Context: an optimization exercise on an open-source flow, tuned for small area, a short achievable clock period and few clock cycles. The choices shown serve that exercise and are no tape-out recipe.
The RTL was checked by simulation tests, not by an equivalence proof against the original design.
Not every run is shown, and edits may drop behaviour that the tests do not exercise.

[flow/config.mk]
export PLATFORM = sky130hd
export DESIGN_NAME = WorkingFinal
export DESIGN_NICKNAME = WorkingFinal
export VERILOG_FILES = /design/flow/design.v
export SDC_FILE = /design/flow/constraint.sdc
export NUM_CORES = 4
export LEC_CHECK = 0
export CAP_MARGIN = 20
export CORE_MARGIN = 2
export CORE_UTILIZATION = 40
export SLEW_MARGIN = 20
[flow/constraint.sdc]
create_clock -name core_clock -period 30.0 [get_ports {clk}]
set_input_delay 6.0000 -clock core_clock [delete_from_list [all_inputs] [get_ports {clk}]]
set_output_delay 6.0000 -clock core_clock [all_outputs]
set_load 0.01 [all_outputs]
[flow/design.v]
module DFF( input D ,input D1 ,output reg Q, input Write,input Write1, input Clk);
	always@(posedge Clk) 
	begin
	if(Write)
		begin
		Q<=D;
		end
	else if(Write1)
		begin
		Q<=D1;
		end
	else
		Q<=Q;
	end
endmodule
module Register(input[15:0] in_Reg,input[15:0] in_Reg1, output [15:0] out_Reg, input reg_Write,input reg_Write1, input Clk);
	DFF D0(in_Reg[0],in_Reg1[0],out_Reg[0],reg_Write,reg_Write1,Clk);
	DFF D1(in_Reg[1],in_Reg1[1],out_Reg[1],reg_Write,reg_Write1,Clk);
	DFF D2(in_Reg[2],in_Reg1[2],out_Reg[2],reg_Write,reg_Write1,Clk);
	DFF D3(in_Reg[3],in_Reg1[3],out_Reg[3],reg_Write,reg_Write1,Clk);
	DFF D4(in_Reg[4],in_Reg1[4],out_Reg[4],reg_Write,reg_Write1,Clk);
	DFF D5(in_Reg[5],in_Reg1[5],out_Reg[5],reg_Write,reg_Write1,Clk);
	DFF D6(in_Reg[6],in_Reg1[6],out_Reg[6],reg_Write,reg_Write1,Clk);
	DFF D7(in_Reg[7],in_Reg1[7],out_Reg[7],reg_Write,reg_Write1,Clk);
	DFF D8(in_Reg[8],in_Reg1[8],out_Reg[8],reg_Write,reg_Write1,Clk);
	DFF D9(in_Reg[9],in_Reg1[9],out_Reg[9],reg_Write,reg_Write1,Clk);
	DFF D10(in_Reg[10],in_Reg1[10],out_Reg[10],reg_Write,reg_Write1,Clk);
	DFF D11(in_Reg[11],in_Reg1[11],out_Reg[11],reg_Write,reg_Write1,Clk);
	DFF D12(in_Reg[12],in_Reg1[12],out_Reg[12],reg_Write,reg_Write1,Clk);
	DFF D13(in_Reg[13],in_Reg1[13],out_Reg[13],reg_Write,reg_Write1,Clk);
	DFF D14(in_Reg[14],in_Reg1[14],out_Reg[14],reg_Write,reg_Write1,Clk);
	DFF D15(in_Reg[15],in_Reg1[15],out_Reg[15],reg_Write,reg_Write1,Clk);
endmodule
module IRlt(input Clk, input [15:0] in_IR, input IR_Write, output [15:0] out_IR);
	Register IR(in_IR,16'd0,out_IR,IR_Write,1'b0,Clk);
endmodule
module Decoder3to8(DestReg, DecOut);
	input [2:0] DestReg;
	output reg [7:0] DecOut;
	always@(DestReg)
	casex(DestReg)
		3'b000: DecOut=8'b00000001;
		3'b001: DecOut=8'b00000010;
		3'b010: DecOut=8'b00000100;
		3'b011: DecOut=8'b00001000;
		3'b100: DecOut=8'b00010000;
		3'b101: DecOut=8'b00100000;
		3'b110: DecOut=8'b01000000;
		3'b111: DecOut=8'b10000000;
	endcase
endmodule
module Mux8to1(reg_Out1,reg_Out2,reg_Out3,reg_Out4,reg_Out5,reg_Out6,reg_Out7,reg_Out8,Bus,Src);
	input[15:0]reg_Out1,reg_Out2,reg_Out3,reg_Out4,reg_Out5,reg_Out6,reg_Out7,reg_Out8;
	input[2:0]Src;
	output reg [15:0]Bus;
	always@(reg_Out1,reg_Out2,reg_Out3,reg_Out4,reg_Out5,reg_Out6,reg_Out7,reg_Out8 ,Src)
	begin
	case(Src)
		3'b000:Bus=reg_Out1;
		3'b001:Bus=reg_Out2;
		3'b010:Bus=reg_Out3;
		3'b011:Bus=reg_Out4;
		3'b100:Bus=reg_Out5;
		3'b101:Bus=reg_Out6;
		3'b110:Bus=reg_Out7;
		3'b111:Bus=reg_Out8;
	endcase
	end
endmodule
module RegFile(SrcA, SrcB,SrcC, DestReg, WriteData,WriteData1, OutBusA, OutBusB,OutBusC,reg_Write,reg_Write1, Clk);
	input [2:0]SrcA, SrcB,SrcC, DestReg;
	input Clk,reg_Write,reg_Write1;
	input [15:0]WriteData,WriteData1;
	output[15:0]OutBusA, OutBusB,OutBusC;
	wire [7:0]DecOut,DecOut1,Array,Array1;
	wire [15:0]out_Reg1,out_Reg2,out_Reg3,out_Reg4,out_Reg5,out_Reg6,out_Reg7,out_Reg8;
	wire [2:0]out;
		Register R1(16'd1,WriteData1,out_Reg1,1'b1,1'b0,Clk);
		Register R2(16'd3,WriteData1,out_Reg2,1'b1,1'b0,Clk);
		Register R3(16'd4,WriteData1,out_Reg3,1'b1,1'b0,Clk);
		Register R4(16'd15,WriteData1,out_Reg4,1'b1,1'b0,Clk);
		Register R5(WriteData,WriteData1,out_Reg5,Array[4],Array1[4],Clk);
		Register R6(WriteData,WriteData1,out_Reg6,Array[5],Array1[5],Clk);
		Register R7(WriteData,WriteData1,out_Reg7,Array[6],Array1[6],Clk);
		Register R8(WriteData,WriteData1,out_Reg8,Array[7],Array1[7],Clk);
		Decoder3to8 dec(DestReg,DecOut);
		Decoder3to8 dec1(SrcA,DecOut1);
		and (Array1[0],DecOut1[0],reg_Write1);
		and (Array1[1],DecOut1[1],reg_Write1);
		and (Array1[2],DecOut1[2],reg_Write1);
		and (Array1[3],DecOut1[3],reg_Write1);
		and (Array1[4],DecOut1[4],reg_Write1);
		and (Array1[5],DecOut1[5],reg_Write1);
		and (Array1[6],DecOut1[6],reg_Write1);
		and (Array1[7],DecOut1[7],reg_Write1);
		and (Array[0],DecOut[0],reg_Write);
		and (Array[1],DecOut[1],reg_Write);
		and (Array[2],DecOut[2],reg_Write);
		and (Array[3],DecOut[3],reg_Write);
		and (Array[4],DecOut[4],reg_Write);
		and (Array[5],DecOut[5],reg_Write);
		and (Array[6],DecOut[6],reg_Write);
		and (Array[7],DecOut[7],reg_Write);
		Mux8to1 m(out_Reg1,out_Reg2,out_Reg3,out_Reg4,out_Reg5,out_Reg6,out_Reg7,out_Reg8,OutBusA,SrcA);
		Mux8to1 m1(out_Reg1,out_Reg2,out_Reg3,out_Reg4,out_Reg5,out_Reg6,out_Reg7,out_Reg8,OutBusB,SrcB);
		Mux8to1 m2(out_Reg1,out_Reg2,out_Reg3,out_Reg4,out_Reg5,out_Reg6,out_Reg7,out_Reg8,OutBusC,SrcC);
endmodule
module Mux2to1(input control, input[15:0] in0, input[15:0] in1, output reg[15:0] out);
always @ (in0 or in1 or control) begin
	case(control)
		1'b0: out=in0;
		1'b1: out=in1;
	endcase
end
endmodule
module Mux4to1(input[1:0] control, input[15:0] in0, input[15:0] in1, input[15:0] in2, input[15:0] in3, output reg[15:0] out);
always @ (control or in0 or in1 or in2 or in3) begin
	case(control)
		2'b00: out=in0;
		2'b01: out=in1;
		2'b10: out=in2;
		2'b11: out=in3;
	endcase
end
endmodule
module Mux4to1_3bit(input [2:0]Src1,input [2:0]Src2, input [1:0]index,output reg [2:0]out);
	always@(Src1,Src2,index)
	begin
	case(index)
		2'b00:out=Src1;
		2'b10:out=Src2;
		2'b01:out=Src1;
		2'b11:out=Src1;
endcase
end
endmodule
module Mux5to1(input[2:0] control, input[15:0] in0, input[15:0] in1, input[15:0] in2, input[15:0] in3, input[15:0] in4, output reg[15:0] out);
always @ (control or in0 or in1 or in2 or in3 or in4) begin
	case(control)
		3'b000: out=in0;
		3'b001: out=in1;
		3'b010: out=in2;
		3'b011: out=in3;
		3'b100: out=in4;
		default: out=0;
	endcase
end
endmodule
module Sext6b(input[5:0] in, output reg[15:0] out);
	always @ (in)
		out = {in[5],in[5],in[5],in[5],in[5],in[5],in[5],in[5],in[5],in[5],in[5],in};
endmodule
module Sext3b(input[2:0] in, output reg[15:0] out);
	always @ (in)
		out = {in[2],in[2],in[2],in[2],in[2],in[2],in[2],in[2],in[2],in[2],in[2],in[2],in[2],in};
endmodule
module Zext6b(input[5:0] in, output reg[15:0] out);
	always @ (in)
		out = {1'b0,1'b0,1'b0,1'b0,1'b0,1'b0,1'b0,1'b0,1'b0,1'b0,in};
endmodule
module shiftconcat (input[15:0] in1, input[11:0] in2, output reg[15:0] out);
reg[11:0] temp;
always @ (in1,in2) begin
	out = {in1[15:13],in2,1'b0};
end
endmodule 
module shift1 (input[15:0] in, output[15:0]  out);
	assign out=in<<1;
endmodule
module ALU(input[3:0] aluop, input[15:0] A, input[15:0] B, input[15:0] C, output reg [15:0] LO, output reg[15:0] HI, output reg NZ);
	wire[15:0] out1; wire[15:0] out2;
	always @ (aluop,A,B,C) begin
		HI=0;
		LO=0;
		NZ=0;
		case(aluop)
			4'b0000: LO=A+B+C;
			4'b0001: LO=A-B-C;
			4'b0010: LO=A+B-C;
			4'b0011: begin
						if (C==16'd0) begin
							LO=16'hffff;
							HI=B;
						end
						else begin
							LO=B/C; 
							HI=B%C;
						end
					 end
			4'b0100: LO=A+B+C;
			4'b0101: LO=A<<C;
			4'b0110: LO=A>>C;
			4'b0111: LO=$signed(A)>>>C;
			4'b1000: LO=C+A;
			4'b1001: LO=C+A;
			4'b1010: begin
						if (A!=B)
							NZ=1;
						end
			4'b1011: LO = A|C;
			4'b1100: LO = A+C; 
			4'b1101: LO = B+C;  
			4'b1111: LO = A+B;
			default: ;
		endcase
	end
endmodule
module ctrlckt(input clk,
input reset,
input [3:0] opcode,
output reg w1,
output reg w2,
output reg pcwritecond,
output reg pcwrite,
output reg iord,
output reg memread,
output reg memwrite,
output reg [1:0] memtoreg,
output reg irwrite,
output reg A,
output reg B,
output reg [2:0] C,
output reg [1:0] pcsource,
output reg [3:0] aluop,
output reg ccpcinit,
output reg [3:0]opcodereg,
output reg [2:0]curstate);
always@(posedge clk)
	begin
	if(reset) begin
		curstate<=3'b000;
		w1<=1'b0;
		w2<=1'b0;
		pcwritecond<=1'b0;
		pcwrite<=1'b0;
		iord<=1'b0;
		memread<=1'b0;
		memwrite<=1'b0;
		memtoreg<=2'b00;
		irwrite<=1'b0;
		A<=1'b0;
		B<=1'b0;
		C<=3'b000;
		pcsource<=2'b00;
		aluop<=4'b0000;
		ccpcinit<=1;
	end
	else begin
		ccpcinit<=0;
		if(curstate==3'b000)
			begin
			curstate<=3'b001;
			w1<=1'b0;
			w2<=1'b0;
			pcwritecond<=1'b0;
			pcwrite<=1'b1;
			iord<=1'b0;
			memread<=1'b1;
			memwrite<=1'b0;
			memtoreg<=2'b00;
			irwrite<=1'b1;
			A<=1'b0;
			B<=1'b0;
			C<=3'b000;
			pcsource<=2'b00;
			aluop<=4'b1111;  
		end
		else if(curstate==3'b001)
			begin
			opcodereg<=opcode;
			curstate<=3'b010;
			w1<=1'b0;
			w2<=1'b0;
			pcwritecond<=1'b0;
			pcwrite<=1'b0;
			iord<=1'b0;
			memread<=1'b0;
			memwrite<=1'b0;
			memtoreg<=2'b00;
			irwrite<=1'b0;
			A<=1'b0;
			B<=1'b0;
			C<=3'b001;
			pcsource<=2'b00;
			aluop<=4'b1100;  
		end
		else if(curstate==3'b010)
			begin
				if(opcode==4'b0000)
				begin
					curstate<=3'b011;
					w1<=1'b0;
					w2<=1'b0;
					pcwritecond<=1'b0;
					pcwrite<=1'b0;
					iord<=1'b0;
					memread<=1'b0;
					memwrite<=1'b0;
					memtoreg<=2'b00;
					irwrite<=1'b0;
					A<=1'b1;
					B<=1'b1;
					C<=3'b000;
					pcsource<=2'b00;
					aluop<=4'b0000;
				end
				else if(opcode==4'b0001)
				begin
					curstate<=3'b011;
					w1<=1'b0;
					w2<=1'b0;
					pcwritecond<=1'b0;
					pcwrite<=1'b0;
					iord<=1'b0;
					memread<=1'b0;
					memwrite<=1'b0;
					memtoreg<=2'b00;
					irwrite<=1'b0;
					A<=1'b1;
					B<=1'b1;
					C<=3'b000;
					pcsource<=2'b00;
					aluop<=4'b0001;
				end
				else if (opcode==4'b0010)
				begin
					curstate<=3'b011;
					w1<=1'b0;
					w2<=1'b0;
					pcwritecond<=1'b0;
					pcwrite<=1'b0;
					iord<=1'b0;
					memread<=1'b0;
					memwrite<=1'b0;
					memtoreg<=2'b00;
					irwrite<=1'b0;
					A<=1'b1;
					B<=1'b1;
					C<=3'b000;
					pcsource<=2'b00;
					aluop<=4'b0010;
				end
				else if (opcode==4'b0011)
				begin
					curstate<=3'b011;
					w1<=1'b0;
					w2<=1'b0;
					pcwritecond<=1'b0;
					pcwrite<=1'b0;
					iord<=1'b0;
					memread<=1'b0;
					memwrite<=1'b0;
					memtoreg<=2'b00;
					irwrite<=1'b0;
					A<=1'b1;
					B<=1'b1;
					C<=3'b000;
					pcsource<=2'b00;
					aluop<=4'b0011;
				end
				else if(opcode == 4'b0100)
				begin
					curstate<=3'b011;
					w1<=1'b0;
					w2<=1'b0;
					pcwritecond<=1'b0;
					pcwrite<=1'b0;
					iord<=1'b0;
					memread<=1'b0;
					memwrite<=1'b0;
					memtoreg<=2'b00;
					irwrite<=1'b0;
					A<=1'b1;
					B<=1'b1;
					C<=3'b011;
					pcsource<=2'b00;
					aluop<=4'b0100;
				end
				else if(opcode==4'b0101)
				begin
					curstate<=3'b011;
					w1<=1'b0;
					w2<=1'b0;
					pcwritecond<=1'b0;
					pcwrite<=1'b0;
					iord<=1'b0;
					memread<=1'b0;
					memwrite<=1'b0;
					memtoreg<=2'b00;
					irwrite<=1'b0;
					A<=1'b1;
					B<=1'b1;
					C<=3'b011;
					pcsource<=2'b00;
					aluop<=4'b0101;
				end
				else if (opcode==4'b0110)
				begin
					curstate<=3'b011;
					w1<=1'b0;
					w2<=1'b0;
					pcwritecond<=1'b0;
					pcwrite<=1'b0;
					iord<=1'b0;
					memread<=1'b0;
					memwrite<=1'b0;
					memtoreg<=2'b00;
					irwrite<=1'b0;
					A<=1'b1;
					B<=1'b1;
					C<=3'b011;
					pcsource<=2'b00;
					aluop<=4'b0110;
				end
				else if (opcode == 4'b0111)
				begin
					curstate<=3'b011;
					w1<=1'b0;
					w2<=1'b0;
					pcwritecond<=1'b0;
					pcwrite<=1'b0;
					iord<=1'b0;
					memread<=1'b0;
					memwrite<=1'b0;
					memtoreg<=2'b00;
					irwrite<=1'b0;
					A<=1'b1;
					B<=1'b1;
					C<=3'b011;
					pcsource<=2'b00;
					aluop<=4'b0111;
				end
				else if (opcode==4'b1000)
				begin
					curstate<=3'b011;
					w1<=1'b0;
					w2<=1'b0;
					pcwritecond<=1'b0;
					pcwrite<=1'b0;
					iord<=1'b0;
					memread<=1'b0;
					memwrite<=1'b0;
					memtoreg<=2'b00;
					irwrite<=1'b0;
					A<=1'b1;
					B<=1'b0;
					C<=3'b010;
					pcsource<=2'b00;
					aluop<=4'b1000;
				end
				else if(opcode==4'b1001)
				begin
					curstate<=3'b011;
					w1<=1'b0;
					w2<=1'b0;
					pcwritecond<=1'b0;
					pcwrite<=1'b0;
					iord<=1'b0;
					memread<=1'b0;
					memwrite<=1'b0;
					memtoreg<=2'b00;
					irwrite<=1'b0;
					A<=1'b1;
					B<=1'b0;
					C<=3'b010;
					pcsource<=2'b00;
					aluop<=4'b1001;
				end
				else if (opcode==4'b1010)
				begin
					curstate<=3'b000;
					w1<=1'b0;
					w2<=1'b0;
					pcwritecond<=1'b1;
					pcwrite<=1'b0;
					iord<=1'b0;
					memread<=1'b0;
					memwrite<=1'b0;
					memtoreg<=2'b00;
					irwrite<=1'b0;
					A<=1'b1;
					B<=1'b1;
					C<=3'b010;
					pcsource<=2'b10;
					aluop<=4'b1010;
				end
				else if(opcode==4'b1011)
				begin
					curstate<=3'b011;
					w1<=1'b0;
					w2<=1'b0;
					pcwritecond<=1'b0;
					pcwrite<=1'b0;
					iord<=1'b0;
					memread<=1'b0;
					memwrite<=1'b0;
					memtoreg<=2'b00;
					irwrite<=1'b0;
					A<=1'b1;
					B<=1'b0;
					C<=3'b100;
					pcsource<=2'b00;
					aluop<=4'b1011;
				end
				else if(opcode==4'b1100)
				begin
					curstate<=3'b000;
					w1<=1'b0;
					w2<=1'b0;
					pcwritecond<=1'b0;
					pcwrite<=1'b1;
					iord<=1'b0;
					memread<=1'b0;
					memwrite<=1'b0;
					memtoreg<=2'b00;
					irwrite<=1'b0;
					A<=1'b1;
					B<=1'b0;
					C<=3'b010;
					pcsource<=2'b01;
					aluop<=4'b1100;
				end
				else if(opcode == 4'b1101)
				begin
					curstate<=3'b000;
					w1<=1'b1;
					w2<=1'b0;
					pcwritecond<=1'b0;
					pcwrite<=1'b1;
					iord<=1'b0;
					memread<=1'b0;
					memwrite<=1'b0;
					memtoreg<=2'b10;
					irwrite<=1'b0;
					A<=1'b1;
					B<=1'b0;
					C<=3'b010;
					pcsource<=2'b00;
					aluop<=4'b1100;
				end		
			end
		else if (curstate==3'b011)	
			begin
				if(opcode==4'b0000)
				begin
					curstate<=3'b000;
					w1<=1'b1;
					w2<=1'b0;
					pcwritecond<=1'b0;
					pcwrite<=1'b0;
					iord<=1'b0;
					memread<=1'b0;
					memwrite<=1'b0;
					memtoreg<=2'b01;
					irwrite<=1'b0;
					A<=1'b0;
					B<=1'b0;
					C<=3'b000;
					pcsource<=2'b00;
					aluop<=4'b1110;
				end	
				else if (opcode==4'b0001)
				begin
					curstate<=3'b000;
					w1<=1'b1;
					w2<=1'b0;
					pcwritecond<=1'b0;
					pcwrite<=1'b0;
					iord<=1'b0;
					memread<=1'b0;
					memwrite<=1'b0;
					memtoreg<=2'b01;
					irwrite<=1'b0;
					A<=1'b0;
					B<=1'b0;
					C<=3'b000;
					pcsource<=2'b00;
					aluop<=4'b1110;
				end
				else if(opcode == 4'b0010)
				begin
					curstate<=3'b000;
					w1<=1'b1;
					w2<=1'b0;
					pcwritecond<=1'b0;
					pcwrite<=1'b0;
					iord<=1'b0;
					memread<=1'b0;
					memwrite<=1'b0;
					memtoreg<=2'b01;
					irwrite<=1'b0;
					A<=1'b0;
					B<=1'b0;
					C<=3'b000;
					pcsource<=2'b00;
					aluop<=4'b1110;
				end
				else if(opcode==4'b0011)
				begin
					curstate<=3'b000;
					w1<=1'b1;
					w2<=1'b1;
					pcwritecond<=1'b0;
					pcwrite<=1'b0;
					iord<=1'b0;
					memread<=1'b0;
					memwrite<=1'b0;
					memtoreg<=2'b01;
					irwrite<=1'b0;
					A<=1'b0;
					B<=1'b0;
					C<=3'b000;
					pcsource<=2'b00;
					aluop<=4'b1110;
				end
				else if(opcode==4'b0100)
				begin
					curstate<=3'b000;
					w1<=1'b1;
					w2<=1'b0;
					pcwritecond<=1'b0;
					pcwrite<=1'b0;
					iord<=1'b0;
					memread<=1'b0;
					memwrite<=1'b0;
					memtoreg<=2'b01;
					irwrite<=1'b0;
					A<=1'b1;
					B<=1'b0;
					C<=3'b100;
					pcsource<=2'b00;
					aluop<=4'b1110;
				end
				else if(opcode==4'b0101)
				begin
					curstate<=3'b000;
					w1<=1'b1;
					w2<=1'b0;
					pcwritecond<=1'b0;
					pcwrite<=1'b0;
					iord<=1'b0;
					memread<=1'b0;
					memwrite<=1'b0;
					memtoreg<=2'b01;
					irwrite<=1'b0;
					A<=1'b1;
					B<=1'b0;
					C<=3'b100;
					pcsource<=2'b00;
					aluop<=4'b1110;
				end
				else if(opcode==4'b0110)
				begin
					curstate<=3'b000;
					w1<=1'b1;
					w2<=1'b0;
					pcwritecond<=1'b0;
					pcwrite<=1'b0;
					iord<=1'b0;
					memread<=1'b0;
					memwrite<=1'b0;
					memtoreg<=2'b01;
					irwrite<=1'b0;
					A<=1'b1;
					B<=1'b0;
					C<=3'b100;
					pcsource<=2'b00;
					aluop<=4'b1110;
				end
				else if(opcode==4'b0111)
				begin
					curstate<=3'b000;
					w1<=1'b1;
					w2<=1'b0;
					pcwritecond<=1'b0;
					pcwrite<=1'b0;
					iord<=1'b0;
					memread<=1'b0;
					memwrite<=1'b0;
					memtoreg<=2'b01;
					irwrite<=1'b0;
					A<=1'b1;
					B<=1'b0;
					C<=3'b100;
					pcsource<=2'b00;
					aluop<=4'b1110;
				end
				else if(opcode==4'b1000)
				begin
					curstate<=3'b100;
					w1<=1'b0;
					w2<=1'b0;
					pcwritecond<=1'b0;
					pcwrite<=1'b0;
					iord<=1'b1;
					memread<=1'b1;
					memwrite<=1'b0;
					memtoreg<=2'b00;
					irwrite<=1'b0;
					A<=1'b0;
					B<=1'b0;
					C<=3'b100;
					pcsource<=2'b00;
					aluop<=4'b1110;
				end
				else if(opcode==4'b1001)
				begin
					curstate<=3'b000;
					w1<=1'b0;
					w2<=1'b0;
					pcwritecond<=1'b0;
					pcwrite<=1'b0;
					iord<=1'b1;
					memread<=1'b0;
					memwrite<=1'b1;
					memtoreg<=2'b00;
					irwrite<=1'b0;
					A<=1'b1;
					B<=1'b0;
					C<=3'b100;
					pcsource<=2'b00;
					aluop<=4'b1110;
					opcodereg<=opcode;
				end
				else if(opcode==4'b1011)
				begin
					curstate<=3'b000;
					w1<=1'b1;
					w2<=1'b0;
					pcwritecond<=1'b0;
					pcwrite<=1'b0;
					iord<=1'b0;
					memread<=1'b0;
					memwrite<=1'b0;
					memtoreg<=2'b01;
					irwrite<=1'b0;
					A<=1'b0;
					B<=1'b0;
					C<=3'b000;
					pcsource<=2'b00;
					aluop<=4'b1110;
				end
			end
		else if (curstate==3'b100) begin
			if(opcode==4'b1000)
			begin
				curstate<=3'b000;
				w1<=1'b1;
				w2<=1'b0;
				pcwritecond<=1'b0;
				pcwrite<=1'b0;
				iord<=1'b0;
				memread<=1'b0;
				memwrite<=1'b0;
				memtoreg<=2'b00;
				irwrite<=1'b0;
				A<=1'b0;
				B<=1'b0;
				C<=3'b000;
				pcsource<=2'b00;
				aluop<=4'b1110;
			end	
		end
	end	
end
endmodule
module WorkingFinal(input clk, input reset, input wire[15:0] mem_rdata, output wire[15:0] mem_addr, output wire[15:0] mem_wdata, output wire mem_we, output wire halt);
	wire[15:0] MemOut, IRout, AluOutLo, AluOutHi, ALUInA, ALUInB, ALUInC, PCin, PCout, MemAddr, OutBusB, DMRout, RegWD1;
	wire ccpcwrite, ccirwrite, ccA, ccB, ccw1;
	wire[2:0] ccC, RFinB, curstate;
	wire[3:0] opcodereg, ccaluop;
	wire[15:0] LOout,Bout, RegWD2,OutBusA,OutBusC,Aout,Cout,PCSrcIn1,AluSrcCIn1,AluSrcCIn2,AluSrcCIn3,AluSrcCIn4;
	wire wNZ, wire1, PCwrite1,ccw2,ccpcwritecond,cciord,ccmemread,ccmemwrite,ccpcinit;
	wire[1:0] ccpcsource,ccmemtoreg;
	ctrlckt  cc (clk,reset,IRout[15:12],ccw1,ccw2,ccpcwritecond,ccpcwrite,cciord,ccmemread,ccmemwrite,ccmemtoreg,ccirwrite,ccA,ccB,ccC,ccpcsource,ccaluop,ccpcinit,opcodereg,curstate);
	and(wire1,ccpcwritecond,wNZ);
	or(PCwrite1,wire1,ccpcwrite);
	Register PC (PCin,16'd0,PCout,PCwrite1,ccpcinit,clk);
	Mux2to1 IorD (cciord,PCout,LOout,MemAddr);
	assign mem_addr = MemAddr;
	assign mem_wdata = Bout;
	assign mem_we = ccmemwrite;
	assign MemOut = mem_rdata;
	assign halt = (curstate == 3'b010) && (IRout[15:13] == 3'b111);
	IRlt ir1(clk,MemOut,ccirwrite,IRout);
	Register DMR(MemOut,16'd0,DMRout,1'b1,1'b0,clk);
	Mux4to1 MemToReg(ccmemtoreg,DMRout,LOout,PCout,16'd1,RegWD1);
	Mux4to1_3bit m4to13bit (IRout[5:3],IRout[11:9],IRout[15:14],RFinB);
	RegFile rfile1 (IRout[8:6],RFinB,IRout[2:0],IRout[11:9],RegWD1,RegWD2,OutBusA,OutBusB,OutBusC,ccw1,ccw2,clk);
	Register RegAluSrcA(OutBusA,16'd0,Aout,1'b1,1'b0,clk);
	Register RegAluSrcB(OutBusB,16'd0,Bout,1'b1,1'b0,clk);
	Register RegAluSrcC(OutBusC,16'd0,Cout,1'b1,1'b0,clk);
	shiftconcat conc (PCout,IRout[11:0],PCSrcIn1);
	Sext6b s6b (IRout[5:0], AluSrcCIn2);
	shift1 sh1 (AluSrcCIn2,AluSrcCIn1);
	Sext3b s3b (IRout[2:0], AluSrcCIn3);
	Zext6b z6b (IRout[5:0],AluSrcCIn4);
	Mux2to1 AluSrcA(ccA, PCout, Aout, ALUInA);
	Mux2to1 AluSrcB(ccB, 16'd2, Bout,ALUInB);
	Mux5to1 AluSrcC(ccC, Cout, AluSrcCIn1, AluSrcCIn2, AluSrcCIn3, AluSrcCIn4, ALUInC);
	ALU alu (ccaluop, ALUInA,ALUInB,ALUInC, AluOutLo,AluOutHi,wNZ);
	Register HI(AluOutHi,16'd0,RegWD2,1'b1,ccpcinit,clk);
	Register LO(AluOutLo,16'd0,LOout,1'b1,ccpcinit,clk);
	Mux4to1 PCSrc (ccpcsource,AluOutLo,PCSrcIn1,LOout,16'd1,PCin);
endmodule
[flow/run.sh]
#!/bin/bash
# synth_recipe.tcl (not shown) runs the flow's synth.tcl, then flattens the netlist and writes it again
# the make line also repeats each setting of config.mk as NAME=value (left out here)
make -C /OpenROAD-flow-scripts/flow DESIGN_CONFIG=/design/flow/config.mk WORK_HOME=/design/flow/orfs CLKGATE_MAP_FILE= SYNTH_SCRIPT=/design/flow/synth_recipe.tcl finish
Fig. 1: run 1, clock network drawn from the DEF
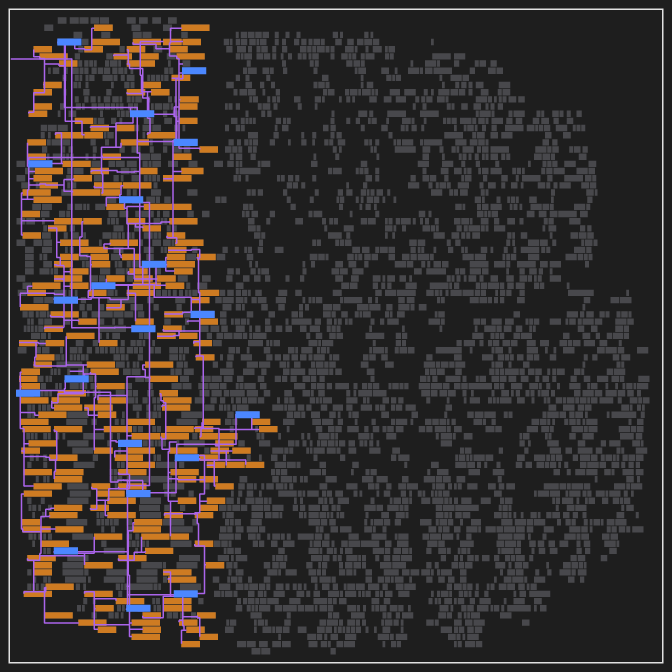
[purple] clock wires | length: 2870 um
[orange] flip-flops | count: 223
[blue] clock-net drivers | count: 20
routed clock nets: 21

Fig. 2: run 1, sequential cells coloured by instance or generate block
Other sequential cells in the stronger grey, the rest of the logic in the fainter grey.
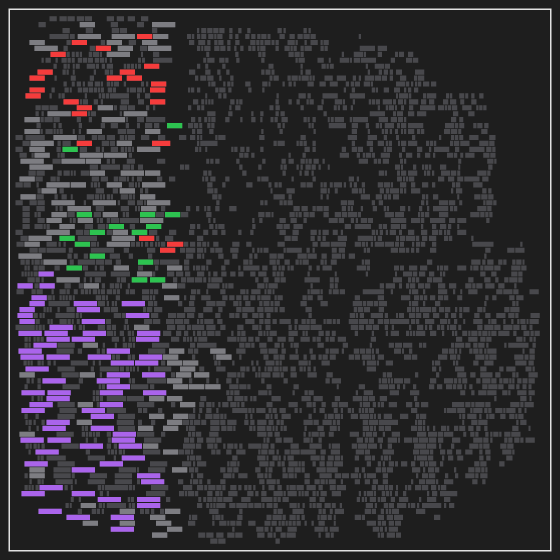
[green] `RegAluSrcA` | sequential cells: 16 | where: left middle
[red] `cc` | sequential cells: 23 | where: top left
[purple] `rfile1` | sequential cells: 72

Fig. 3: run 1, port wiring
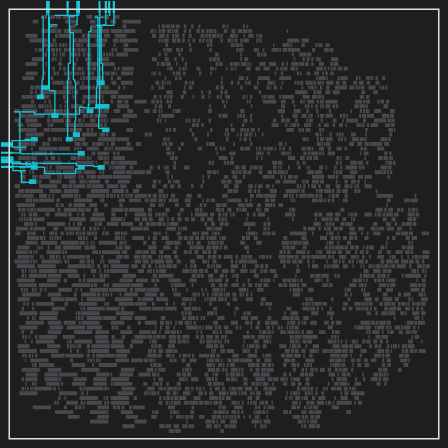
[cyan] `mem_addr` | direction: output | end cells: 16 | wire: 897 um

Fig. 4: run 1, M1 wires
Supply wires on this layer in grey.
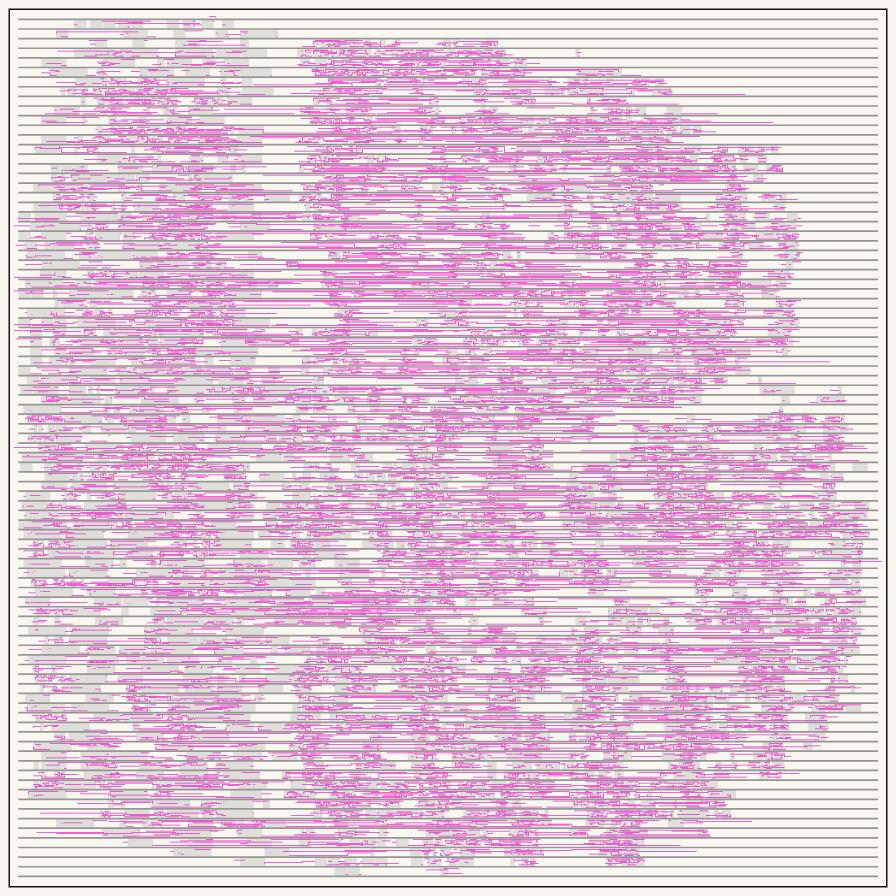
wire length on this layer: 41.7 mm
longest straight run: 116 um

==> impl_results.md, run 1 <==
- Area share of the leading cell type in the synthesized netlist: roughly an eighth
- Vias in the first global route: roughly 23000
- Met2 Use GR: 52.0%
- Arrival time at the worst endpoint: roughly 29000 ps
- Slowest stage cell, crit path: sky130_fd_sc_hd__or4b_1
- Synth Flop Type: sky130_fd_sc_hd__dfxtp_1
- Count of buffering cells on the critical path with inverters included: 13
- Clock tree from TritonCTS: done
- Min Clock Period, post-route: roughly 29000 ps
- Avg Vias per Cell: 6.38
- Most used cells in the layout excluding fill and tap cells: sky130_fd_sc_hd__nand2_1, sky130_fd_sc_hd__o21ai_0, sky130_fd_sc_hd__a21oi_1
- Post-DP Area: around 26000 sq um
- H-tree depth: 1
- Post-place setup slack: -1100 ps
- Number of library cell types mapped by synthesis: 102
- Maximum frequency from static timing analysis: approximately 35 MHz
- Pin count of the biggest net entering global routing: just over 40
- Result of the run: no timing/DRC/antenna violations
- Number of cells traversed by the worst register-to-register path: 127
- Wire length per cell: 26.5 um
- WP data required: 30270 ps
- Core utilization of the finished layout: 45.8%
- Most prevalent standard cell on the critical path: sky130_fd_sc_hd__ha_1
- Chip Height: around 250 um
- Number of instances on the worst hold path: 0
- Global routing met1 resource utilization: 41.7%
- Total track usage: 31.9%
- First-pass GRT wire length: between 100000 and 150000 um
- Largest stage delay, worst path: around 560 ps
- Buffers added on ports: 51
- Effective utilization at floorplan: around 40%
- Worst Max-Slew Pin Slew: 1150 ps
- Number of cells in the design after placement: 3732
- Placed wire-length estimate after detailed placement: 77200 um
- Commonest cells in the netlist: sky130_fd_sc_hd__nand2_1, sky130_fd_sc_hd__o21ai_0, sky130_fd_sc_hd__a21oi_1, sky130_fd_sc_hd__nor2_1, sky130_fd_sc_hd__ha_1
- Critical path depth in cells: about 130
- Async SR Flop Fraction: 0%
- Met1 Routed Length: 41700 um
- Setup-failing EPs final: 0
- Post-Synthesis Cells: 2939
- Most common library cell in the layout ignoring fill and taps: sky130_fd_sc_hd__nand2_1
- Buffers inserted by post-CTS timing repair: 3
- Minimum setup slack in the final design: 1240 ps
- Die X-Extent: roughly 250 um
- Worst Hold Slack: around 460 ps
- Number of placement rows: 89
- Fraction of layout cells with a size suffix above 1: 14.2%
- Post-route fraction of the period consumed by the critical path: 95.9%
- Area inside the core boundary: 58800 sq um
- Initial antenna violation count: 0
- Launch point of the worst reg-to-reg path: cc.C[0]
- DR WL met2: around 45000 um
- Clock transition at path regs: 70 ps
- Capture instance of the worst register-to-register path: PC.D0.Q
- Net total in the final layout: 3245
- Critical-path maximum fanout: 20
- Last weighted congestion value of the routability-driven placer: slightly above 1
- Clock buffer count from CTS: 20
- Capture point of the critical path: PC.D0.Q
- Met3 routing resource usage after global routing: 3.86%
- Top Layer Used: met4
- Max Transition Viols Final: 0
- Setup clock skew after layout: 14.4 ps
- Root buffer cell: sky130_fd_sc_hd__clkbuf_16
- Largest cells by area after synthesis: sky130_fd_sc_hd__edfxtp_1, sky130_fd_sc_hd__dfxtp_1, sky130_fd_sc_hd__ha_1
- Number of iterations in the first detailed-routing pass: 6
- Number of resized instances in the post-cts repair step: 17
- Top Ports: 52
- Final design instance area without fill: 26900 sq um
- Busiest layer in global routing: met2
- Mean instance size in the synthesized netlist: 8.07 sq um
- Sum of met3 wire segment lengths after detailed routing: 7740 um
- Via count of the routed design: 24200
- Area added between synthesis and finish: 13.5%
- Setup crit start: cc.C[0]
- Final non-filler cell total: 3798
- Slew Limit Headroom: 21.7%
- Latest clock arrival within the worst-skew pair: around 520 ps
- Antenna Violating Nets Remaining: 0
- Hold buffer count at cts: 0
- Worst setup SP type: flop
- Max cap viols: 0
- Hold/Removal Path Class: reg2reg
- Maximum clock insertion buffer count: 3
- Sequential area share after synthesis: between 20 and 25%
- Synth Cell Area: 23700 sq um
- FF+latch count, synth: 223
- Initial drt markers: 2625
- Launch point of the worst hold path: cc.irwrite
- Die area: 61200 sq um
- Worst setup EP type: flop
- Synthesized Nets: between 3000 and 4000
- Hold Path End: ir1.IR.D4.Q
- Top Family by Delay on Critical Path: compound AO/OA/AOI/OAI gates
- Final-report hold violation count: 0
- Worst setup slack for register-to-register paths: 1240 ps
- Cell type with the largest total area after synthesis: sky130_fd_sc_hd__edfxtp_1
Testbench counts for the RTL of run 1, summed over its fixed seeds: cycles 35,663.
-- run 1: cells by family after synthesis --
group,after synthesis,synth area share (%)
AOI/OAI and AO/OA,972,26.8
and+or+nand+nor,926,18.6
buffers and inverters,291,5.05
DFF,223,22.9
adders and majority gates,217,12.1
muxes,166,9.31
xor gates and xnor gates,144,5.32
-- run 1: layout make-up --
| type | instances | area (sq um) |
|---|---|---|
| diodes | 1 | 2.50 |
| clock buffers | 26 | 554 |
| clock inverters | 10 | 101 |
| fillers | 5813 | 31900 |
| inverters | 123 | 462 |
| multi-input cells | 2426 | 17600 |
| flip-flops and latches | 223 | 5430 |
| well taps | 773 | 967 |
| repair buffers | 216 | 1810 |
-- run 1: registers in the layout (all words and copies together) (netlist names), 2 cells and up --
signal          cells
cc.memtoreg         2
cc.pcsource         2
cc.C                3
cc.aluop            4
rfile1.DecOut1      4
rfile1.DecOut       4
cc.curstate         3
==> run 2: a larger rewrite; changed files in full <==
==> flow/design.v <==
module WorkingFinal(input clk, input reset, input wire [15:0] mem_rdata,
                    output wire [15:0] mem_addr, output wire [15:0] mem_wdata,
                    output wire mem_we, output wire halt);
	reg [15:0] mar;       
	reg [15:0] pc;        
	reg [15:0] ir;        
	reg        iv;        
	reg [15:0] wdr;       
	reg [15:0] rem;       
	reg [15:0] r4, r5, r6, r7;
	reg        we;        
	reg        dcyc;      
	reg        ldw;       
	reg [2:0]  ldrd;      
	reg        halted;
	reg [1:0]  dst;       
	reg [3:0]  cnt;       
	assign mem_addr  = mar;
	assign mem_wdata = wdr;
	assign mem_we    = we;
	assign halt      = halted;
	wire [3:0] op = ir[15:12];
	wire [2:0] rd = ir[11:9];
	wire [2:0] rs = ir[8:6];
	wire [2:0] rt = ir[5:3];
	wire [2:0] rc = ir[2:0];
	wire [15:0] sext6 = {{10{ir[5]}}, ir[5:0]};
	wire [15:0] sext3 = {{13{ir[2]}}, ir[2:0]};
	wire isDIV  = (op == 4'b0011);
	wire isLW   = (op == 4'b1000);
	wire isSW   = (op == 4'b1001);
	wire isBNE  = (op == 4'b1010);
	wire isJ    = (op == 4'b1100);
	wire isJALR = (op == 4'b1101);
	wire isSH   = (op[3:2] == 2'b01) && (op[1:0] != 2'b00);
	wire isORI  = (op == 4'b1011);
	wire wrRd   = (op[3] == 1'b0 && op != 4'b0011) || isORI || isJALR;
	wire fc = !dcyc && !halted;    
	wire ev = iv && fc;            
	function [15:0] rdreg(input [2:0] i, input [15:0] a4, input [15:0] a5,
	                      input [15:0] a6, input [15:0] a7);
		case (i)
			3'd0: rdreg = 16'd1;
			3'd1: rdreg = 16'd3;
			3'd2: rdreg = 16'd4;
			3'd3: rdreg = 16'd15;
			3'd4: rdreg = a4;
			3'd5: rdreg = a5;
			3'd6: rdreg = a6;
			default: rdreg = a7;
		endcase
	endfunction
	wire [2:0] bidx = (isBNE || isSW) ? rd : rt;
	wire [15:0] A = rdreg(rs, r4, r5, r6, r7);
	wire [15:0] B = rdreg(bidx, r4, r5, r6, r7);
	wire [15:0] C = rdreg(rc, r4, r5, r6, r7);
	reg [15:0] x, y;
	reg cin1, cin2;
	always @(*) begin
		x = B; y = C; cin1 = 1'b0; cin2 = 1'b0;
		case (op)
			4'b0001: begin x = ~B; y = ~C; cin1 = 1'b1; cin2 = 1'b1; end
			4'b0010: begin y = ~C; cin2 = 1'b1; end
			4'b0100: y = sext3;
			4'b1000, 4'b1001, 4'b1101: begin x = 16'd0; y = sext6; end
			default: ;
		endcase
	end
	wire [15:0] cs = A ^ x ^ y;
	wire [15:0] cc = (A & x) | (A & y) | (x & y);
	wire [16:0] addw = {cs, 1'b1} + {cc[14:0], cin1, cin2};
	wire [15:0] sum = addw[16:1];
	wire big = ir[2];    
	wire [1:0] sa = ir[1:0];
	wire [15:0] sll = big ? 16'd0 : (A << sa);
	wire [15:0] srl = big ? 16'd0 : (A >> sa);
	wire signed [15:0] As = A;
	wire [15:0] sra0 = As >>> sa;
	wire [15:0] sra = big ? {16{A[15]}} : sra0;
	reg [15:0] res;
	always @(*) begin
		case (op)
			4'b0101: res = sll;
			4'b0110: res = srl;
			4'b0111: res = sra;
			4'b1011: res = A | {10'd0, ir[5:0]};
			default: res = sum;
		endcase
	end
	wire [15:0] marp2 = mar + 16'd2;
	wire ne = (A != B);
	wire [15:0] btgt = mar + {sext6[14:0], 1'b0};
	wire [15:0] jtgt_e = {mar[15:13], ir[11:0], 1'b0};
	wire [15:0] jtgt_f = {marp2[15:13], mem_rdata[11:0], 1'b0};
	wire e_redir = ev && ((isBNE && ne) || isJALR || isJ);
	wire e_mem   = ev && (isLW || isSW);
	wire e_stall = ev && isDIV && (dst != 2'd2);
	wire fa      = fc && !e_redir && !e_stall;            
	wire fj_ok   = fa && !e_mem;                          
	wire f_isJ   = (mem_rdata[15:12] == 4'b1100);
	wire f_isH   = (mem_rdata[15:13] == 3'b111);
	wire div_start = ev && isDIV && (dst == 2'd0);
	wire div_iter  = (dst == 2'd1);
	wire div_last  = div_iter && (cnt == 4'd0);
	wire div_qw    = ev && (dst == 2'd2);
	wire [16:0] dt = {rem, wdr[15]} - {1'b0, C};
	wire dq = !dt[16];
	wire [15:0] rnext = dq ? dt[15:0] : {rem[14:0], wdr[15]};
	wire dz = (C == 16'd0);
	wire [1:0] lzn = dz ? 2'd0 :
	                 (B[15:12] != 4'd0) ? 2'd0 :
	                 (B[11:8]  != 4'd0) ? 2'd1 :
	                 (B[7:4]   != 4'd0) ? 2'd2 : 2'd3;
	reg [15:0] bsh;
	always @(*) begin
		case (lzn)
			2'd0: bsh = B;
			2'd1: bsh = {B[11:0], 4'd0};
			2'd2: bsh = {B[7:0], 8'd0};
			default: bsh = {B[3:0], 12'd0};
		endcase
	end
	reg        wen;
	reg [1:0]  widx;
	reg [15:0] wdat;
	always @(*) begin
		wen = 1'b0; widx = rd[1:0]; wdat = res;
		if (dcyc) begin
			wen = ldw && ldrd[2]; widx = ldrd[1:0]; wdat = mem_rdata;
		end else if (div_last) begin
			wen = rs[2]; widx = rs[1:0]; wdat = rnext;
		end else if (div_qw) begin
			wen = rd[2]; widx = rd[1:0]; wdat = wdr;
		end else if (ev && wrRd) begin
			wen = rd[2]; widx = rd[1:0]; wdat = isJALR ? mar : res;
		end
	end
	always @(posedge clk) begin
		if (wen && widx == 2'd0) r4 <= wdat;
		if (wen && widx == 2'd1) r5 <= wdat;
		if (wen && widx == 2'd2) r6 <= wdat;
		if (wen && widx == 2'd3) r7 <= wdat;
	end
	always @(posedge clk) begin
		pc <= marp2;
		if (reset) begin
			mar <= 16'd0;
			iv <= 1'b0;
			we <= 1'b0;
			dcyc <= 1'b0;
			halted <= 1'b0;
			dst <= 2'd0;
		end else begin
			we <= 1'b0;
			dcyc <= 1'b0;
			if (dcyc) begin
				mar <= pc;
			end else if (!halted) begin
				if (fa) begin
					ir <= mem_rdata;
					iv <= !(fj_ok && f_isJ);
					if (f_isH) halted <= 1'b1;
				end else if (e_redir) begin
					iv <= 1'b0;
				end
				if (e_redir)
					mar <= isBNE ? btgt : (isJ ? jtgt_e : sum);
				else if (e_mem)
					mar <= sum;
				else if (e_stall)
					mar <= mar;
				else if (f_isJ)
					mar <= jtgt_f;
				else
					mar <= marp2;
				if (e_mem) begin
					dcyc <= 1'b1;
					we <= isSW;
					ldw <= isLW;
					ldrd <= rd;
					wdr <= B;
				end
				if (div_start) begin
					wdr <= bsh;
					rem <= 16'd0;
					cnt <= {~lzn, 2'b11};
					dst <= 2'd1;
				end
				if (div_qw)
					dst <= 2'd0;
			end
			if (div_iter) begin
				wdr <= {wdr[14:0], dq};
				rem <= rnext;
				cnt <= cnt - 4'd1;
				if (cnt == 4'd0) dst <= 2'd2;
			end
		end
	end
endmodule
Fig. 5: run 2, the routed nets
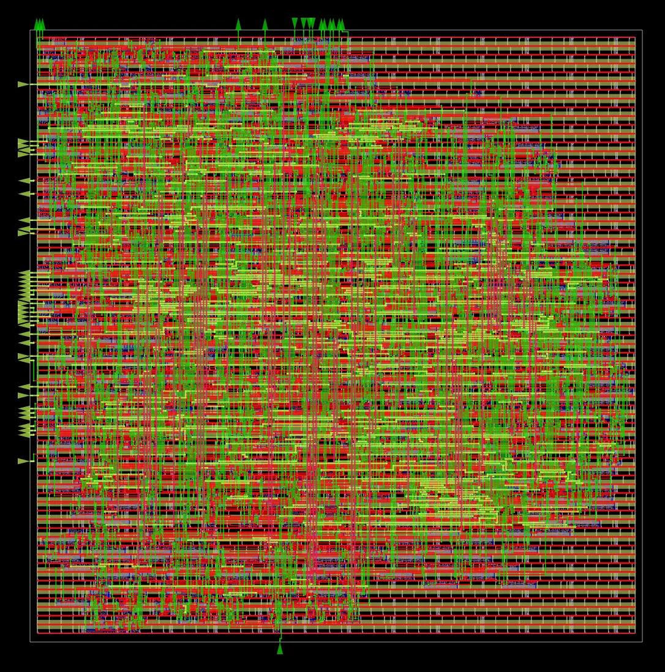
sum of met3 wire segment lengths after detailed routing: 6610 um
via count of the routed design: 14200

Fig. 6: run 2, M1 wires
Supply wires on this layer in grey.
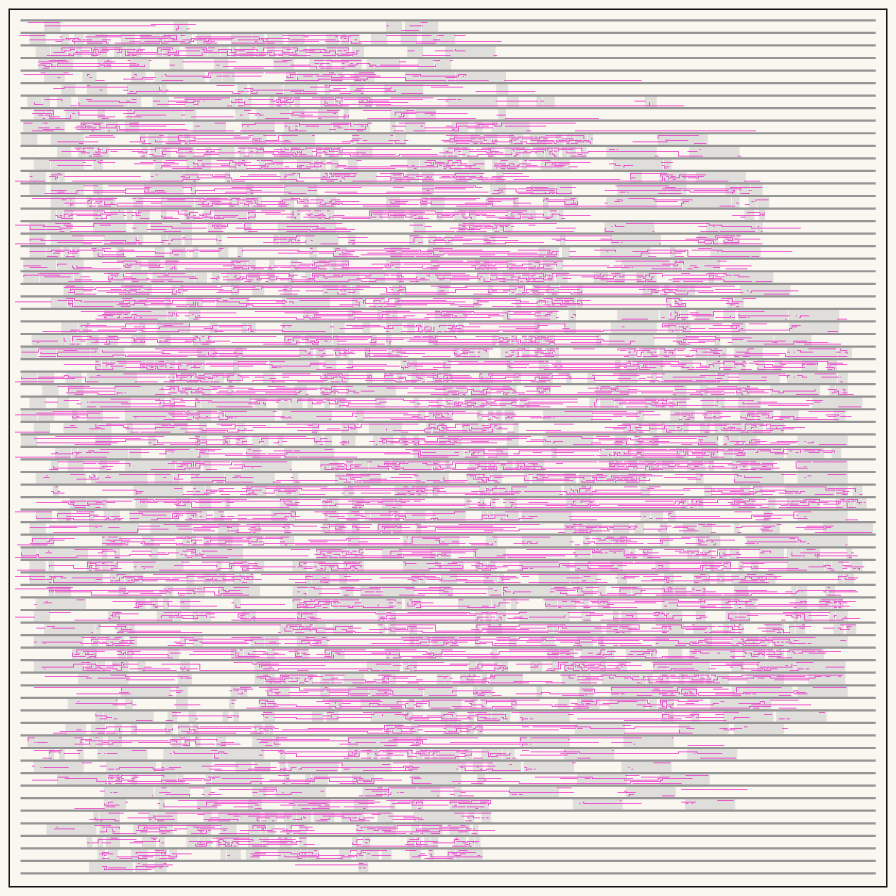
longest straight run: 72.5 um
share of all routed wire: 40%
wire length on this layer: 24.3 mm
nets with wire on the layer: 1614

==> run 2 against run 1 <==
Effect of this change:
- global-route usage up 1.6 points
- sequential share of layout area up 8.1 points
- highest routed layer unchanged
- sequential cell count is 65 lower
- via count down 41%
- die area decreased by 41%
- critical path type unchanged
==> impl_results.md, run 2 <==
- Hold buffer count at cts: 0 (unchanged)
- Initial drt markers: 1893 (-28%)
- WP data required: 30110 ps (-160 ps)
- Clock-cell share of area: 3.65% (+1.2 points)
- Cell type with the largest total area after synthesis: sky130_fd_sc_hd__edfxtp_1
- Antenna Violating Nets Remaining: 0 (unchanged)
- Total negative slack: 0 ps
- Final design instance area without fill: 15400 sq um (-43%)
- Root buffer cell: sky130_fd_sc_hd__clkbuf_16
- Largest stage delay, worst path: 780 ps (+220 ps)
- Capture point of the critical path: r7[11]
- Clock buffer count from CTS: 17 (-15%)
- Capture instance of the worst register-to-register path: r7[11]
- Slowest stage cell, crit path: sky130_fd_sc_hd__o21ai_0
- Total number of clock tree sinks: between 150 and 200
- Worst Max-Slew Pin Slew: 1110 ps (-39.0 ps)
- Cells along the critical path: nor2b_1 > buf_4 > nand2_2 > a31oi_2 > nor2_1 > a311oi_2 > o21ai_0 > fa_1 > fa_1 > nor2b_1 > o31ai_1 > a221oi_1 > a211o_1 > a21oi_1 > xnor2_1 > a221oi_1 > o21ai_0 > o21ai_0 > o21ai_0
- Number of tap instances: 455 (-41%)
- Post-Synthesis Cells: 1651 (-44%)
- Arrival time at the worst endpoint: 8040 ps (-21000 ps)
- Min Clock Period, post-route: 7930 ps (-20830 ps)
- Net total in the final layout: 1740 (-46%)
- Number of placement rows: 68 (-24%)
- Maximum frequency from static timing analysis: 126 MHz (+260%)
- Worst setup EP type: flop
- Setup clock skew after layout: 13.1 ps (-1.30 ps)
- Latest clock arrival within the worst-skew pair: 450 ps (-70 ps)
- Effective utilization at floorplan: 40.3% (about the same)
- Pin count of the biggest net entering global routing: 57 (+39%)
- Max Transition Viols Final: 0 (unchanged)
- Initial antenna violation count: 1 (+1)
- Critical-path maximum fanout: 14 (-30%)
- Clock transition at path regs: 70 ps (about the same)
- Area inside the core boundary: 34300 sq um (-42%)
- Inverter count of the layout excluding clock inverters: 71 (-42%)
- Slew Limit Headroom: 26.1% (+4.4 points)
- Fraction of layout cells with a size suffix above 1: 7.54% (-6.6 points)
- Async SR Flop Fraction: 0% (unchanged)
- Gr ovfl total: 0
- Mean instance size in the synthesized netlist: 8.37 sq um (+3.8%)
- Number of cells in the design after placement: 2093 (-44%)
- Chip Height: 190 um (-23%)
- First-pass GRT wire length: 89600 um (-39%)
- Largest cells by area after synthesis: sky130_fd_sc_hd__edfxtp_1, sky130_fd_sc_hd__dfxtp_1, sky130_fd_sc_hd__a21oi_1
- Critical path depth in cells: 19 (-85%)
- RSZ-0062 raised after global routing: false
- Share of the final layout cell area in multi-input gates: 57.1% (-8.2 points)
- Last weighted congestion value of the routability-driven placer: 1.01 (-2.8%)
- Avg Vias per Cell: 6.70 (+5.0%)
- Sequential cell area share: 28.3% (+8.1 points)
- Wire length per cell: 28.4 um (+7.0%)
- Setup crit start: ir[15]
- Clock buf count: 17 (-35%)
- Vias in the first global route: 13500 (-42%)
- Synth Cell Area: 13800 sq um (-42%)
- Worst setup SP type: flop
- Maximum clock insertion buffer count: 2 (-1)
- FF+latch count, synth: 158 (-29%)
- Number of instances on the worst hold path: 0 (unchanged)
- Hold Path End: pc[0]
- Area share of the leading cell type in the synthesized netlist: 26.1% (+14 points)
- Launch point of the worst hold path: mar[0]
- Post-DP Area: 14800 sq um (-42%)
- Synthesized Nets: 1734 (-45%)
- Num sequential: 158 (-29%)
- Post-route fraction of the period consumed by the critical path: 26.4% (-69 points)
- Filler cell count in the final layout: 3426 (-41%)
- Hold/Removal Path Class: reg2reg
- Number of resized instances in the post-cts repair step: 0 (-17)
- Clock tree from TritonCTS: done
- Number of cells traversed by the worst register-to-register path: 19 (-85%)
- Count of buffering cells on the critical path with inverters included: 1 (-12)
- Number of enable-type register cells in the synthesized netlist: 120
- Most common library cell in the layout ignoring fill and taps: sky130_fd_sc_hd__nor2_1
- Max cap viols: 0 (unchanged)
- Kind of critical path: reg2reg
- H-tree depth: 4 (+3)
- Buffers inserted by post-CTS timing repair: 0 (-3)
- Number of library cell types mapped by synthesis: 84 (-18%)
- Top Ports: 52 (unchanged)
- Core utilization of the finished layout: 45.0% (-0.79 points)
- Area taken by multi-input logic gates: 8800 sq um (-50%)
- Commonest cells in the netlist: sky130_fd_sc_hd__nor2_1, sky130_fd_sc_hd__nand2_1, sky130_fd_sc_hd__a21oi_1, sky130_fd_sc_hd__edfxtp_1, sky130_fd_sc_hd__o21ai_0
- Total track usage: 33.6% (+1.6 points)
- Worst setup slack for register-to-register paths: 22070 ps (+20830 ps)
- Total inserted antenna cells: 1 (unchanged)
- Final non-filler cell total: 2126 (-44%)
- Final Routed Wirelength: 60400 um
- Synth Flop Type: sky130_fd_sc_hd__edfxtp_1
- Result of the run: no timing/DRC/antenna violations
- Number of multi-input combinational cells in the layout: 1313 (-46%)
- Most used cells in the layout excluding fill and tap cells: sky130_fd_sc_hd__nor2_1, sky130_fd_sc_hd__nand2_1, sky130_fd_sc_hd__a21oi_1
- Most prevalent standard cell on the critical path: sky130_fd_sc_hd__o21ai_0
- Buffers added on ports: 51 (unchanged)
- Launch point of the worst reg-to-reg path: ir[15]
- Top Family by Delay on Critical Path: compound AO/OA/AOI/OAI gates
- Sequential area share after synthesis: 31.6% (+8.7 points)
- Setup-failing EPs final: 0 (unchanged)
- Die area: 36100 sq um (-41%)
- Final-report hold violation count: 0 (unchanged)
- Worst Hold Slack: 424 ps (-39.9 ps)
- DRC errors left: 0
- Number of buffers other than clock buffers in the final layout: 96 (-56%)
- Most repeated cell in the gate-level netlist after synthesis: sky130_fd_sc_hd__nor2_1
- Synthesis warning total: 1
- Die X-Extent: 190 um (-23%)
- Final non-clock buffer share: 5.50% (-1.2 points)
- Area taken by flip-flops and latches: 4370 sq um (-20%)
- Number of iterations in the first detailed-routing pass: 8 (+2)
- Dominant class by area: multi-input combinational cells
- Placed wire-length estimate after detailed placement: 45700 um (-41%)
- Area added between synthesis and finish: 11.5%
Testbench counts for the RTL of run 2, summed over its fixed seeds: cycles 17,385.
## run 2: changes by cell type in the layout (fill, tap and decap cells not counted), sizes merged, moves of 61 or more
cell,previous run,this run
nand2,298,160
nor3,98,37
buf,165,45
dfxtp,127,38
o21ai,252,121
ha,198,47
a21oi,239,135
## run 2: metal layers
| layer | routed length (um) | up-vias | global-route usage, % | share of wire [%] |
|---|---|---|---|---|
| li1 | - | 6206 | - | - |
| met1 | 24300 | 6895 | 46.0 | 40 |
| met2 | 25900 | 953 | 50.9 | 43 |
| met3 | 6610 | 183 | 6.22 | 11 |
| met4 | 3560 | 0 | 16.6 | 5.9 |
| met5 | 0 | - | 0 | 0 |
## run 2: cell families (layout without fill, tap and decap cells)
family,count (synthesis),in the layout,share of synthesized area (%)
compound gates,550,550,26.4
xor+xnor,61,61,4.14
fa+ha+maj,65,65,6.86
buf+inv,180,199,5.18
flops,158,158,31.6
mux,80,80,7.18
other cells,0,1,0
simple gates,557,557,18.7
## run 2: stage by stage
stage / setup slack, ps
2_1_floorplan: 22320
3_3_place_gp: 21740
3_5_place_dp: 21690
4_1_cts: 22160
5_1_grt: 21760
6_report: 22070
==> run 3: a larger rewrite; changed files in full <==
removed: flow/run.sh
==> flow/design.v <==
module WorkingFinal(input clk, input reset, input wire [15:0] mem_rdata,
                    output wire [15:0] mem_addr, output wire [15:0] mem_wdata,
                    output wire mem_we, output wire halt);
	reg [15:0] mar;       
	reg [15:0] ir;        
	reg        iv;        
	reg [15:0] wdr;       
	reg [15:0] rem;       
	reg [15:0] r4, r5, r6, r7;
	reg        we;        
	reg        dcyc;      
	reg        ldw;       
	reg [2:0]  ldrd;      
	reg        halted;
	reg [1:0]  dst;       
	reg [2:0]  cnt;       
	assign mem_addr  = mar;
	assign mem_wdata = wdr;
	assign mem_we    = we;
	assign halt      = halted;
	wire [3:0] op = ir[15:12];
	wire [2:0] rd = ir[11:9];
	wire [2:0] rs = ir[8:6];
	wire [2:0] rt = ir[5:3];
	wire [2:0] rc = ir[2:0];
	wire [15:0] sext6 = {{10{ir[5]}}, ir[5:0]};
	wire [15:0] sext3 = {{13{ir[2]}}, ir[2:0]};
	wire [15:0] soff = {sext6[14:0], 1'b0};
	wire isDIV  = (op == 4'b0011);
	wire isLW   = (op == 4'b1000);
	wire isSW   = (op == 4'b1001);
	wire isBNE  = (op == 4'b1010);
	wire isJALR = (op == 4'b1101);
	wire isSH   = (op[3:2] == 2'b01) && (op[1:0] != 2'b00);
	wire isORI  = (op == 4'b1011);
	wire wrRd   = (op[3] == 1'b0 && op != 4'b0011) || isORI || isJALR;
	wire fc = !dcyc && !halted;    
	wire ev = iv && fc;            
	function [15:0] rdreg(input [2:0] i, input [15:0] a4, input [15:0] a5,
	                      input [15:0] a6, input [15:0] a7);
		case (i)
			3'd0: rdreg = 16'd1;
			3'd1: rdreg = 16'd3;
			3'd2: rdreg = 16'd4;
			3'd3: rdreg = 16'd15;
			3'd4: rdreg = a4;
			3'd5: rdreg = a5;
			3'd6: rdreg = a6;
			default: rdreg = a7;
		endcase
	endfunction
	wire [2:0] bidx = (isBNE || isSW) ? rd : rt;
	wire [15:0] A = rdreg(rs, r4, r5, r6, r7);
	wire [15:0] B = rdreg(bidx, r4, r5, r6, r7);
	wire [15:0] C = rdreg(rc, r4, r5, r6, r7);
	reg [15:0] x, y;
	reg cin1, cin2;
	always @(*) begin
		x = B; y = C; cin1 = 1'b0; cin2 = 1'b0;
		case (op)
			4'b0001: begin x = ~B; y = ~C; cin1 = 1'b1; cin2 = 1'b1; end
			4'b0010: begin y = ~C; cin2 = 1'b1; end
			4'b0100: y = sext3;
			4'b1010: begin x = mar; y = soff; end
			4'b1000, 4'b1001, 4'b1101: begin x = 16'd0; y = sext6; end
			default: ;
		endcase
	end
	wire [15:0] a = isBNE ? 16'd0 : A;
	wire [15:0] cs = a ^ x ^ y;
	wire [15:0] cc = (a & x) | (a & y) | (x & y);
	wire [16:0] addw = {cs, 1'b1} + {cc[14:0], cin1, cin2};
	wire [15:0] sum = addw[16:1];
	wire big = ir[2];    
	wire [1:0] sa = ir[1:0];
	wire [15:0] sll = big ? 16'd0 : (A << sa);
	wire [15:0] srl = big ? 16'd0 : (A >> sa);
	wire signed [15:0] As = A;
	wire [15:0] sra0 = As >>> sa;
	wire [15:0] sra = big ? {16{A[15]}} : sra0;
	reg [15:0] res;
	always @(*) begin
		case (op)
			4'b0101: res = sll;
			4'b0110: res = srl;
			4'b0111: res = sra;
			4'b1011: res = A | {10'd0, ir[5:0]};
			default: res = sum;
		endcase
	end
	wire [15:0] marp2 = mar + 16'd2;
	wire ne = (A != B);
	wire [15:0] jtgt_f = {marp2[15:13], mem_rdata[11:0], 1'b0};
	wire e_redir = ev && ((isBNE && ne) || isJALR);
	wire e_mem   = ev && (isLW || isSW);
	wire e_stall = ev && isDIV && (dst != 2'd2);
	wire fa      = fc && !e_redir && !e_stall;            
	wire f_isJ   = (mem_rdata[15:12] == 4'b1100);
	wire f_isH   = (mem_rdata[15:13] == 3'b111);
	wire [15:0] nseq = f_isJ ? jtgt_f : marp2;
	wire div_start = ev && isDIV && (dst == 2'd0);
	wire div_iter  = (dst == 2'd1);
	wire div_last  = div_iter && (cnt == 3'd0);
	wire div_qw    = ev && (dst == 2'd2);
	wire [16:0] dt1 = {rem, wdr[15]} - {1'b0, C};
	wire dq1 = !dt1[16];
	wire [15:0] r1 = dq1 ? dt1[15:0] : {rem[14:0], wdr[15]};
	wire [16:0] dt2 = {r1, wdr[14]} - {1'b0, C};
	wire dq2 = !dt2[16];
	wire [15:0] rnext = dq2 ? dt2[15:0] : {r1[14:0], wdr[14]};
	wire dz = (C == 16'd0);
	wire [1:0] lzn = dz ? 2'd0 :
	                 (B[15:12] != 4'd0) ? 2'd0 :
	                 (B[11:8]  != 4'd0) ? 2'd1 :
	                 (B[7:4]   != 4'd0) ? 2'd2 : 2'd3;
	reg [15:0] bsh;
	always @(*) begin
		case (lzn)
			2'd0: bsh = B;
			2'd1: bsh = {B[11:0], 4'd0};
			2'd2: bsh = {B[7:0], 8'd0};
			default: bsh = {B[3:0], 12'd0};
		endcase
	end
	reg        wen;
	reg [1:0]  widx;
	reg [15:0] wdat;
	always @(*) begin
		wen = 1'b0; widx = rd[1:0]; wdat = res;
		if (dcyc) begin
			wen = ldw && ldrd[2]; widx = ldrd[1:0]; wdat = mem_rdata;
		end else if (div_last) begin
			wen = rs[2]; widx = rs[1:0]; wdat = rnext;
		end else if (div_qw) begin
			wen = rd[2]; widx = rd[1:0]; wdat = wdr;
		end else if (ev && wrRd) begin
			wen = rd[2]; widx = rd[1:0]; wdat = isJALR ? mar : res;
		end
	end
	always @(posedge clk) begin
		if (wen && widx == 2'd0) r4 <= wdat;
		if (wen && widx == 2'd1) r5 <= wdat;
		if (wen && widx == 2'd2) r6 <= wdat;
		if (wen && widx == 2'd3) r7 <= wdat;
	end
	always @(posedge clk) begin
		if (reset) begin
			mar <= 16'd0;
			iv <= 1'b0;
			we <= 1'b0;
			dcyc <= 1'b0;
			halted <= 1'b0;
			dst <= 2'd0;
		end else begin
			we <= e_mem && isSW;
			dcyc <= e_mem;
			if (dcyc)
				mar <= rem;
			else if (halted)
				mar <= mar;
			else if (e_redir)
				mar <= sum;
			else if (e_mem)
				mar <= sum;
			else if (e_stall)
				mar <= mar;
			else
				mar <= nseq;
			if (fa)
				iv <= !f_isJ;
			else if (e_redir)
				iv <= 1'b0;
			if (fa && f_isH)
				halted <= 1'b1;
			if (div_start)
				dst <= 2'd1;
			else if (div_last)
				dst <= 2'd2;
			else if (div_qw)
				dst <= 2'd0;
		end
	end
	always @(posedge clk) begin
		if (fa)
			ir <= mem_rdata;
		ldw <= isLW;
		ldrd <= rd;
		if (div_iter)
			wdr <= {wdr[13:0], dq1, dq2};
		else if (div_start)
			wdr <= bsh;
		else
			wdr <= B;
		if (div_iter)
			cnt <= cnt - 3'd1;
		else
			cnt <= {~lzn, 1'b1};
		if (div_iter)
			rem <= rnext;
		else if (div_start)
			rem <= 16'd0;
		else
			rem <= nseq;
	end
endmodule
==> flow/flow/run.sh <==
#!/bin/bash
# The standard layout (standard.sh: ORFS synthesis to finish, unchanged
# scripts and constraints), with timing repair asked to keep a setup margin,
# so that the repair works on the achieved period and not just on the 30 ns
# clock. The make output goes to standard.log; ORFS keeps each step's log
# under orfs/logs.
set -euo pipefail
bash standard.sh SETUP_SLACK_MARGIN=23 finish > standard.log 2>&1
==> flow/standard.sh <==
#!/bin/bash
# synth_recipe.tcl (not shown) runs the flow's synth.tcl, then flattens the netlist and writes it again
# the make line also repeats each setting of config.mk as NAME=value (left out here)
make -C /OpenROAD-flow-scripts/flow DESIGN_CONFIG=/design/flow/config.mk WORK_HOME=/design/flow/orfs CLKGATE_MAP_FILE= SYNTH_SCRIPT=/design/flow/synth_recipe.tcl "${@:-finish}"
==> flow/config.mk <==
export PLATFORM = sky130hd
export DESIGN_NAME = WorkingFinal
export DESIGN_NICKNAME = WorkingFinal
export VERILOG_FILES = /design/flow/design.v
export SDC_FILE = /design/flow/constraint.sdc
export NUM_CORES = 4
export LEC_CHECK = 0
export ABC_AREA = 1
export CAP_MARGIN = 20
export CORE_MARGIN = 2
export CORE_UTILIZATION = 45
export SLEW_MARGIN = 20
Fig. 7: run 3, the routed nets
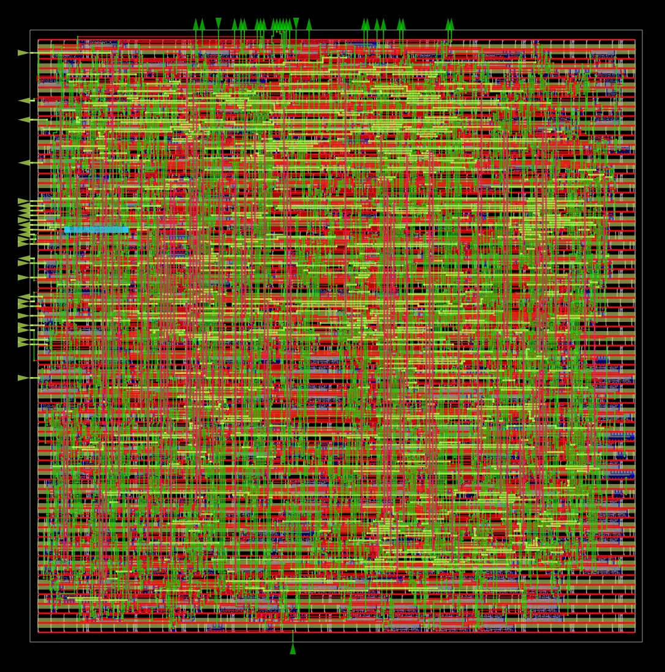
wire length per cell: 24.3 um
Met1 Routed Length: 24300 um
via count of the routed design: 15100
sum of met3 wire segment lengths after detailed routing: 6200 um
DR WL met2: 25400 um

Fig. 8: run 3, placement density heat map
Bar = 50 um. 17 x 17 tiles, from white (low) to dark blue (high), 0 to 100% covered.
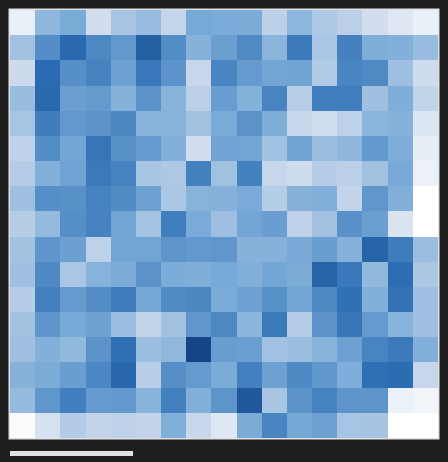
mean over tiles: 48%
nearly empty tiles: 1.4%
fullest tile: 92%
tiles over 75% full: 3.8%

==> run 3 against run 2 <==
Effect of this change:
- via count is 5.8% higher
- global-route usage is 6.1 points higher
- critical path depth is 18 lower
- register-to-register slack better by 1300 ps
==> impl_results.md, run 3 <==
- Result of the run: no timing/DRC/antenna violations
- Maximum clock insertion buffer count: 2 (unchanged)
- Largest cells by area after synthesis: sky130_fd_sc_hd__edfxtp_1, sky130_fd_sc_hd__nand2_1, sky130_fd_sc_hd__dfxtp_1
- Net total in the final layout: 2176 (+25%)
- Critical-path maximum fanout: 2 (-12)
- Final Routed Wirelength: 60500 um (+0.25%)
- Commonest cells in the netlist: sky130_fd_sc_hd__nand2_1, sky130_fd_sc_hd__inv_1, sky130_fd_sc_hd__o21ai_0, sky130_fd_sc_hd__nand3_1, sky130_fd_sc_hd__nor2_1
- Count of buffering cells on the critical path with inverters included: 1 (unchanged)
- Maximum frequency from static timing analysis: 143 MHz (+14%)
- Synth Cell Area: 13000 sq um (-5.8%)
- Setup-failing EPs final: 0 (unchanged)
- Number of placement rows: 62 (-8.8%)
- Setup crit start: mar[3]
- Buffers added on ports: 51 (unchanged)
- Synthesis warning total: 1 (unchanged)
- Core utilization of the finished layout: 52.4% (+7.5 points)
- Area inside the core boundary: 28600 sq um (-17%)
- Synthesized Nets: 2095 (+21%)
- Latest clock arrival within the worst-skew pair: 470 ps (+20 ps)
- Vias in the first global route: 13900 (+2.9%)
- Most repeated cell in the gate-level netlist after synthesis: sky130_fd_sc_hd__nand2_1
- Critical path depth in cells: 1 (-18)
- Clock transition at path regs: 80 ps (about the same)
- WP data required: 24000 ps (-6110 ps)
- Slew Limit Headroom: 23.2% (-2.9 points)
- Worst setup SP type: flop
- Last weighted congestion value of the routability-driven placer: 1.02 (+0.99%)
- RSZ-0062 raised after global routing: true
- Post-DP Area: 14000 sq um (-5.8%)
- Initial antenna violation count: 2 (+1)
- Die X-Extent: 174 um (-8.3%)
- Filler cell count in the final layout: 2888 (-16%)
- Async SR Flop Fraction: 0% (unchanged)
- Number of iterations in the first detailed-routing pass: 5 (-3)
- Max cap viols: 0 (unchanged)
- Launch point of the worst hold path: cnt[0]
- H-tree depth: 4 (unchanged)
- Largest stage delay, worst path: 370 ps (-410 ps)
- FF+latch count, synth: 141 (-11%)
- Post-route fraction of the period consumed by the critical path: 23.2% (-3.2 points)
- Total inserted antenna cells: 0 (-1)
- Number of cells traversed by the worst register-to-register path: 30 (+11)
- Total number of clock tree sinks: 141 (-11%)
- Most used cells in the layout excluding fill and tap cells: sky130_fd_sc_hd__nand2_1, sky130_fd_sc_hd__inv_1, sky130_fd_sc_hd__o21ai_0
- Placed wire-length estimate after detailed placement: 47200 um (+3.2%)
- Post-place setup slack: 21610 ps (-81.2 ps)
- Launch point of the worst reg-to-reg path: ir[12]
- Clock tree from TritonCTS: done
- Most common library cell in the layout ignoring fill and taps: sky130_fd_sc_hd__nand2_1
- Total track usage: 39.7% (+6.1 points)
- Slowest stage cell, crit path: sky130_fd_sc_hd__dfxtp_4
- Total negative slack: 0 ps (unchanged)
- Clock buffer count from CTS: 17 (unchanged)
- Top Family by Delay on Critical Path: flip-flops
- Worst Hold Slack: 389 ps (-35.7 ps)
- Root buffer cell: sky130_fd_sc_hd__clkbuf_16
- Hold/Removal Path Class: reg2reg
- Worst setup EP type: output port
- Worst Max-Slew Pin Slew: 1150 ps (+44.3 ps)
- Capture point of the critical path: mem_addr[3]
- Sequential area share after synthesis: 27.8% (-3.7 points)
- Top Ports: 52 (unchanged)
- Arrival time at the worst endpoint: 970 ps (-7070 ps)
- Final-report hold violation count: 0 (unchanged)
- Area taken by multi-input logic gates: 8330 sq um (-5.4%)
- Hold Path End: cnt[0]
- Synth Flop Type: sky130_fd_sc_hd__edfxtp_1
- Number of cells in the design after placement: 2405 (+15%)
- Final non-filler cell total: 2487 (+17%)
- Worst setup slack for register-to-register paths: 23390 ps (+1320 ps)
- First-pass GRT wire length: 88000 um (-1.7%)
- Minimum setup slack in the final design: 23030 ps (+962 ps)
- Antenna Violating Nets Remaining: 0 (unchanged)
- Number of enable-type register cells in the synthesized netlist: 80 (-33%)
- Setup clock skew after layout: 18.7 ps (+5.57 ps)
- Capture instance of the worst register-to-register path: r7[13]
- Area taken by flip-flops and latches: 3720 sq um (-15%)
- Area share of the leading cell type in the synthesized netlist: 18.4% (-7.6 points)
- Area added between synthesis and finish: 15.3%
- Cells along the critical path: buf_2
- Fraction of layout cells with a size suffix above 1: 12.4% (+4.8 points)
- Avg Vias per Cell: 6.06 (-9.6%)
- Effective utilization at floorplan: 45.5% (+5.2 points)
- Die area: 30300 sq um (-16%)
- Min Clock Period, post-route: 6970 ps (-962 ps)
- Gr ovfl total: 0 (unchanged)
- Hold buffer count at cts: 0 (unchanged)
- Chip Height: 174 um (-8.3%)
- Final design instance area without fill: 15000 sq um (-2.7%)
- Number of instances on the worst hold path: 1 (+1)
- Number of library cell types mapped by synthesis: 60 (-29%)
- Initial drt markers: 2229 (+18%)
- Mean instance size in the synthesized netlist: 6.48 sq um (-23%)
- Cell type with the largest total area after synthesis: sky130_fd_sc_hd__edfxtp_1
- DRC errors left: 0 (unchanged)
- Pin count of the biggest net entering global routing: 36 (-37%)
- Post-Synthesis Cells: 2009 (+22%)
- Max Transition Viols Final: 0 (unchanged)
- Kind of critical path: reg2out
Testbench counts for the RTL of run 3, summed over its fixed seeds: cycles 15,817.
run 3: cell families after synthesis:
kind of cell	synth area share [%]
AND/OR/NAND/NOR	32.6
AO/OA/AOI/OAI	18.7
buffers and inverters	9.80
flip-flops	27.8
adder cells (fa/ha/maj)	7.57
XOR/XNOR	3.23
multiplexers	0.231
run 3: final cells by class:
type | count | share of cell area [%]
Sequential cell | 141 | 24.8
Inverter | 261 | 6.74
Clock buffer | 17 | 2.83
Timing Repair Buffer | 125 | 6.06
Tap cell | 384 | 3.20
Multi-Input combinational cell | 1544 | 55.5
Clock inverter | 15 | 0.909
run 3: repair_timing:
action	4_1_cts	5_1_grt
pin swaps	1	8
resized for setup	226	44
endpoints found under the setup margin	129	95
setup buffers	32	16
cloned	0	2
run 3: metal layers:
metal  share of wire [%]  global-route usage [%]  vias up
li1                    -                       -     6863
met1                  40                    52.4     7023
met2                  42                    60.2      953
met3                  10                    6.98      222
met4                 7.7                    25.0        2
met5               0.026                       0        -
==> run 4: changes to the inputs <==
--- a/flow/design.v
+++ b/flow/design.v
@@ -13,7 +13,7 @@
 	reg [2:0]  ldrd;      
 	reg        halted;
 	reg [1:0]  dst;       
-	reg [2:0]  cnt;       
+	reg [3:0]  cnt;       
 	assign mem_addr  = mar;
 	assign mem_wdata = wdr;
 	assign mem_we    = we;
@@ -60,17 +60,19 @@
 		case (op)
 			4'b0001: begin x = ~B; y = ~C; cin1 = 1'b1; cin2 = 1'b1; end
 			4'b0010: begin y = ~C; cin2 = 1'b1; end
+			4'b0011: begin x = {rem[14:0], wdr[15]}; y = ~C; cin2 = 1'b1; end
 			4'b0100: y = sext3;
 			4'b1010: begin x = mar; y = soff; end
 			4'b1000, 4'b1001, 4'b1101: begin x = 16'd0; y = sext6; end
 			default: ;
 		endcase
 	end
-	wire [15:0] a = isBNE ? 16'd0 : A;
+	wire [15:0] a = (isBNE || isDIV) ? 16'd0 : A;
 	wire [15:0] cs = a ^ x ^ y;
 	wire [15:0] cc = (a & x) | (a & y) | (x & y);
-	wire [16:0] addw = {cs, 1'b1} + {cc[14:0], cin1, cin2};
+	wire [17:0] addw = {1'b0, cs, 1'b1} + {1'b0, cc[14:0], cin1, cin2};
 	wire [15:0] sum = addw[16:1];
+	wire cout = addw[17] | cc[15];    
 	wire big = ir[2];    
 	wire [1:0] sa = ir[1:0];
 	wire [15:0] sll = big ? 16'd0 : (A << sa);
@@ -100,14 +102,10 @@
 	wire [15:0] nseq = f_isJ ? jtgt_f : marp2;
 	wire div_start = ev && isDIV && (dst == 2'd0);
 	wire div_iter  = (dst == 2'd1);
-	wire div_last  = div_iter && (cnt == 3'd0);
+	wire div_last  = div_iter && (cnt == 4'd0);
 	wire div_qw    = ev && (dst == 2'd2);
-	wire [16:0] dt1 = {rem, wdr[15]} - {1'b0, C};
-	wire dq1 = !dt1[16];
-	wire [15:0] r1 = dq1 ? dt1[15:0] : {rem[14:0], wdr[15]};
-	wire [16:0] dt2 = {r1, wdr[14]} - {1'b0, C};
-	wire dq2 = !dt2[16];
-	wire [15:0] rnext = dq2 ? dt2[15:0] : {r1[14:0], wdr[14]};
+	wire dq = rem[15] | cout;
+	wire [15:0] rnext = dq ? sum : {rem[14:0], wdr[15]};
 	wire dz = (C == 16'd0);
 	wire [1:0] lzn = dz ? 2'd0 :
 	                 (B[15:12] != 4'd0) ? 2'd0 :
@@ -122,6 +120,9 @@
 			default: bsh = {B[3:0], 12'd0};
 		endcase
 	end
+	wire dhz = (C[15:2] == 14'd0);
+	wire s1q = dz || (dhz && C[1:0] == 2'd1 && bsh[15]);
+	wire s1r = bsh[15] && !(dhz && C[1:0] == 2'd1);
 	reg        wen;
 	reg [1:0]  widx;
 	reg [15:0] wdat;
@@ -186,19 +187,19 @@
 		ldw <= isLW;
 		ldrd <= rd;
 		if (div_iter)
-			wdr <= {wdr[13:0], dq1, dq2};
+			wdr <= {wdr[14:0], dq};
 		else if (div_start)
-			wdr <= bsh;
+			wdr <= {bsh[14:0], s1q};
 		else
 			wdr <= B;
 		if (div_iter)
-			cnt <= cnt - 3'd1;
+			cnt <= cnt - 4'd1;
 		else
-			cnt <= {~lzn, 1'b1};
+			cnt <= {~lzn, 2'b10};
 		if (div_iter)
 			rem <= rnext;
 		else if (div_start)
-			rem <= 16'd0;
+			rem <= {15'd0, s1r};
 		else
 			rem <= nseq;
 	end
Fig. 9: run 4, placement density heat map
Bar = 50 um. 17 x 17 tiles, from white (low) to dark blue (high), 0 to 100% covered.
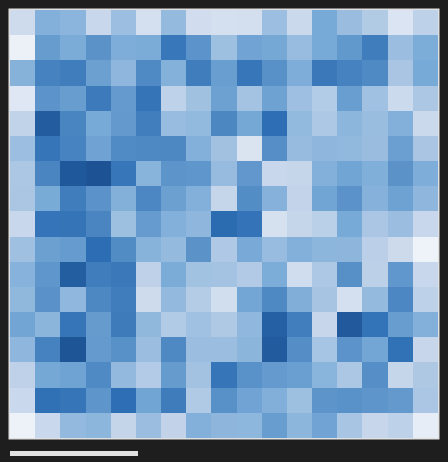
fullest tile: 86%
tiles over 75% full: 4.2%
densest ninth of the die: left middle
mean over tiles: 48%
area inside the core boundary: 26100 sq um
core utilization of the finished layout: 52.5%
effective utilization at floorplan: 45.7%

Fig. 10: run 4, clock network drawn from the DEF
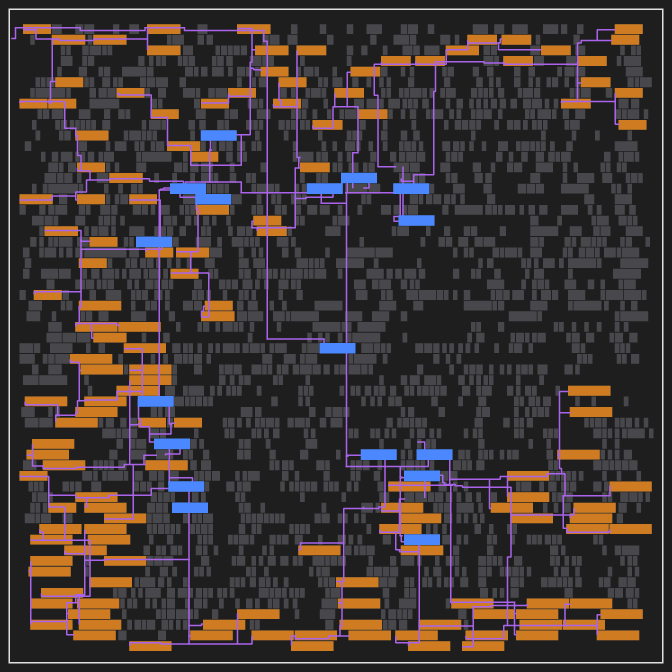
[purple] clock wires | length: 2370 um
[orange] flip-flops | count: 142
[blue] clock-net drivers | count: 17
flops lie: all over the die

==> run 4 against run 3 <==
Effect of this change:
- setup slack worse by 59 ps
- synthesized cell count fell by 9.6%
- cell area decreased by 8.9%
- largest cell class unchanged
==> impl_results.md, run 4 <==
- Result of the run: no timing/DRC/antenna violations
- Top Layer Used: met5
- Die area: 27800 sq um (-8.3%)
- Most used cells in the layout excluding fill and tap cells: sky130_fd_sc_hd__nand2_1, sky130_fd_sc_hd__inv_1, sky130_fd_sc_hd__nor2_1
- Cell type with the largest total area after synthesis: sky130_fd_sc_hd__edfxtp_1
- Final design instance area without fill: 13700 sq um (-8.9%)
- Slew Limit Headroom: 25.3% (+2.1 points)
- Synthesized-area fraction occupied by ao, oa, aoi and oai cells: 18.9% (+0.18 points)
- Kind of critical path: in2reg
- Num sequential: 142 (+0.71%)
- Clock buf count: 17 (unchanged)
- Maximum frequency from static timing analysis: 142 MHz (-0.83%)
- Number of cells in the design after placement: 2154 (-10%)
- Setup clock skew after layout: 18.3 ps (-0.389 ps)
- Worst setup SP type: input port
- Sequential cell area share: 27.2% (+2.5 points)
- Global routing met1 resource utilization: 54.8% (+2.4 points)
- Number of resized instances in the post-cts repair step: 196 (-13%)
- Inverter count of the layout excluding clock inverters: 287 (+10%)
- Number of cells traversed by the worst register-to-register path: 27 (-10%)
- First-pass GRT wire length: 80300 um (-8.7%)
- Buffers inserted by post-CTS timing repair: 30 (-6.3%)
- Mean instance size in the synthesized netlist: 6.56 sq um (+1.2%)
- Root buffer cell: sky130_fd_sc_hd__clkbuf_16
- DRC errors left: 0 (unchanged)
- Maximum clock insertion buffer count: 2 (unchanged)
- Most common library cell in the layout ignoring fill and taps: sky130_fd_sc_hd__nand2_1
- Post-Synthesis Cells: 1816 (-9.6%)
- Final non-clock buffer share: 5.68% (-0.38 points)
- Final-report hold violation count: 0 (unchanged)
- Number of enable-type register cells in the synthesized netlist: 80 (unchanged)
- RSZ-0062 raised after global routing: false
- Busiest layer in global routing: met2
- Critical-path maximum fanout: 4 (+2)
- Worst setup slack for register-to-register paths: 23280 ps (-110 ps)
- Largest cells by area after synthesis: sky130_fd_sc_hd__edfxtp_1, sky130_fd_sc_hd__nand2_1, sky130_fd_sc_hd__dfxtp_1
- Arrival time at the worst endpoint: 7170 ps (+6200 ps)
- Top Ports: 52 (unchanged)
- Worst Hold Slack: 416 ps (+27.1 ps)
- Worst setup EP type: flop
- Area taken by multi-input logic gates: 7080 sq um (-15%)
- Total negative slack: 0 ps (unchanged)
- Initial drt markers: 2217 (-0.54%)
- Total inserted antenna cells: 0 (unchanged)
- Most repeated cell in the gate-level netlist after synthesis: sky130_fd_sc_hd__nand2_1
- Number of multi-input combinational cells in the layout: 1322 (-14%)
- Post-DP Area: 12800 sq um (-8.3%)
- Area share of the leading cell type in the synthesized netlist: 20.2% (+1.7 points)
- Async SR Flop Fraction: 0% (unchanged)
- Via count of the routed design: 13700 (-9.0%)
- Synth Flop Type: sky130_fd_sc_hd__edfxtp_1
- Placed wire-length estimate after detailed placement: 41700 um (-12%)
- Latest clock arrival within the worst-skew pair: 440 ps (-30 ps)
- Initial antenna violation count: 2 (unchanged)
- Clock tree from TritonCTS: done
- Launch point of the worst reg-to-reg path: ir[13]
- Synth Cell Area: 11900 sq um (-8.5%)
- WP data required: 30140 ps (+6140 ps)
- Sum of met3 wire segment lengths after detailed routing: 7430 um (+20%)
- Hold/Removal Path Class: reg2reg
- Synth Area in XOR/XNOR: 1.54% (-1.7 points)
- Filler cell count in the final layout: 2734 (-5.3%)
- Hold Path End: cnt[0]
- Share of the final layout cell area in multi-input gates: 51.8% (-3.7 points)
- Clock buffer count from CTS: 17 (unchanged)
Testbench counts for the RTL of run 4, summed over its fixed seeds: cycles 16,919.
==> run 4: changes by cell type after synthesis, sizes merged, moves of 30 or more <==
| cell | previous run | this run |
|---|---|---|
| a21oi | 102 | 37 |
| nor2 | 148 | 196 |
| o21ai | 179 | 142 |
| ha | 50 | 19 |
| nand2 | 657 | 490 |
| o22ai | 54 | 84 |
==> run 4: cell families (layout without fill, tap and decap cells) <==
logic type                 Yosys count  after routing
and+or+nand+nor                    895            897
AOI/OAI and AO/OA                  367            367
buffers and inverters              354            423
DFF                                142            142
adders and majority gates           36             36
xor gates and xnor gates            21             21
muxes                                1              1
==> run 4: how the worst max path moves through the flow <==
stage | from | end | slack (ps) | depth (start not counted)
final | mem_rdata[7] | r5[7] | 22970 | 3
after global placement | mem_rdata[15] | mar[2] | 21890 | 11
after global routing | mem_rdata[15] | mar[2] | 23000 | 12
after floorplan | mem_rdata[15] | mar[3] | 22900 | 11
after CTS | wdr[15] | mem_wdata[15] | 23000 | 1
after detailed placement | mem_rdata[15] | mar[2] | 21810 | 11
==> run 5: changes to the inputs <==
--- a/flow/config.mk
+++ b/flow/config.mk
@@ -9,4 +9,5 @@
 export CAP_MARGIN = 20
 export CORE_MARGIN = 2
 export CORE_UTILIZATION = 45
+export CTS_BUF_LIST = sky130_fd_sc_hd__clkbuf_8
 export SLEW_MARGIN = 20
Fig. 11: run 5, placement density heat map
Bar = 50 um. 17 x 17 tiles, from white (low) to dark blue (high), 0 to 100% covered.
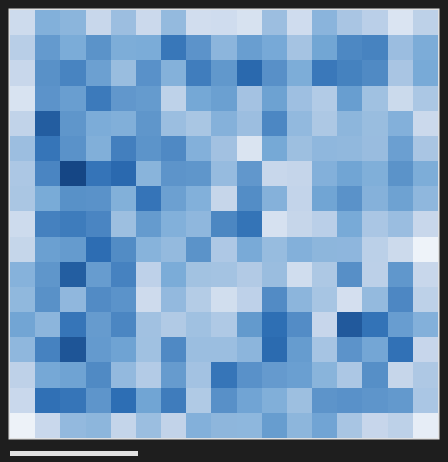
densest ninth of the die: left middle
mean over tiles: 47%
tiles over 75% full: 3.5%
fullest tile: 91%

Fig. 12: run 5, the routed nets
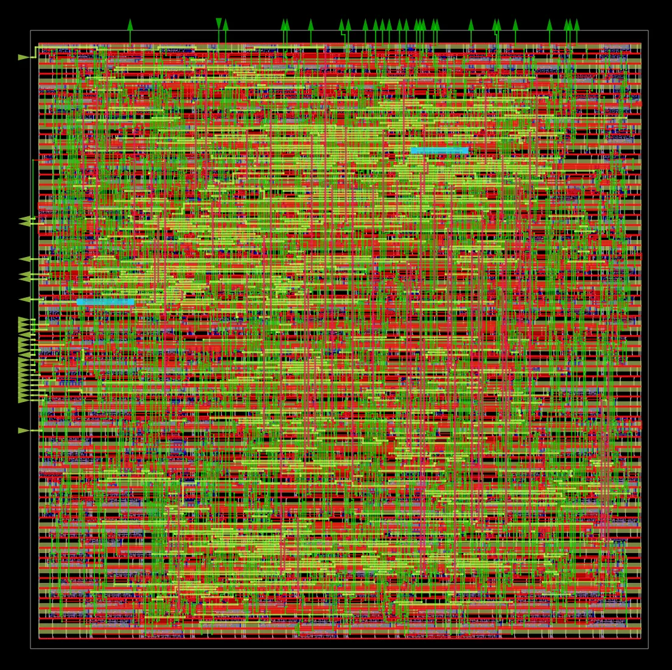
total track usage: 38.5%
Met1 Routed Length: 22600 um
Final Routed Wirelength: 55000 um
via count of the routed design: 13700

==> run 5 against run 4 <==
Effect of this change:
- still clean on timing, DRC and antenna
- setup slack improved by 46 ps
- critical path depth fell by 2
- synthesized cell count did not move
- count of clock-buffer cells in the layout did not move
- critical endpoint is now mem_addr[8]
- highest routed layer unchanged
==> impl_results.md, run 5 <==
- Number of cells in the design after placement: 2154 (unchanged)
- Clock tree from TritonCTS: done
- Min Clock Period, post-route: around 7000 ps
- Initial antenna violation count: 2 (unchanged)
- Async SR Flop Fraction: 0% (unchanged)
- Placed wire-length estimate after detailed placement: 41700 um (unchanged)
- Synthesized Nets: ~1900
- Most common library cell in the layout ignoring fill and taps: sky130_fd_sc_hd__nand2_1
- Root buffer cell: sky130_fd_sc_hd__clkbuf_8
- Hold/Removal Path Class: reg2reg
- Final non-clock buffer share: 5.58% (-0.11 points)
- Final-report hold violation count: 0 (unchanged)
- Setup crit start: mar[8]
- Post-route fraction of the period consumed by the critical path: roughly a quarter
- Largest cells by area after synthesis: sky130_fd_sc_hd__edfxtp_1, sky130_fd_sc_hd__nand2_1, sky130_fd_sc_hd__dfxtp_1
- DR WL met2: 22600 um
- Number of enable-type register cells in the synthesized netlist: 80 (unchanged)
- Worst setup slack for register-to-register paths: 23270 ps (about the same)
- Critical-path maximum fanout: 2 (-2)
- DRC errors left: 0 (unchanged)
- Kind of critical path: reg2out
- Top Layer Used: met5
- Area share of the leading cell type in the synthesized netlist: 20.2% (unchanged)
- Final design instance area without fill: 13400 sq um (-1.7%)
- Number of placement rows: approximately 60
- Total negative slack: 0 ps (unchanged)
- Sequential cell area share: 27.7% (+0.47 points)
- Top Ports: 52 (unchanged)
- Capture point of the critical path: mem_addr[8]
- Filler cell count in the final layout: 2748 (+0.51%)
- Number of multi-input combinational cells in the layout: 1322 (unchanged)
- Met3 routing resource usage after global routing: 11.0%
- Arrival time at the worst endpoint: 980 ps (-6190 ps)
- Slowest stage cell, crit path: sky130_fd_sc_hd__dfxtp_4
- Total inserted antenna cells: 0 (unchanged)
- Num sequential: 142 (unchanged)
- Die area: 27800 sq um (unchanged)
- Synth Cell Area: 11900 sq um (unchanged)
- Slew Limit Headroom: 25.0% (-0.34 points)
- Latest clock arrival within the worst-skew pair: 480 ps (+40 ps)
- Busiest layer in global routing: met2
- RSZ-0062 raised after global routing: true
- Synth Flop Type: sky130_fd_sc_hd__edfxtp_1
- Worst Max-Slew Pin Slew: 1120 ps
- Most used cells in the layout excluding fill and tap cells: sky130_fd_sc_hd__nand2_1, sky130_fd_sc_hd__inv_1, sky130_fd_sc_hd__nor2_1
- Cell type with the largest total area after synthesis: sky130_fd_sc_hd__edfxtp_1
- Critical path depth in cells: 1 (-2)
- Share of the final layout cell area in multi-input gates: 52.6% (+0.86 points)
- Sum of met3 wire segment lengths after detailed routing: 7460 um (+0.42%)
- Worst Hold Slack: 422 ps (+5.82 ps)
- Number of resized instances in the post-cts repair step: 208 (+6.1%)
- Result of the run: no timing/DRC/antenna violations
- Maximum frequency from static timing analysis: 143 MHz (+0.66%)
- Launch point of the worst reg-to-reg path: ir[13]
- Core utilization of the finished layout: 51.6% (-0.88 points)
- Number of cells traversed by the worst register-to-register path: 27 (unchanged)
- Clock buf count: 17 (unchanged)
- Worst setup SP type: flop
- Area inside the core boundary: 26100 sq um (unchanged)
- WP data required: 24000 ps (-6140 ps)
- Effective utilization at floorplan: 45.7% (unchanged)
- Mean instance size in the synthesized netlist: 6.56 sq um (unchanged)
- Buffers inserted by post-CTS timing repair: 32 (+6.7%)
- Worst setup EP type: output port
- Area taken by multi-input logic gates: 7070 sq um (about the same)
- Clock buffer count from CTS: 17 (unchanged)
- First-pass GRT wire length: 80000 um (-0.40%)
- Post-DP Area: 12800 sq um (unchanged)
- Most repeated cell in the gate-level netlist after synthesis: sky130_fd_sc_hd__nand2_1
- Commonest cells in the netlist: sky130_fd_sc_hd__nand2_1, sky130_fd_sc_hd__inv_1, sky130_fd_sc_hd__nor2_1, sky130_fd_sc_hd__o21ai_0, sky130_fd_sc_hd__nand3_1
- Maximum clock insertion buffer count: 2 (unchanged)
- Global routing met1 resource utilization: 54.5% (-0.29 points)
- Inverter count of the layout excluding clock inverters: 286 (-0.35%)
- Setup clock skew after layout: 30.3 ps (+12.0 ps)
- Post-Synthesis Cells: 1816 (unchanged)
## run 5: changes by cell type in the layout (fill, tap and decap cells not counted), sizes merged
| cell | previous run | this run |
|---|---|---|
| inv | 283 | 282 |
| clkdlybuf4s15 | 7 | 0 |
| buf | 84 | 90 |
| clkbuf | 18 | 19 |
| dlygate4sd2 | 0 | 1 |
## run 5: worst min path at each step
stage               slack [ps]      end  startpoint  cells after the start
floorplan                  370  ldrd[1]      ir[10]                      0
global placement           400  ldrd[1]      ir[10]                      0
detailed placement         410   cnt[0]      cnt[0]                      1
CTS                        430  ldrd[1]      ir[10]                      0
global route               440  ldrd[1]      ir[10]                      0
finish                     420   cnt[0]      cnt[0]                      1
## run 5: cell families after synthesis
group	count (synthesis)	synth area share [%]
compound gates	367	18.9
xor+xnor	21	1.54
fa+ha+maj	36	4.85
buf+inv	354	11.6
flops	142	30.6
mux	1	0.0840
simple gates	895	32.4
==> run 6: changes to the inputs <==
==> flow/flow/run.sh (replaced) <==
#!/bin/bash
# The standard layout (standard.sh: ORFS from synthesis to finish, with
# the standard flow's constraints), with two changes:
#  - synthesis is the standard flow's synthesis script, except that ABC maps the logic
#    with flow/abc_map_a.script (area-oriented mapping); flip-flop mapping and
#    every other synthesis step are unchanged, so the registers are the same;
#  - timing repair keeps a setup margin, so that it works on the achieved
#    period and not only on the 30 ns clock.
# Make's output goes to standard.log; ORFS keeps each step's log under orfs/logs.
set -euo pipefail
here=$(pwd)
{
  echo "proc abc {args} { set i [lsearch \$args -script]; if {\$i >= 0} { lset args [expr {\$i + 1}] $here/flow/abc_map_a.script }; yosys abc {*}\$args }"
  cat synth_recipe.tcl
} > synth_recipe_own.tcl
sed "s#SYNTH_SCRIPT=$here/synth_recipe.tcl#SYNTH_SCRIPT=$here/synth_recipe_own.tcl#" standard.sh > standard_own.sh
grep -q synth_recipe_own.tcl standard_own.sh
bash standard_own.sh SETUP_SLACK_MARGIN=23 finish > standard.log 2>&1
==> flow/flow/abc_map_a.script (new file) <==
strash
dch -f
map -a
topo
stime -c
Fig. 13: run 6, clock network drawn from the DEF
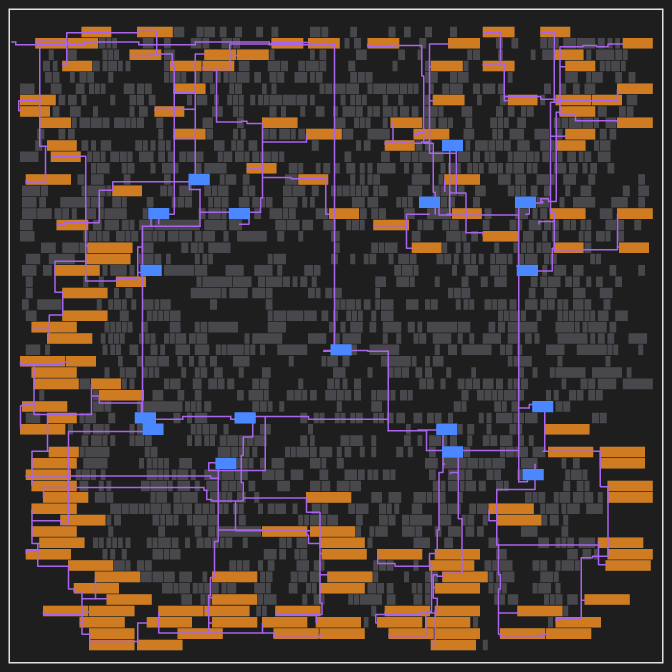
[blue] clock-net drivers | count: 17
[purple] clock wires | length: 2360 um
[orange] flip-flops | count: 142
flops lie: all over the die

Fig. 14: run 6, port wiring
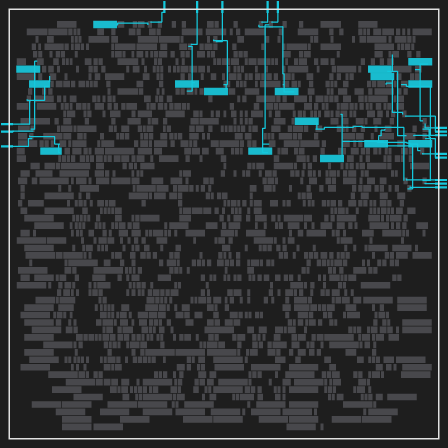
[cyan] `mem_addr` | direction: output | end cells: 16 | wire: 646 um

==> run 6 against run 5 <==
Effect of this change:
- final cell count fell by 17%
- setup slack got worse by 23 ps
- die area is 12% lower
- cell area shrank 7.6%
- count of clock-buffer cells in the layout unchanged
- clock skew is 11 ps lower
- critical path depth is 2 higher
- non-clock buffer count grew 14
- critical endpoint is now r6[4]
==> impl_results.md, run 6 <==
- Worst Hold Slack: 385 ps (-36.7 ps)
- Setup crit start: mem_rdata[4]
- Final non-clock buffer share: 6.95% (+1.4 points)
- Number of resized instances in the post-cts repair step: 216 (+3.8%)
- Buffers inserted by post-CTS timing repair: 32 (unchanged)
- Core utilization of the finished layout: 54.7% (+3.1 points)
- Maximum clock insertion buffer count: 2 (unchanged)
- Area share of the leading cell type in the synthesized netlist: 23.0% (+2.9 points)
- Number of cells traversed by the worst register-to-register path: 28 (+3.7%)
- Share of the final layout cell area in multi-input gates: 49.6% (-3.1 points)
- Final design instance area without fill: 12400 sq um (-7.6%)
- DRC errors left: 0 (unchanged)
- Initial antenna violation count: 0 (-2)
- Final-report hold violation count: 0 (unchanged)
- First-pass GRT wire length: 66900 um (-16%)
- Synthesized-area fraction occupied by ao, oa, aoi and oai cells: 30.4% (+12 points)
- Most repeated cell in the gate-level netlist after synthesis: sky130_fd_sc_hd__nand2_1
- Clock tree from TritonCTS: done
- Root buffer cell: sky130_fd_sc_hd__clkbuf_8
- Post-synthesis mux area share: 0.768% (+0.68 points)
- Top Ports: 52 (unchanged)
- Most common library cell in the layout ignoring fill and taps: sky130_fd_sc_hd__nand2_1
- Hold/Removal Path Class: reg2reg
- Mean instance size in the synthesized netlist: 7.41 sq um (+13%)
- Synth Cell Area: 10400 sq um (-12%)
- Capture point of the critical path: r6[4]
- Arrival time at the worst endpoint: 7220 ps (+6240 ps)
- Synth Flop Type: sky130_fd_sc_hd__edfxtp_1
- Worst setup EP type: flop
- Synthesized Nets: 1462 (-22%)
- Number of enable-type register cells in the synthesized netlist: 80 (unchanged)
- Slew Limit Headroom: 26.8% (+1.8 points)
- Total track usage: 36.9% (-1.6 points)
- Effective utilization at floorplan: 45.9% (+0.19 points)
- Result of the run: no timing/DRC/antenna violations
- Filler cell count in the final layout: 2242 (-18%)
- Adder-Cell Fraction of Synth Area: 5.54% (+0.69 points)
- Combinational family with the most area after synthesis: compound AO/OA/AOI/OAI gates
- Synth Area in XOR/XNOR: 3.28% (+1.7 points)
- Post-Synthesis Cells: 1408 (-22%)
- Placed wire-length estimate after detailed placement: 33300 um (-20%)
- Clock buffer count from CTS: 17 (unchanged)
- Launch point of the worst reg-to-reg path: ir[6]
- Async SR Flop Fraction: 0% (unchanged)
- Final Routed Wirelength: 44700 um (-19%)
- Worst setup SP type: input port
- Most used cells in the layout excluding fill and tap cells: sky130_fd_sc_hd__nand2_1, sky130_fd_sc_hd__clkinv_1, sky130_fd_sc_hd__o21ai_0
- WP data required: 30220 ps (+6220 ps)
- Maximum frequency from static timing analysis: 143 MHz (-0.33%)
- Post-route fraction of the period consumed by the critical path: 23.4% (+0.078 points)
- RSZ-0062 raised after global routing: true
- Area taken by multi-input logic gates: 6160 sq um (-13%)
- Critical-path maximum fanout: 4 (+2)
- Cell type with the largest total area after synthesis: sky130_fd_sc_hd__edfxtp_1
- Num sequential: 142 (unchanged)
- Kind of critical path: in2reg
- Min Clock Period, post-route: 7010 ps (+23.4 ps)
- Commonest cells in the netlist: sky130_fd_sc_hd__nand2_1, sky130_fd_sc_hd__clkinv_1, sky130_fd_sc_hd__o21ai_0, sky130_fd_sc_hd__nor2_1, sky130_fd_sc_hd__a21oi_1
- Post-DP Area: 11600 sq um (-9.6%)
- Largest cells by area after synthesis: sky130_fd_sc_hd__edfxtp_1, sky130_fd_sc_hd__dfxtp_1, sky130_fd_sc_hd__o21ai_0
- Worst Max-Slew Pin Slew: 1100 ps (-28.2 ps)
- Number of instances on the worst hold path: 0 (-1)
- Inverter count of the layout excluding clock inverters: 219 (-23%)
- Worst setup slack for register-to-register paths: 23320 ps (+50 ps)
==> run 6: changes by cell type after synthesis, moves of 46 or more <==
cell,change
sky130_fd_sc_hd__inv_1,-271
sky130_fd_sc_hd__nand2_1,-253
sky130_fd_sc_hd__clkinv_1,+210
sky130_fd_sc_hd__nand3_1,-102
sky130_fd_sc_hd__a21oi_1,+92
sky130_fd_sc_hd__o21ai_0,+65
sky130_fd_sc_hd__clkbuf_1,-46
sky130_fd_sc_hd__o22ai_1,-46
==> run 6: worst min-delay path by stage <==
stage	from	end	slack, ps
final	ir[10]	ldrd[1]	380
after global routing	ir[10]	ldrd[1]	420
after CTS	ir[10]	ldrd[1]	390
after detailed placement	ir[10]	ldrd[1]	370
after global placement	ir[10]	ldrd[1]	360
after floorplan	ir[10]	ldrd[1]	360
==> run 6: metal layers <==
metal,share of wire [%],up-vias,track usage [%]
met3,12,133,8.92
met5,0,-,0
met2,43,750,54.8
met1,40,5497,50.4
met4,5.3,0,17.6
li1,-,5368,-
==> run 6: worst max-delay path: stages <==
cell	delay, ps
sky130_fd_sc_hd__clkdlybuf4s50_1	520
sky130_fd_sc_hd__clkinv_1	170
sky130_fd_sc_hd__o21ai_1	540
==> run 7: changes to the inputs <==
--- a/flow/design.v
+++ b/flow/design.v
@@ -14,6 +14,7 @@
 	reg        halted;
 	reg [1:0]  dst;       
 	reg [3:0]  cnt;       
+	reg        dsm;       
 	assign mem_addr  = mar;
 	assign mem_wdata = wdr;
 	assign mem_we    = we;
@@ -60,7 +61,7 @@
 		case (op)
 			4'b0001: begin x = ~B; y = ~C; cin1 = 1'b1; cin2 = 1'b1; end
 			4'b0010: begin y = ~C; cin2 = 1'b1; end
-			4'b0011: begin x = {rem[14:0], wdr[15]}; y = ~C; cin2 = 1'b1; end
+			4'b0011: begin x = (dst == 2'd1) ? {rem[14:0], wdr[15]} : B; y = ~C; cin2 = 1'b1; end
 			4'b0100: y = sext3;
 			4'b1010: begin x = mar; y = soff; end
 			4'b1000, 4'b1001, 4'b1101: begin x = 16'd0; y = sext6; end
@@ -101,7 +102,8 @@
 	wire f_isH   = (mem_rdata[15:13] == 3'b111);
 	wire [15:0] nseq = f_isJ ? jtgt_f : marp2;
 	wire div_start = ev && isDIV && (dst == 2'd0);
-	wire div_iter  = (dst == 2'd1);
+	wire div_small = (dst == 2'd1) && dsm;
+	wire div_iter  = (dst == 2'd1) && !dsm;
 	wire div_last  = div_iter && (cnt == 4'd0);
 	wire div_qw    = ev && (dst == 2'd2);
 	wire dq = rem[15] | cout;
@@ -132,6 +134,8 @@
 			wen = ldw && ldrd[2]; widx = ldrd[1:0]; wdat = mem_rdata;
 		end else if (div_last) begin
 			wen = rs[2]; widx = rs[1:0]; wdat = rnext;
+		end else if (div_small) begin
+			wen = rs[2]; widx = rs[1:0]; wdat = B;
 		end else if (div_qw) begin
 			wen = rd[2]; widx = rd[1:0]; wdat = wdr;
 		end else if (ev && wrRd) begin
@@ -175,7 +179,7 @@
 				halted <= 1'b1;
 			if (div_start)
 				dst <= 2'd1;
-			else if (div_last)
+			else if (div_last || div_small)
 				dst <= 2'd2;
 			else if (div_qw)
 				dst <= 2'd0;
@@ -186,7 +190,10 @@
 			ir <= mem_rdata;
 		ldw <= isLW;
 		ldrd <= rd;
-		if (div_iter)
+		dsm <= div_start && !cout;
+		if (div_small)
+			wdr <= 16'd0;
+		else if (div_iter)
 			wdr <= {wdr[14:0], dq};
 		else if (div_start)
 			wdr <= {bsh[14:0], s1q};
Fig. 15: run 7, placement density heat map
Bar = 50 um. 16 x 16 tiles, from white (low) to dark blue (high), 0 to 100% covered.
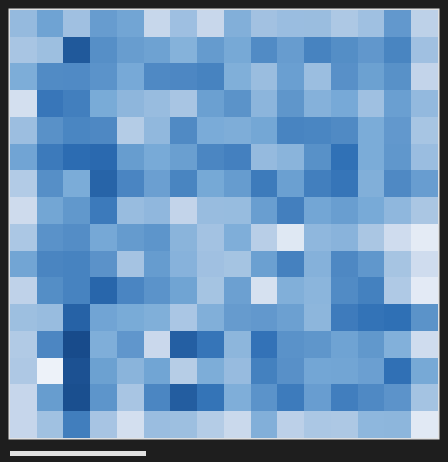
mean over tiles: 51%
fullest tile: 89%
tiles over 75% full: 4.3%
core utilization of the finished layout: 55.7%
effective utilization at floorplan: 45.5%

Fig. 16: run 7, clock network drawn from the DEF
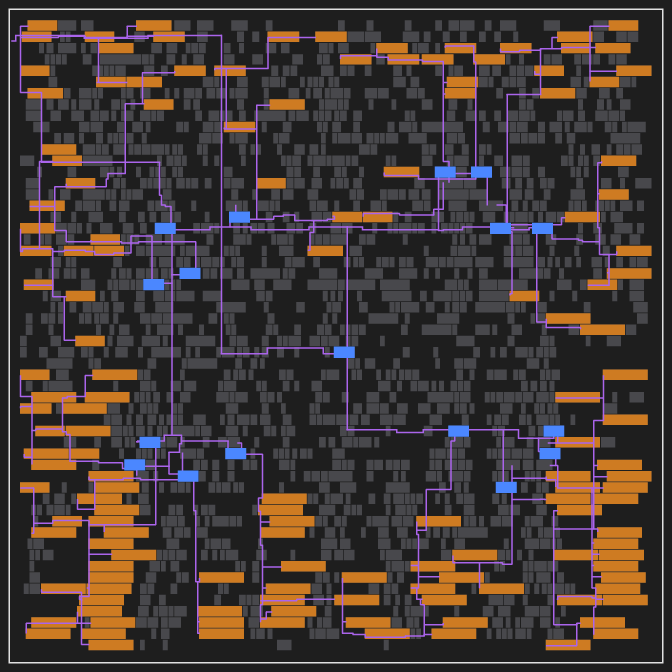
[orange] flip-flops | count: 143
[purple] clock wires | length: 2230 um
[blue] clock-net drivers | count: 17
routed clock nets: 18
setup clock skew after layout: 18.3 ps

==> run 7 against run 6 <==
Effect of this change:
- worst hold slack improved by 35 ps
- still clean on timing, DRC and antenna
- routed wire length up 7.8%
- critical path type unchanged
- die area is 1.6% higher
==> impl_results.md, run 7 <==
- Result of the run: no timing/DRC/antenna violations
- Avg Vias per Cell: about 6.4
- Number of enable-type register cells in the synthesized netlist: 80 (unchanged)
- Area taken by multi-input logic gates: 6350 sq um (+3.1%)
- Most repeated cell in the gate-level netlist after synthesis: sky130_fd_sc_hd__nand2_1
- Chip Height: 157 um
- Latest clock arrival within the worst-skew pair: 490 ps
- Worst setup SP type: input port
- Max Transition Viols Final: 0
- Critical path depth in cells: 3 (unchanged)
- Buffers inserted by post-CTS timing repair: 35 (+9.4%)
- Net total in the final layout: 1650
- Total track usage: 39.3% (+2.5 points)
- Synth Cell Area: 10600 sq um (+1.6%)
- Largest stage delay, worst path: 530 ps (about the same)
- Most common library cell in the layout ignoring fill and taps: sky130_fd_sc_hd__nand2_1
- Met3 routing resource usage after global routing: 7.87% (-1.0 points)
- Placed wire-length estimate after detailed placement: 34700 um (+4.3%)
- Number of cells traversed by the worst register-to-register path: 35 (+25%)
- Final Routed Wirelength: 48200 um (+7.8%)
- Global routing met1 resource utilization: 52.9% (+2.5 points)
- DRC errors left: 0 (unchanged)
- Last weighted congestion value of the routability-driven placer: slightly above 1
- Minimum setup slack in the final design: around 23000 ps
- Hold/Removal Path Class: reg2reg
- Top Family by Delay on Critical Path: buffers and inverters
- Setup-failing EPs final: 0
- Die area: 24800 sq um
- Arrival time at the worst endpoint: 7200 ps (-20 ps)
- Number of iterations in the first detailed-routing pass: 7
- Pin count of the biggest net entering global routing: 38
- Clock buffer count from CTS: 17 (unchanged)
- H-tree depth: 4
- Final design instance area without fill: 12900 sq um (+4.2%)
- Async SR Flop Fraction: 0% (unchanged)
- Total number of clock tree sinks: between 100 and 150
- Sequential area share after synthesis: 34.6%
- Number of library cell types mapped by synthesis: 38
- Vias in the first global route: 11600
- Gr ovfl total: 0
- Initial drt markers: about 1600
- Clock transition at path regs: approximately 100 ps
- Fraction of layout cells with a size suffix above 1: ~16%
- Worst Hold Slack: 419 ps (+34.6 ps)
- Max cap viols: 0
- Number of instances on the worst hold path: 0 (unchanged)
- RSZ-0062 raised after global routing: true
- Filler cell count in the final layout: 2330 (+3.9%)
- Wire length per cell: roughly 25 um
- Sum of met3 wire segment lengths after detailed routing: 5380 um (+4.3%)
- Slew Limit Headroom: 28.6% (+1.9 points)
- Kind of critical path: in2reg
- Slowest stage cell, crit path: sky130_fd_sc_hd__clkdlybuf4s50_1
- Post-DP Area: 11800 sq um (+2.1%)
- Final non-filler cell total: 1928
- Launch point of the worst hold path: ir[10]
- Area taken by flip-flops and latches: 3750 sq um
- Top Ports: 52 (unchanged)
- Critical-path maximum fanout: 4 (unchanged)
- Area added between synthesis and finish: 22.2%
- Number of cells in the design after placement: 1837
- Most used cells in the layout excluding fill and tap cells: sky130_fd_sc_hd__nand2_1, sky130_fd_sc_hd__clkinv_1, sky130_fd_sc_hd__a21oi_1
- Hold buffer count at cts: 0
- FF+latch count, synth: ~140
- Count of buffering cells on the critical path with inverters included: 2 (unchanged)
- Synthesis warning total: 1
- Worst Max-Slew Pin Slew: 1070 ps (-27.8 ps)
- Capture instance of the worst register-to-register path: r7[13]
- Top Layer Used: met4
- Total inserted antenna cells: 0
- Via count of the routed design: 12400
- Root buffer cell: sky130_fd_sc_hd__clkbuf_8
- Post-Synthesis Cells: 1432 (+1.7%)
- Worst setup slack for register-to-register paths: 23260 ps (-60 ps)
- Clock tree from TritonCTS: done
- Area inside the core boundary: 23300 sq um
- First-pass GRT wire length: 71800 um (+7.3%)
- Maximum frequency from static timing analysis: 143 MHz (+0.24%)
- DR WL met2: 20800 um (+9.0%)
- Number of placement rows: 56
- Die X-Extent: around 160 um
- Worst setup EP type: flop
- Antenna Violating Nets Remaining: 0
- Launch point of the worst reg-to-reg path: ir[12]
- Total negative slack: 0 ps
- Synth Flop Type: sky130_fd_sc_hd__edfxtp_1
- Met1 Routed Length: 19100 um (+5.4%)
- Cells along the critical path: clkdlybuf4s50_1 > clkinv_1 > o21ai_1
- Met2 Use GR: 60.0% (+5.1 points)
- Capture point of the critical path: r4[9]
- Largest cells by area after synthesis: sky130_fd_sc_hd__edfxtp_1, sky130_fd_sc_hd__dfxtp_1, sky130_fd_sc_hd__a21oi_1
- Initial antenna violation count: 0 (unchanged)
- Synthesized Nets: 1486 (+1.6%)
- Maximum clock insertion buffer count: 2 (unchanged)
- Number of resized instances in the post-cts repair step: 238 (+10%)
- Commonest cells in the netlist: sky130_fd_sc_hd__nand2_1, sky130_fd_sc_hd__clkinv_1, sky130_fd_sc_hd__a21oi_1, sky130_fd_sc_hd__nor2_1, sky130_fd_sc_hd__o21ai_0
- Post-route fraction of the period consumed by the critical path: 23.3% (-0.056 points)
- Post-place setup slack: 21400 ps
- WP data required: 30210 ps (about the same)
- Setup crit start: mem_rdata[9]
- Busiest layer in global routing: met2
- Final-report hold violation count: 0 (unchanged)
- Mean instance size in the synthesized netlist: 7.40 sq um (about the same)
- Area share of the leading cell type in the synthesized netlist: 22.7% (-0.36 points)
- Buffers added on ports: 51
- Min Clock Period, post-route: 6990 ps (-16.7 ps)
- Hold Path End: ldrd[1]
- Cell type with the largest total area after synthesis: sky130_fd_sc_hd__edfxtp_1
Testbench counts for the RTL of run 7, summed over its fixed seeds: cycles 16,429.
## run 7: cell count changes in the layout (fill, tap and decap cells not counted), moves of 10 or more
| cell | previous run | this run |
|---|---|---|
| sky130_fd_sc_hd__o21ai_0 | 173 | 112 |
| sky130_fd_sc_hd__a221oi_1 | 28 | 18 |
| sky130_fd_sc_hd__buf_4 | 66 | 86 |
| sky130_fd_sc_hd__a21oi_1 | 125 | 169 |
| sky130_fd_sc_hd__buf_6 | 1 | 13 |
| sky130_fd_sc_hd__o211ai_1 | 25 | 43 |
| sky130_fd_sc_hd__o22ai_1 | 38 | 60 |
| sky130_fd_sc_hd__a22oi_1 | 25 | 64 |
## run 7: layout make-up
class | instances | area share, %
clock buffers | 17 | 1.81
flip-flops and latches | 143 | 29.0
repair buffers | 145 | 9.29
well taps | 319 | 3.08
inverters | 212 | 6.40
clock inverters | 15 | 1.40
multi-input cells | 1077 | 49.1
## run 7: cell families after synthesis
logic type               count (synthesis)  share of synthesized area, %
AO/OA/AOI/OAI                          553                          32.0
XOR/XNOR                                39                          3.22
adder cells (fa/ha/maj)                 36                          5.46
buffers and inverters                  212                          7.51
flip-flops                             143                          34.6
multiplexers                             2                         0.189
AND/OR/NAND/NOR                        447                          17.0
==> run 8: changes to the inputs <==
--- a/flow/design.v
+++ b/flow/design.v
@@ -54,6 +54,13 @@
 	wire [15:0] A = rdreg(rs, r4, r5, r6, r7);
 	wire [15:0] B = rdreg(bidx, r4, r5, r6, r7);
 	wire [15:0] C = rdreg(rc, r4, r5, r6, r7);
+	wire big = ir[2];
+	wire [1:0] sa = ir[1:0];
+	wire left = (op == 4'b0101);
+	wire fill = (op == 4'b0111) && A[15];
+	wire [15:0] s1 = sa[0] ? (left ? {A[14:0], 1'b0} : {fill, A[15:1]}) : A;
+	wire [15:0] s2 = sa[1] ? (left ? {s1[13:0], 2'b0} : {{2{fill}}, s1[15:2]}) : s1;
+	wire [15:0] shv = big ? {16{fill}} : s2;
 	reg [15:0] x, y;
 	reg cin1, cin2;
 	always @(*) begin
@@ -64,33 +71,19 @@
 			4'b0011: begin x = (dst == 2'd1) ? {rem[14:0], wdr[15]} : B; y = ~C; cin2 = 1'b1; end
 			4'b0100: y = sext3;
 			4'b1010: begin x = mar; y = soff; end
+			4'b0101, 4'b0110, 4'b0111: begin x = shv; y = 16'd0; end
+			4'b1011: begin x = 16'd0; y = {10'd0, ir[5:0] & ~A[5:0]}; end
 			4'b1000, 4'b1001, 4'b1101: begin x = 16'd0; y = sext6; end
 			default: ;
 		endcase
 	end
-	wire [15:0] a = (isBNE || isDIV) ? 16'd0 : A;
+	wire [15:0] a = (isBNE || isDIV || isSH) ? 16'd0 : A;
 	wire [15:0] cs = a ^ x ^ y;
 	wire [15:0] cc = (a & x) | (a & y) | (x & y);
 	wire [17:0] addw = {1'b0, cs, 1'b1} + {1'b0, cc[14:0], cin1, cin2};
 	wire [15:0] sum = addw[16:1];
 	wire cout = addw[17] | cc[15];    
-	wire big = ir[2];    
-	wire [1:0] sa = ir[1:0];
-	wire [15:0] sll = big ? 16'd0 : (A << sa);
-	wire [15:0] srl = big ? 16'd0 : (A >> sa);
-	wire signed [15:0] As = A;
-	wire [15:0] sra0 = As >>> sa;
-	wire [15:0] sra = big ? {16{A[15]}} : sra0;
-	reg [15:0] res;
-	always @(*) begin
-		case (op)
-			4'b0101: res = sll;
-			4'b0110: res = srl;
-			4'b0111: res = sra;
-			4'b1011: res = A | {10'd0, ir[5:0]};
-			default: res = sum;
-		endcase
-	end
+	wire [15:0] res = sum;
 	wire [15:0] marp2 = mar + 16'd2;
 	wire ne = (A != B);
 	wire [15:0] jtgt_f = {marp2[15:13], mem_rdata[11:0], 1'b0};
Fig. 17: run 8, clock network drawn from the DEF
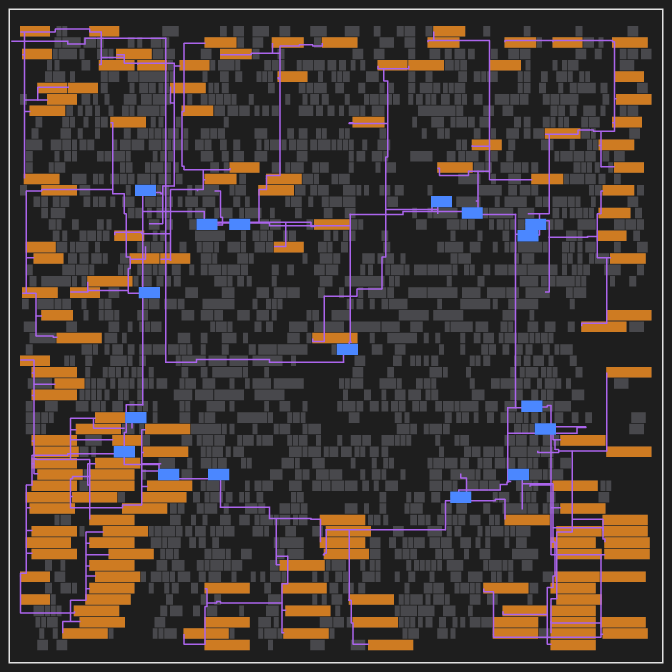
[purple] clock wires | length: 2280 um
[orange] flip-flops | count: 143
[blue] clock-net drivers | count: 17
flops lie: all over the die
routed clock nets: 18
latest clock arrival within the worst-skew pair: 490 ps
setup clock skew after layout: 16.8 ps

Fig. 18: run 8, placement density heat map
Bar = 50 um. 16 x 16 tiles, from white (low) to dark blue (high), 0 to 100% covered.
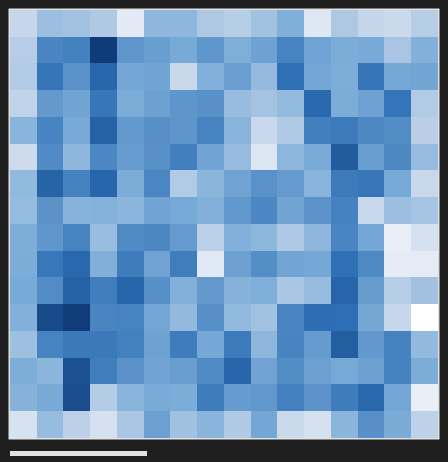
fullest tile: 96%
nearly empty tiles: 0.40%
mean over tiles: 51%
core utilization of the finished layout: 56.9%
area inside the core boundary: 22600 sq um
effective utilization at floorplan: 45.9%

==> run 8 against run 7 <==
Effect of this change:
- still clean
- critical path type is now reg2out
- sequential cell count unchanged
- die area is 1.8% lower
- maximum frequency about the same
- critical path depth decreased by 2
- critical endpoint is now mem_wdata[12]
- non-clock buffer count increased by 7
- setup slack worse by 4.8 ps
- cell area shrank 0.53%
==> impl_results.md, run 8 <==
- Largest stage delay, worst path: 370 ps (-160 ps)
- Total number of clock tree sinks: 143 (unchanged)
- Number of multi-input combinational cells in the layout: 1046 (-2.9%)
- Top Family by Delay on Critical Path: flip-flops
- Last weighted congestion value of the routability-driven placer: 1.02 (+1.2%)
- Post-route fraction of the period consumed by the critical path: 23.3% (about the same)
- Number of buffers other than clock buffers in the final layout: 152 (+4.8%)
- Via count of the routed design: 12300 (-0.79%)
- Synth Flop Type: sky130_fd_sc_hd__edfxtp_1
- Max Transition Viols Final: 0 (unchanged)
- Initial drt markers: 1794 (+9.6%)
- Synthesized-area fraction occupied by ao, oa, aoi and oai cells: 31.4% (-0.58 points)
- Filler cell count in the final layout: 2186 (-6.2%)
- Post-place setup slack: 21470 ps (+71.4 ps)
- H-tree depth: 4 (unchanged)
- Final non-clock buffer share: 9.19% (-0.096 points)
- Inverter count of the layout excluding clock inverters: 196 (-7.5%)
- Clock buf count: 17 (unchanged)
- Max cap viols: 0 (unchanged)
- Sequential area share after synthesis: 35.2% (+0.64 points)
- Most used cells in the layout excluding fill and tap cells: sky130_fd_sc_hd__nand2_1, sky130_fd_sc_hd__clkinv_1, sky130_fd_sc_hd__nor2_1, sky130_fd_sc_hd__a21oi_1, sky130_fd_sc_hd__o21ai_0
- Hold Path End: ldrd[2]
- Most repeated cell in the gate-level netlist after synthesis: sky130_fd_sc_hd__nand2_1
- Area added between synthesis and finish: 23.8%
- Setup-failing EPs final: 0 (unchanged)
- Sum of met3 wire segment lengths after detailed routing: 6510 um (+21%)
- Critical path depth in cells: 1 (-2)
- Worst Max-Slew Pin Slew: 876 ps (-192 ps)
- Final Routed Wirelength: 49000 um (+1.7%)
- Adder-Cell Fraction of Synth Area: 5.56% (+0.10 points)
- Met1 Routed Length: 19100 um (+0.14%)
- Min Clock Period, post-route: 7000 ps (+4.80 ps)
- FF+latch count, synth: 143 (unchanged)
- Buffers added on ports: 51 (unchanged)
- Synthesized Nets: 1438 (-3.2%)
- Maximum clock insertion buffer count: 2 (unchanged)
- Chip Height: 156 um (-0.90%)
- Number of tap instances: 285 (-11%)
- Clock transition at path regs: 100 ps (about the same)
- Number of cells in the design after placement: 1765 (-3.9%)
- Result of the run: no timing/DRC/antenna violations
- Area taken by multi-input logic gates: 6370 sq um (+0.28%)
- Root buffer cell: sky130_fd_sc_hd__clkbuf_8
- Critical-path maximum fanout: 2 (-2)
- Slowest stage cell, crit path: sky130_fd_sc_hd__dfxtp_2
- Commonest cells in the netlist: sky130_fd_sc_hd__nand2_1, sky130_fd_sc_hd__clkinv_1, sky130_fd_sc_hd__nor2_1, sky130_fd_sc_hd__a21oi_1, sky130_fd_sc_hd__o21ai_0
- Post-DP Area: 11700 sq um (-1.4%)
- Most common library cell in the layout ignoring fill and taps: sky130_fd_sc_hd__nand2_1
- Hold/Removal Path Class: reg2reg
- Clock tree from TritonCTS: done
- Fraction of layout cells with a size suffix above 1: 18.7% (+2.7 points)
- Launch point of the worst reg-to-reg path: ir[15]
- Clock-cell share of area: 3.25% (+0.046 points)
- Final-report hold violation count: 0 (unchanged)
- Count of buffering cells on the critical path with inverters included: 1 (-1)
- Setup crit start: wdr[12]
- Clock buffer count from CTS: 17 (unchanged)
- Synth Area in XOR/XNOR: 3.37% (+0.14 points)
- Final design instance area without fill: 12900 sq um (-0.53%)
- Number of iterations in the first detailed-routing pass: 6 (-1)
- Post-synthesis share of cell area spent on and, or, nand and nor gates: 17.3% (+0.26 points)
Testbench counts for the RTL of run 8, summed over its fixed seeds: cycles 16,429.
## run 8: cell count changes in the layout (fill, tap and decap cells not counted), sizes merged, moves of 4 or more
| cell | before | now |
|---|---|---|
| clkinv | 212 | 191 |
| o211ai | 43 | 32 |
| o221ai | 16 | 26 |
| a32oi | 5 | 16 |
| nand2 | 220 | 231 |
| o21a | 1 | 5 |
| nor3 | 22 | 16 |
| a221oi | 18 | 25 |
| a22oi | 66 | 55 |
| a21oi | 172 | 140 |
| clkinvlp | 1 | 8 |
| o22ai | 60 | 44 |
## run 8: logic make-up (layout without fill, tap and decap cells)
family                   Yosys count  in the layout
AO/OA/AOI/OAI                    520            520
XOR/XNOR                          40             40
adder cells (fa/ha/maj)           36             36
buffers and inverters            195            380
flip-flops                       143            143
multiplexers                       1              1
AND/OR/NAND/NOR                  449            449
## run 8: layer usage
metal	track usage, %	vias to the layer above
li1	-	5426
met2	57.5	965
met4	24.1	2
met3	11.1	209
met1	53.7	5726
met5	0	-

==> notes/layouts.md <==
Pictures saved along the way, in no particular order.

Port wiring.
image #1
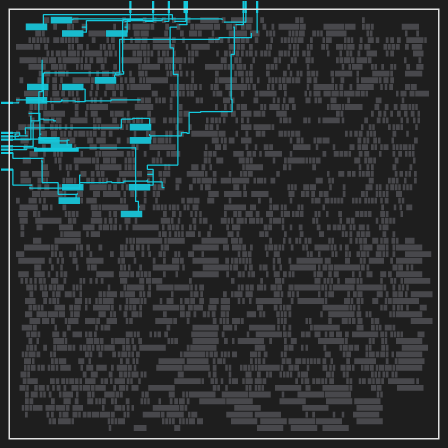
image #2
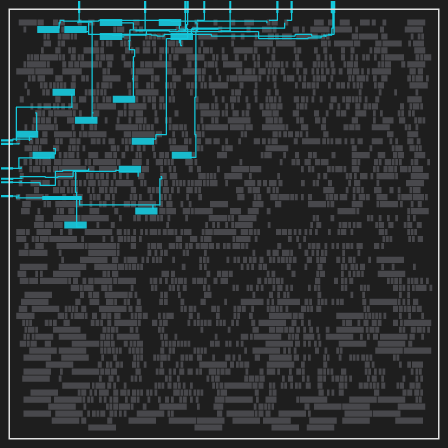
image #3
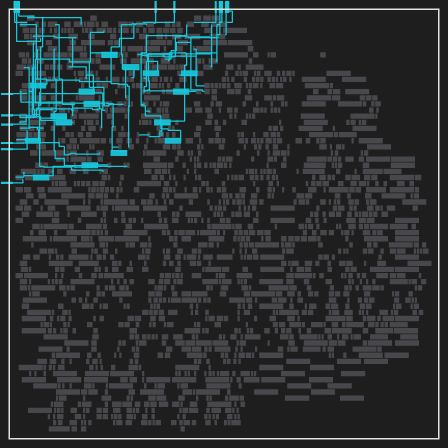
image #4
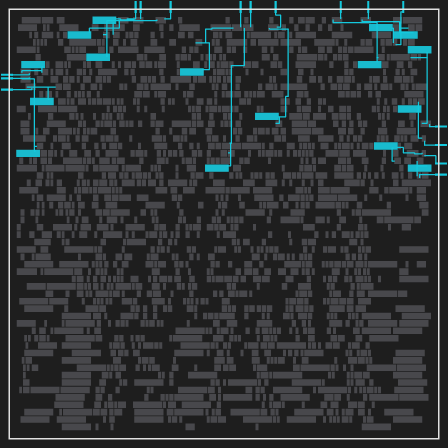
image #5
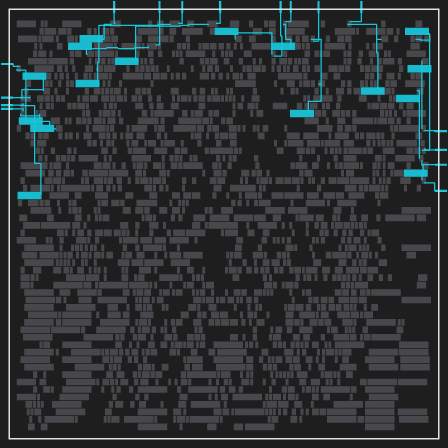
Image #3 is run 2.
Image #5 is run 8.
Image #1 is run 3.
Image #2 is run 4.
Image #4 is run 7.

Key to image #3:
[cyan] `mem_addr` | direction: output | end cells: 16 | wire: 1710 um


==> screenshots <==
The routed nets.
picture 1
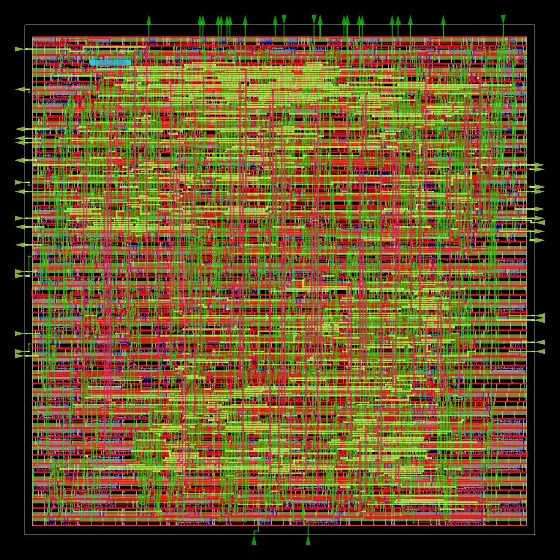
picture 2
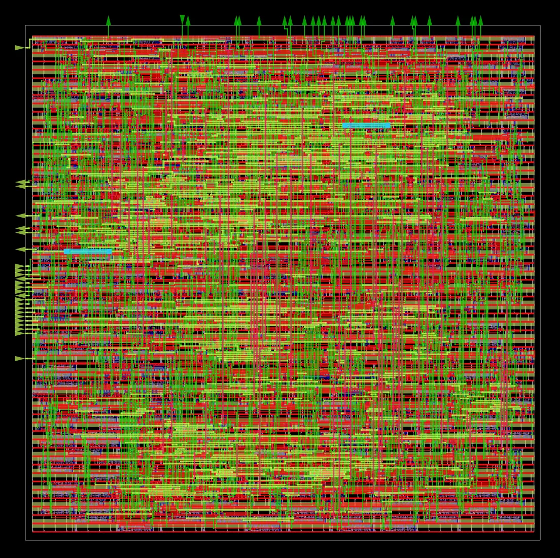
picture 3
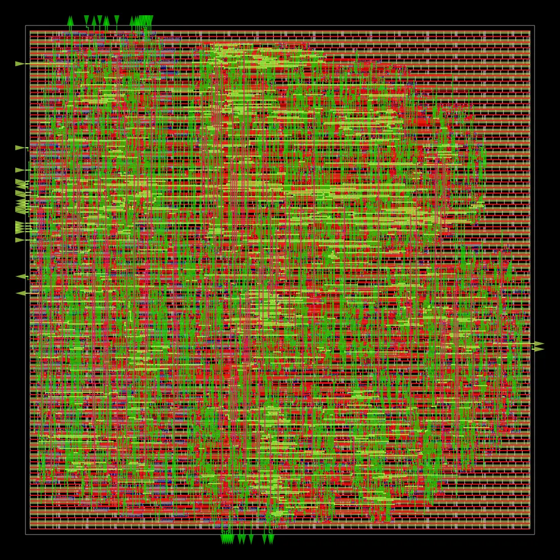
picture 4
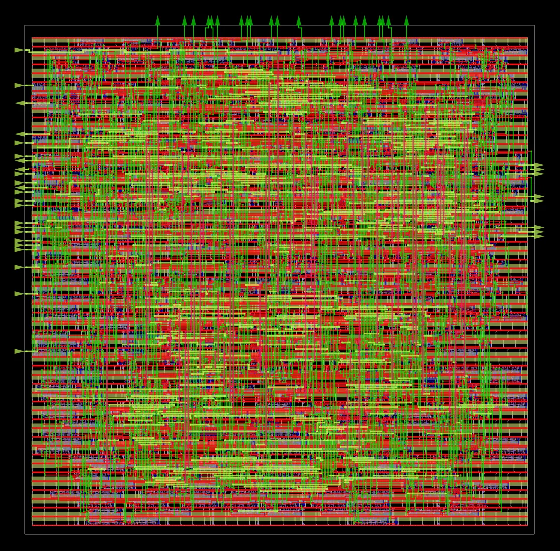
For run 8, see picture 1.
For run 4, see picture 2.
For run 6, see picture 4.
For run 1, see picture 3.
The one with the most wire is picture 3.

-- re-timing with driven ports --
Ports are ideal in the flow. The routed layouts listed here were re-timed in OpenROAD. Step 1, drivers: a clkbuf_16 drives clk and a buf_2 each remaining input, both assumed. Step 2 adds t to the input delays and takes it off the output delays; t is the mean of the earliest and latest rising clock arrival at the registers after step 1. Input paths then give back, and output paths get back, about the clock's delay inside the block. a / b / c = no drivers / after step 1 / after step 2; a / b = the first two.
run	t (ns)	setup slack, ns	slew at the worst register clock pin (ns)
run 1	0.562	1.236 / 1.236 / 1.236	0.07 / 0.07
run 2	0.499	22.065 / 22.065 / 21.664	0.08 / 0.08
run 3	0.516	23.028 / 22.973 / 22.523	0.08 / 0.08
run 4	0.485	22.969 / 22.961 / 22.505	0.08 / 0.08
run 5	0.512	23.015 / 22.969 / 22.531	0.12 / 0.12
run 6	0.532	22.992 / 22.971 / 22.482	0.11 / 0.11
run 7	0.526	23.008 / 22.973 / 22.509	0.11 / 0.11
run 8	0.534	23.004 / 22.954 / 22.569	0.11 / 0.11
After both steps every run listed still meets setup and hold. For run 6, which loses most, drivers alone change the setup slack by -0.021 ns; drivers and shift together by -0.510 ns.
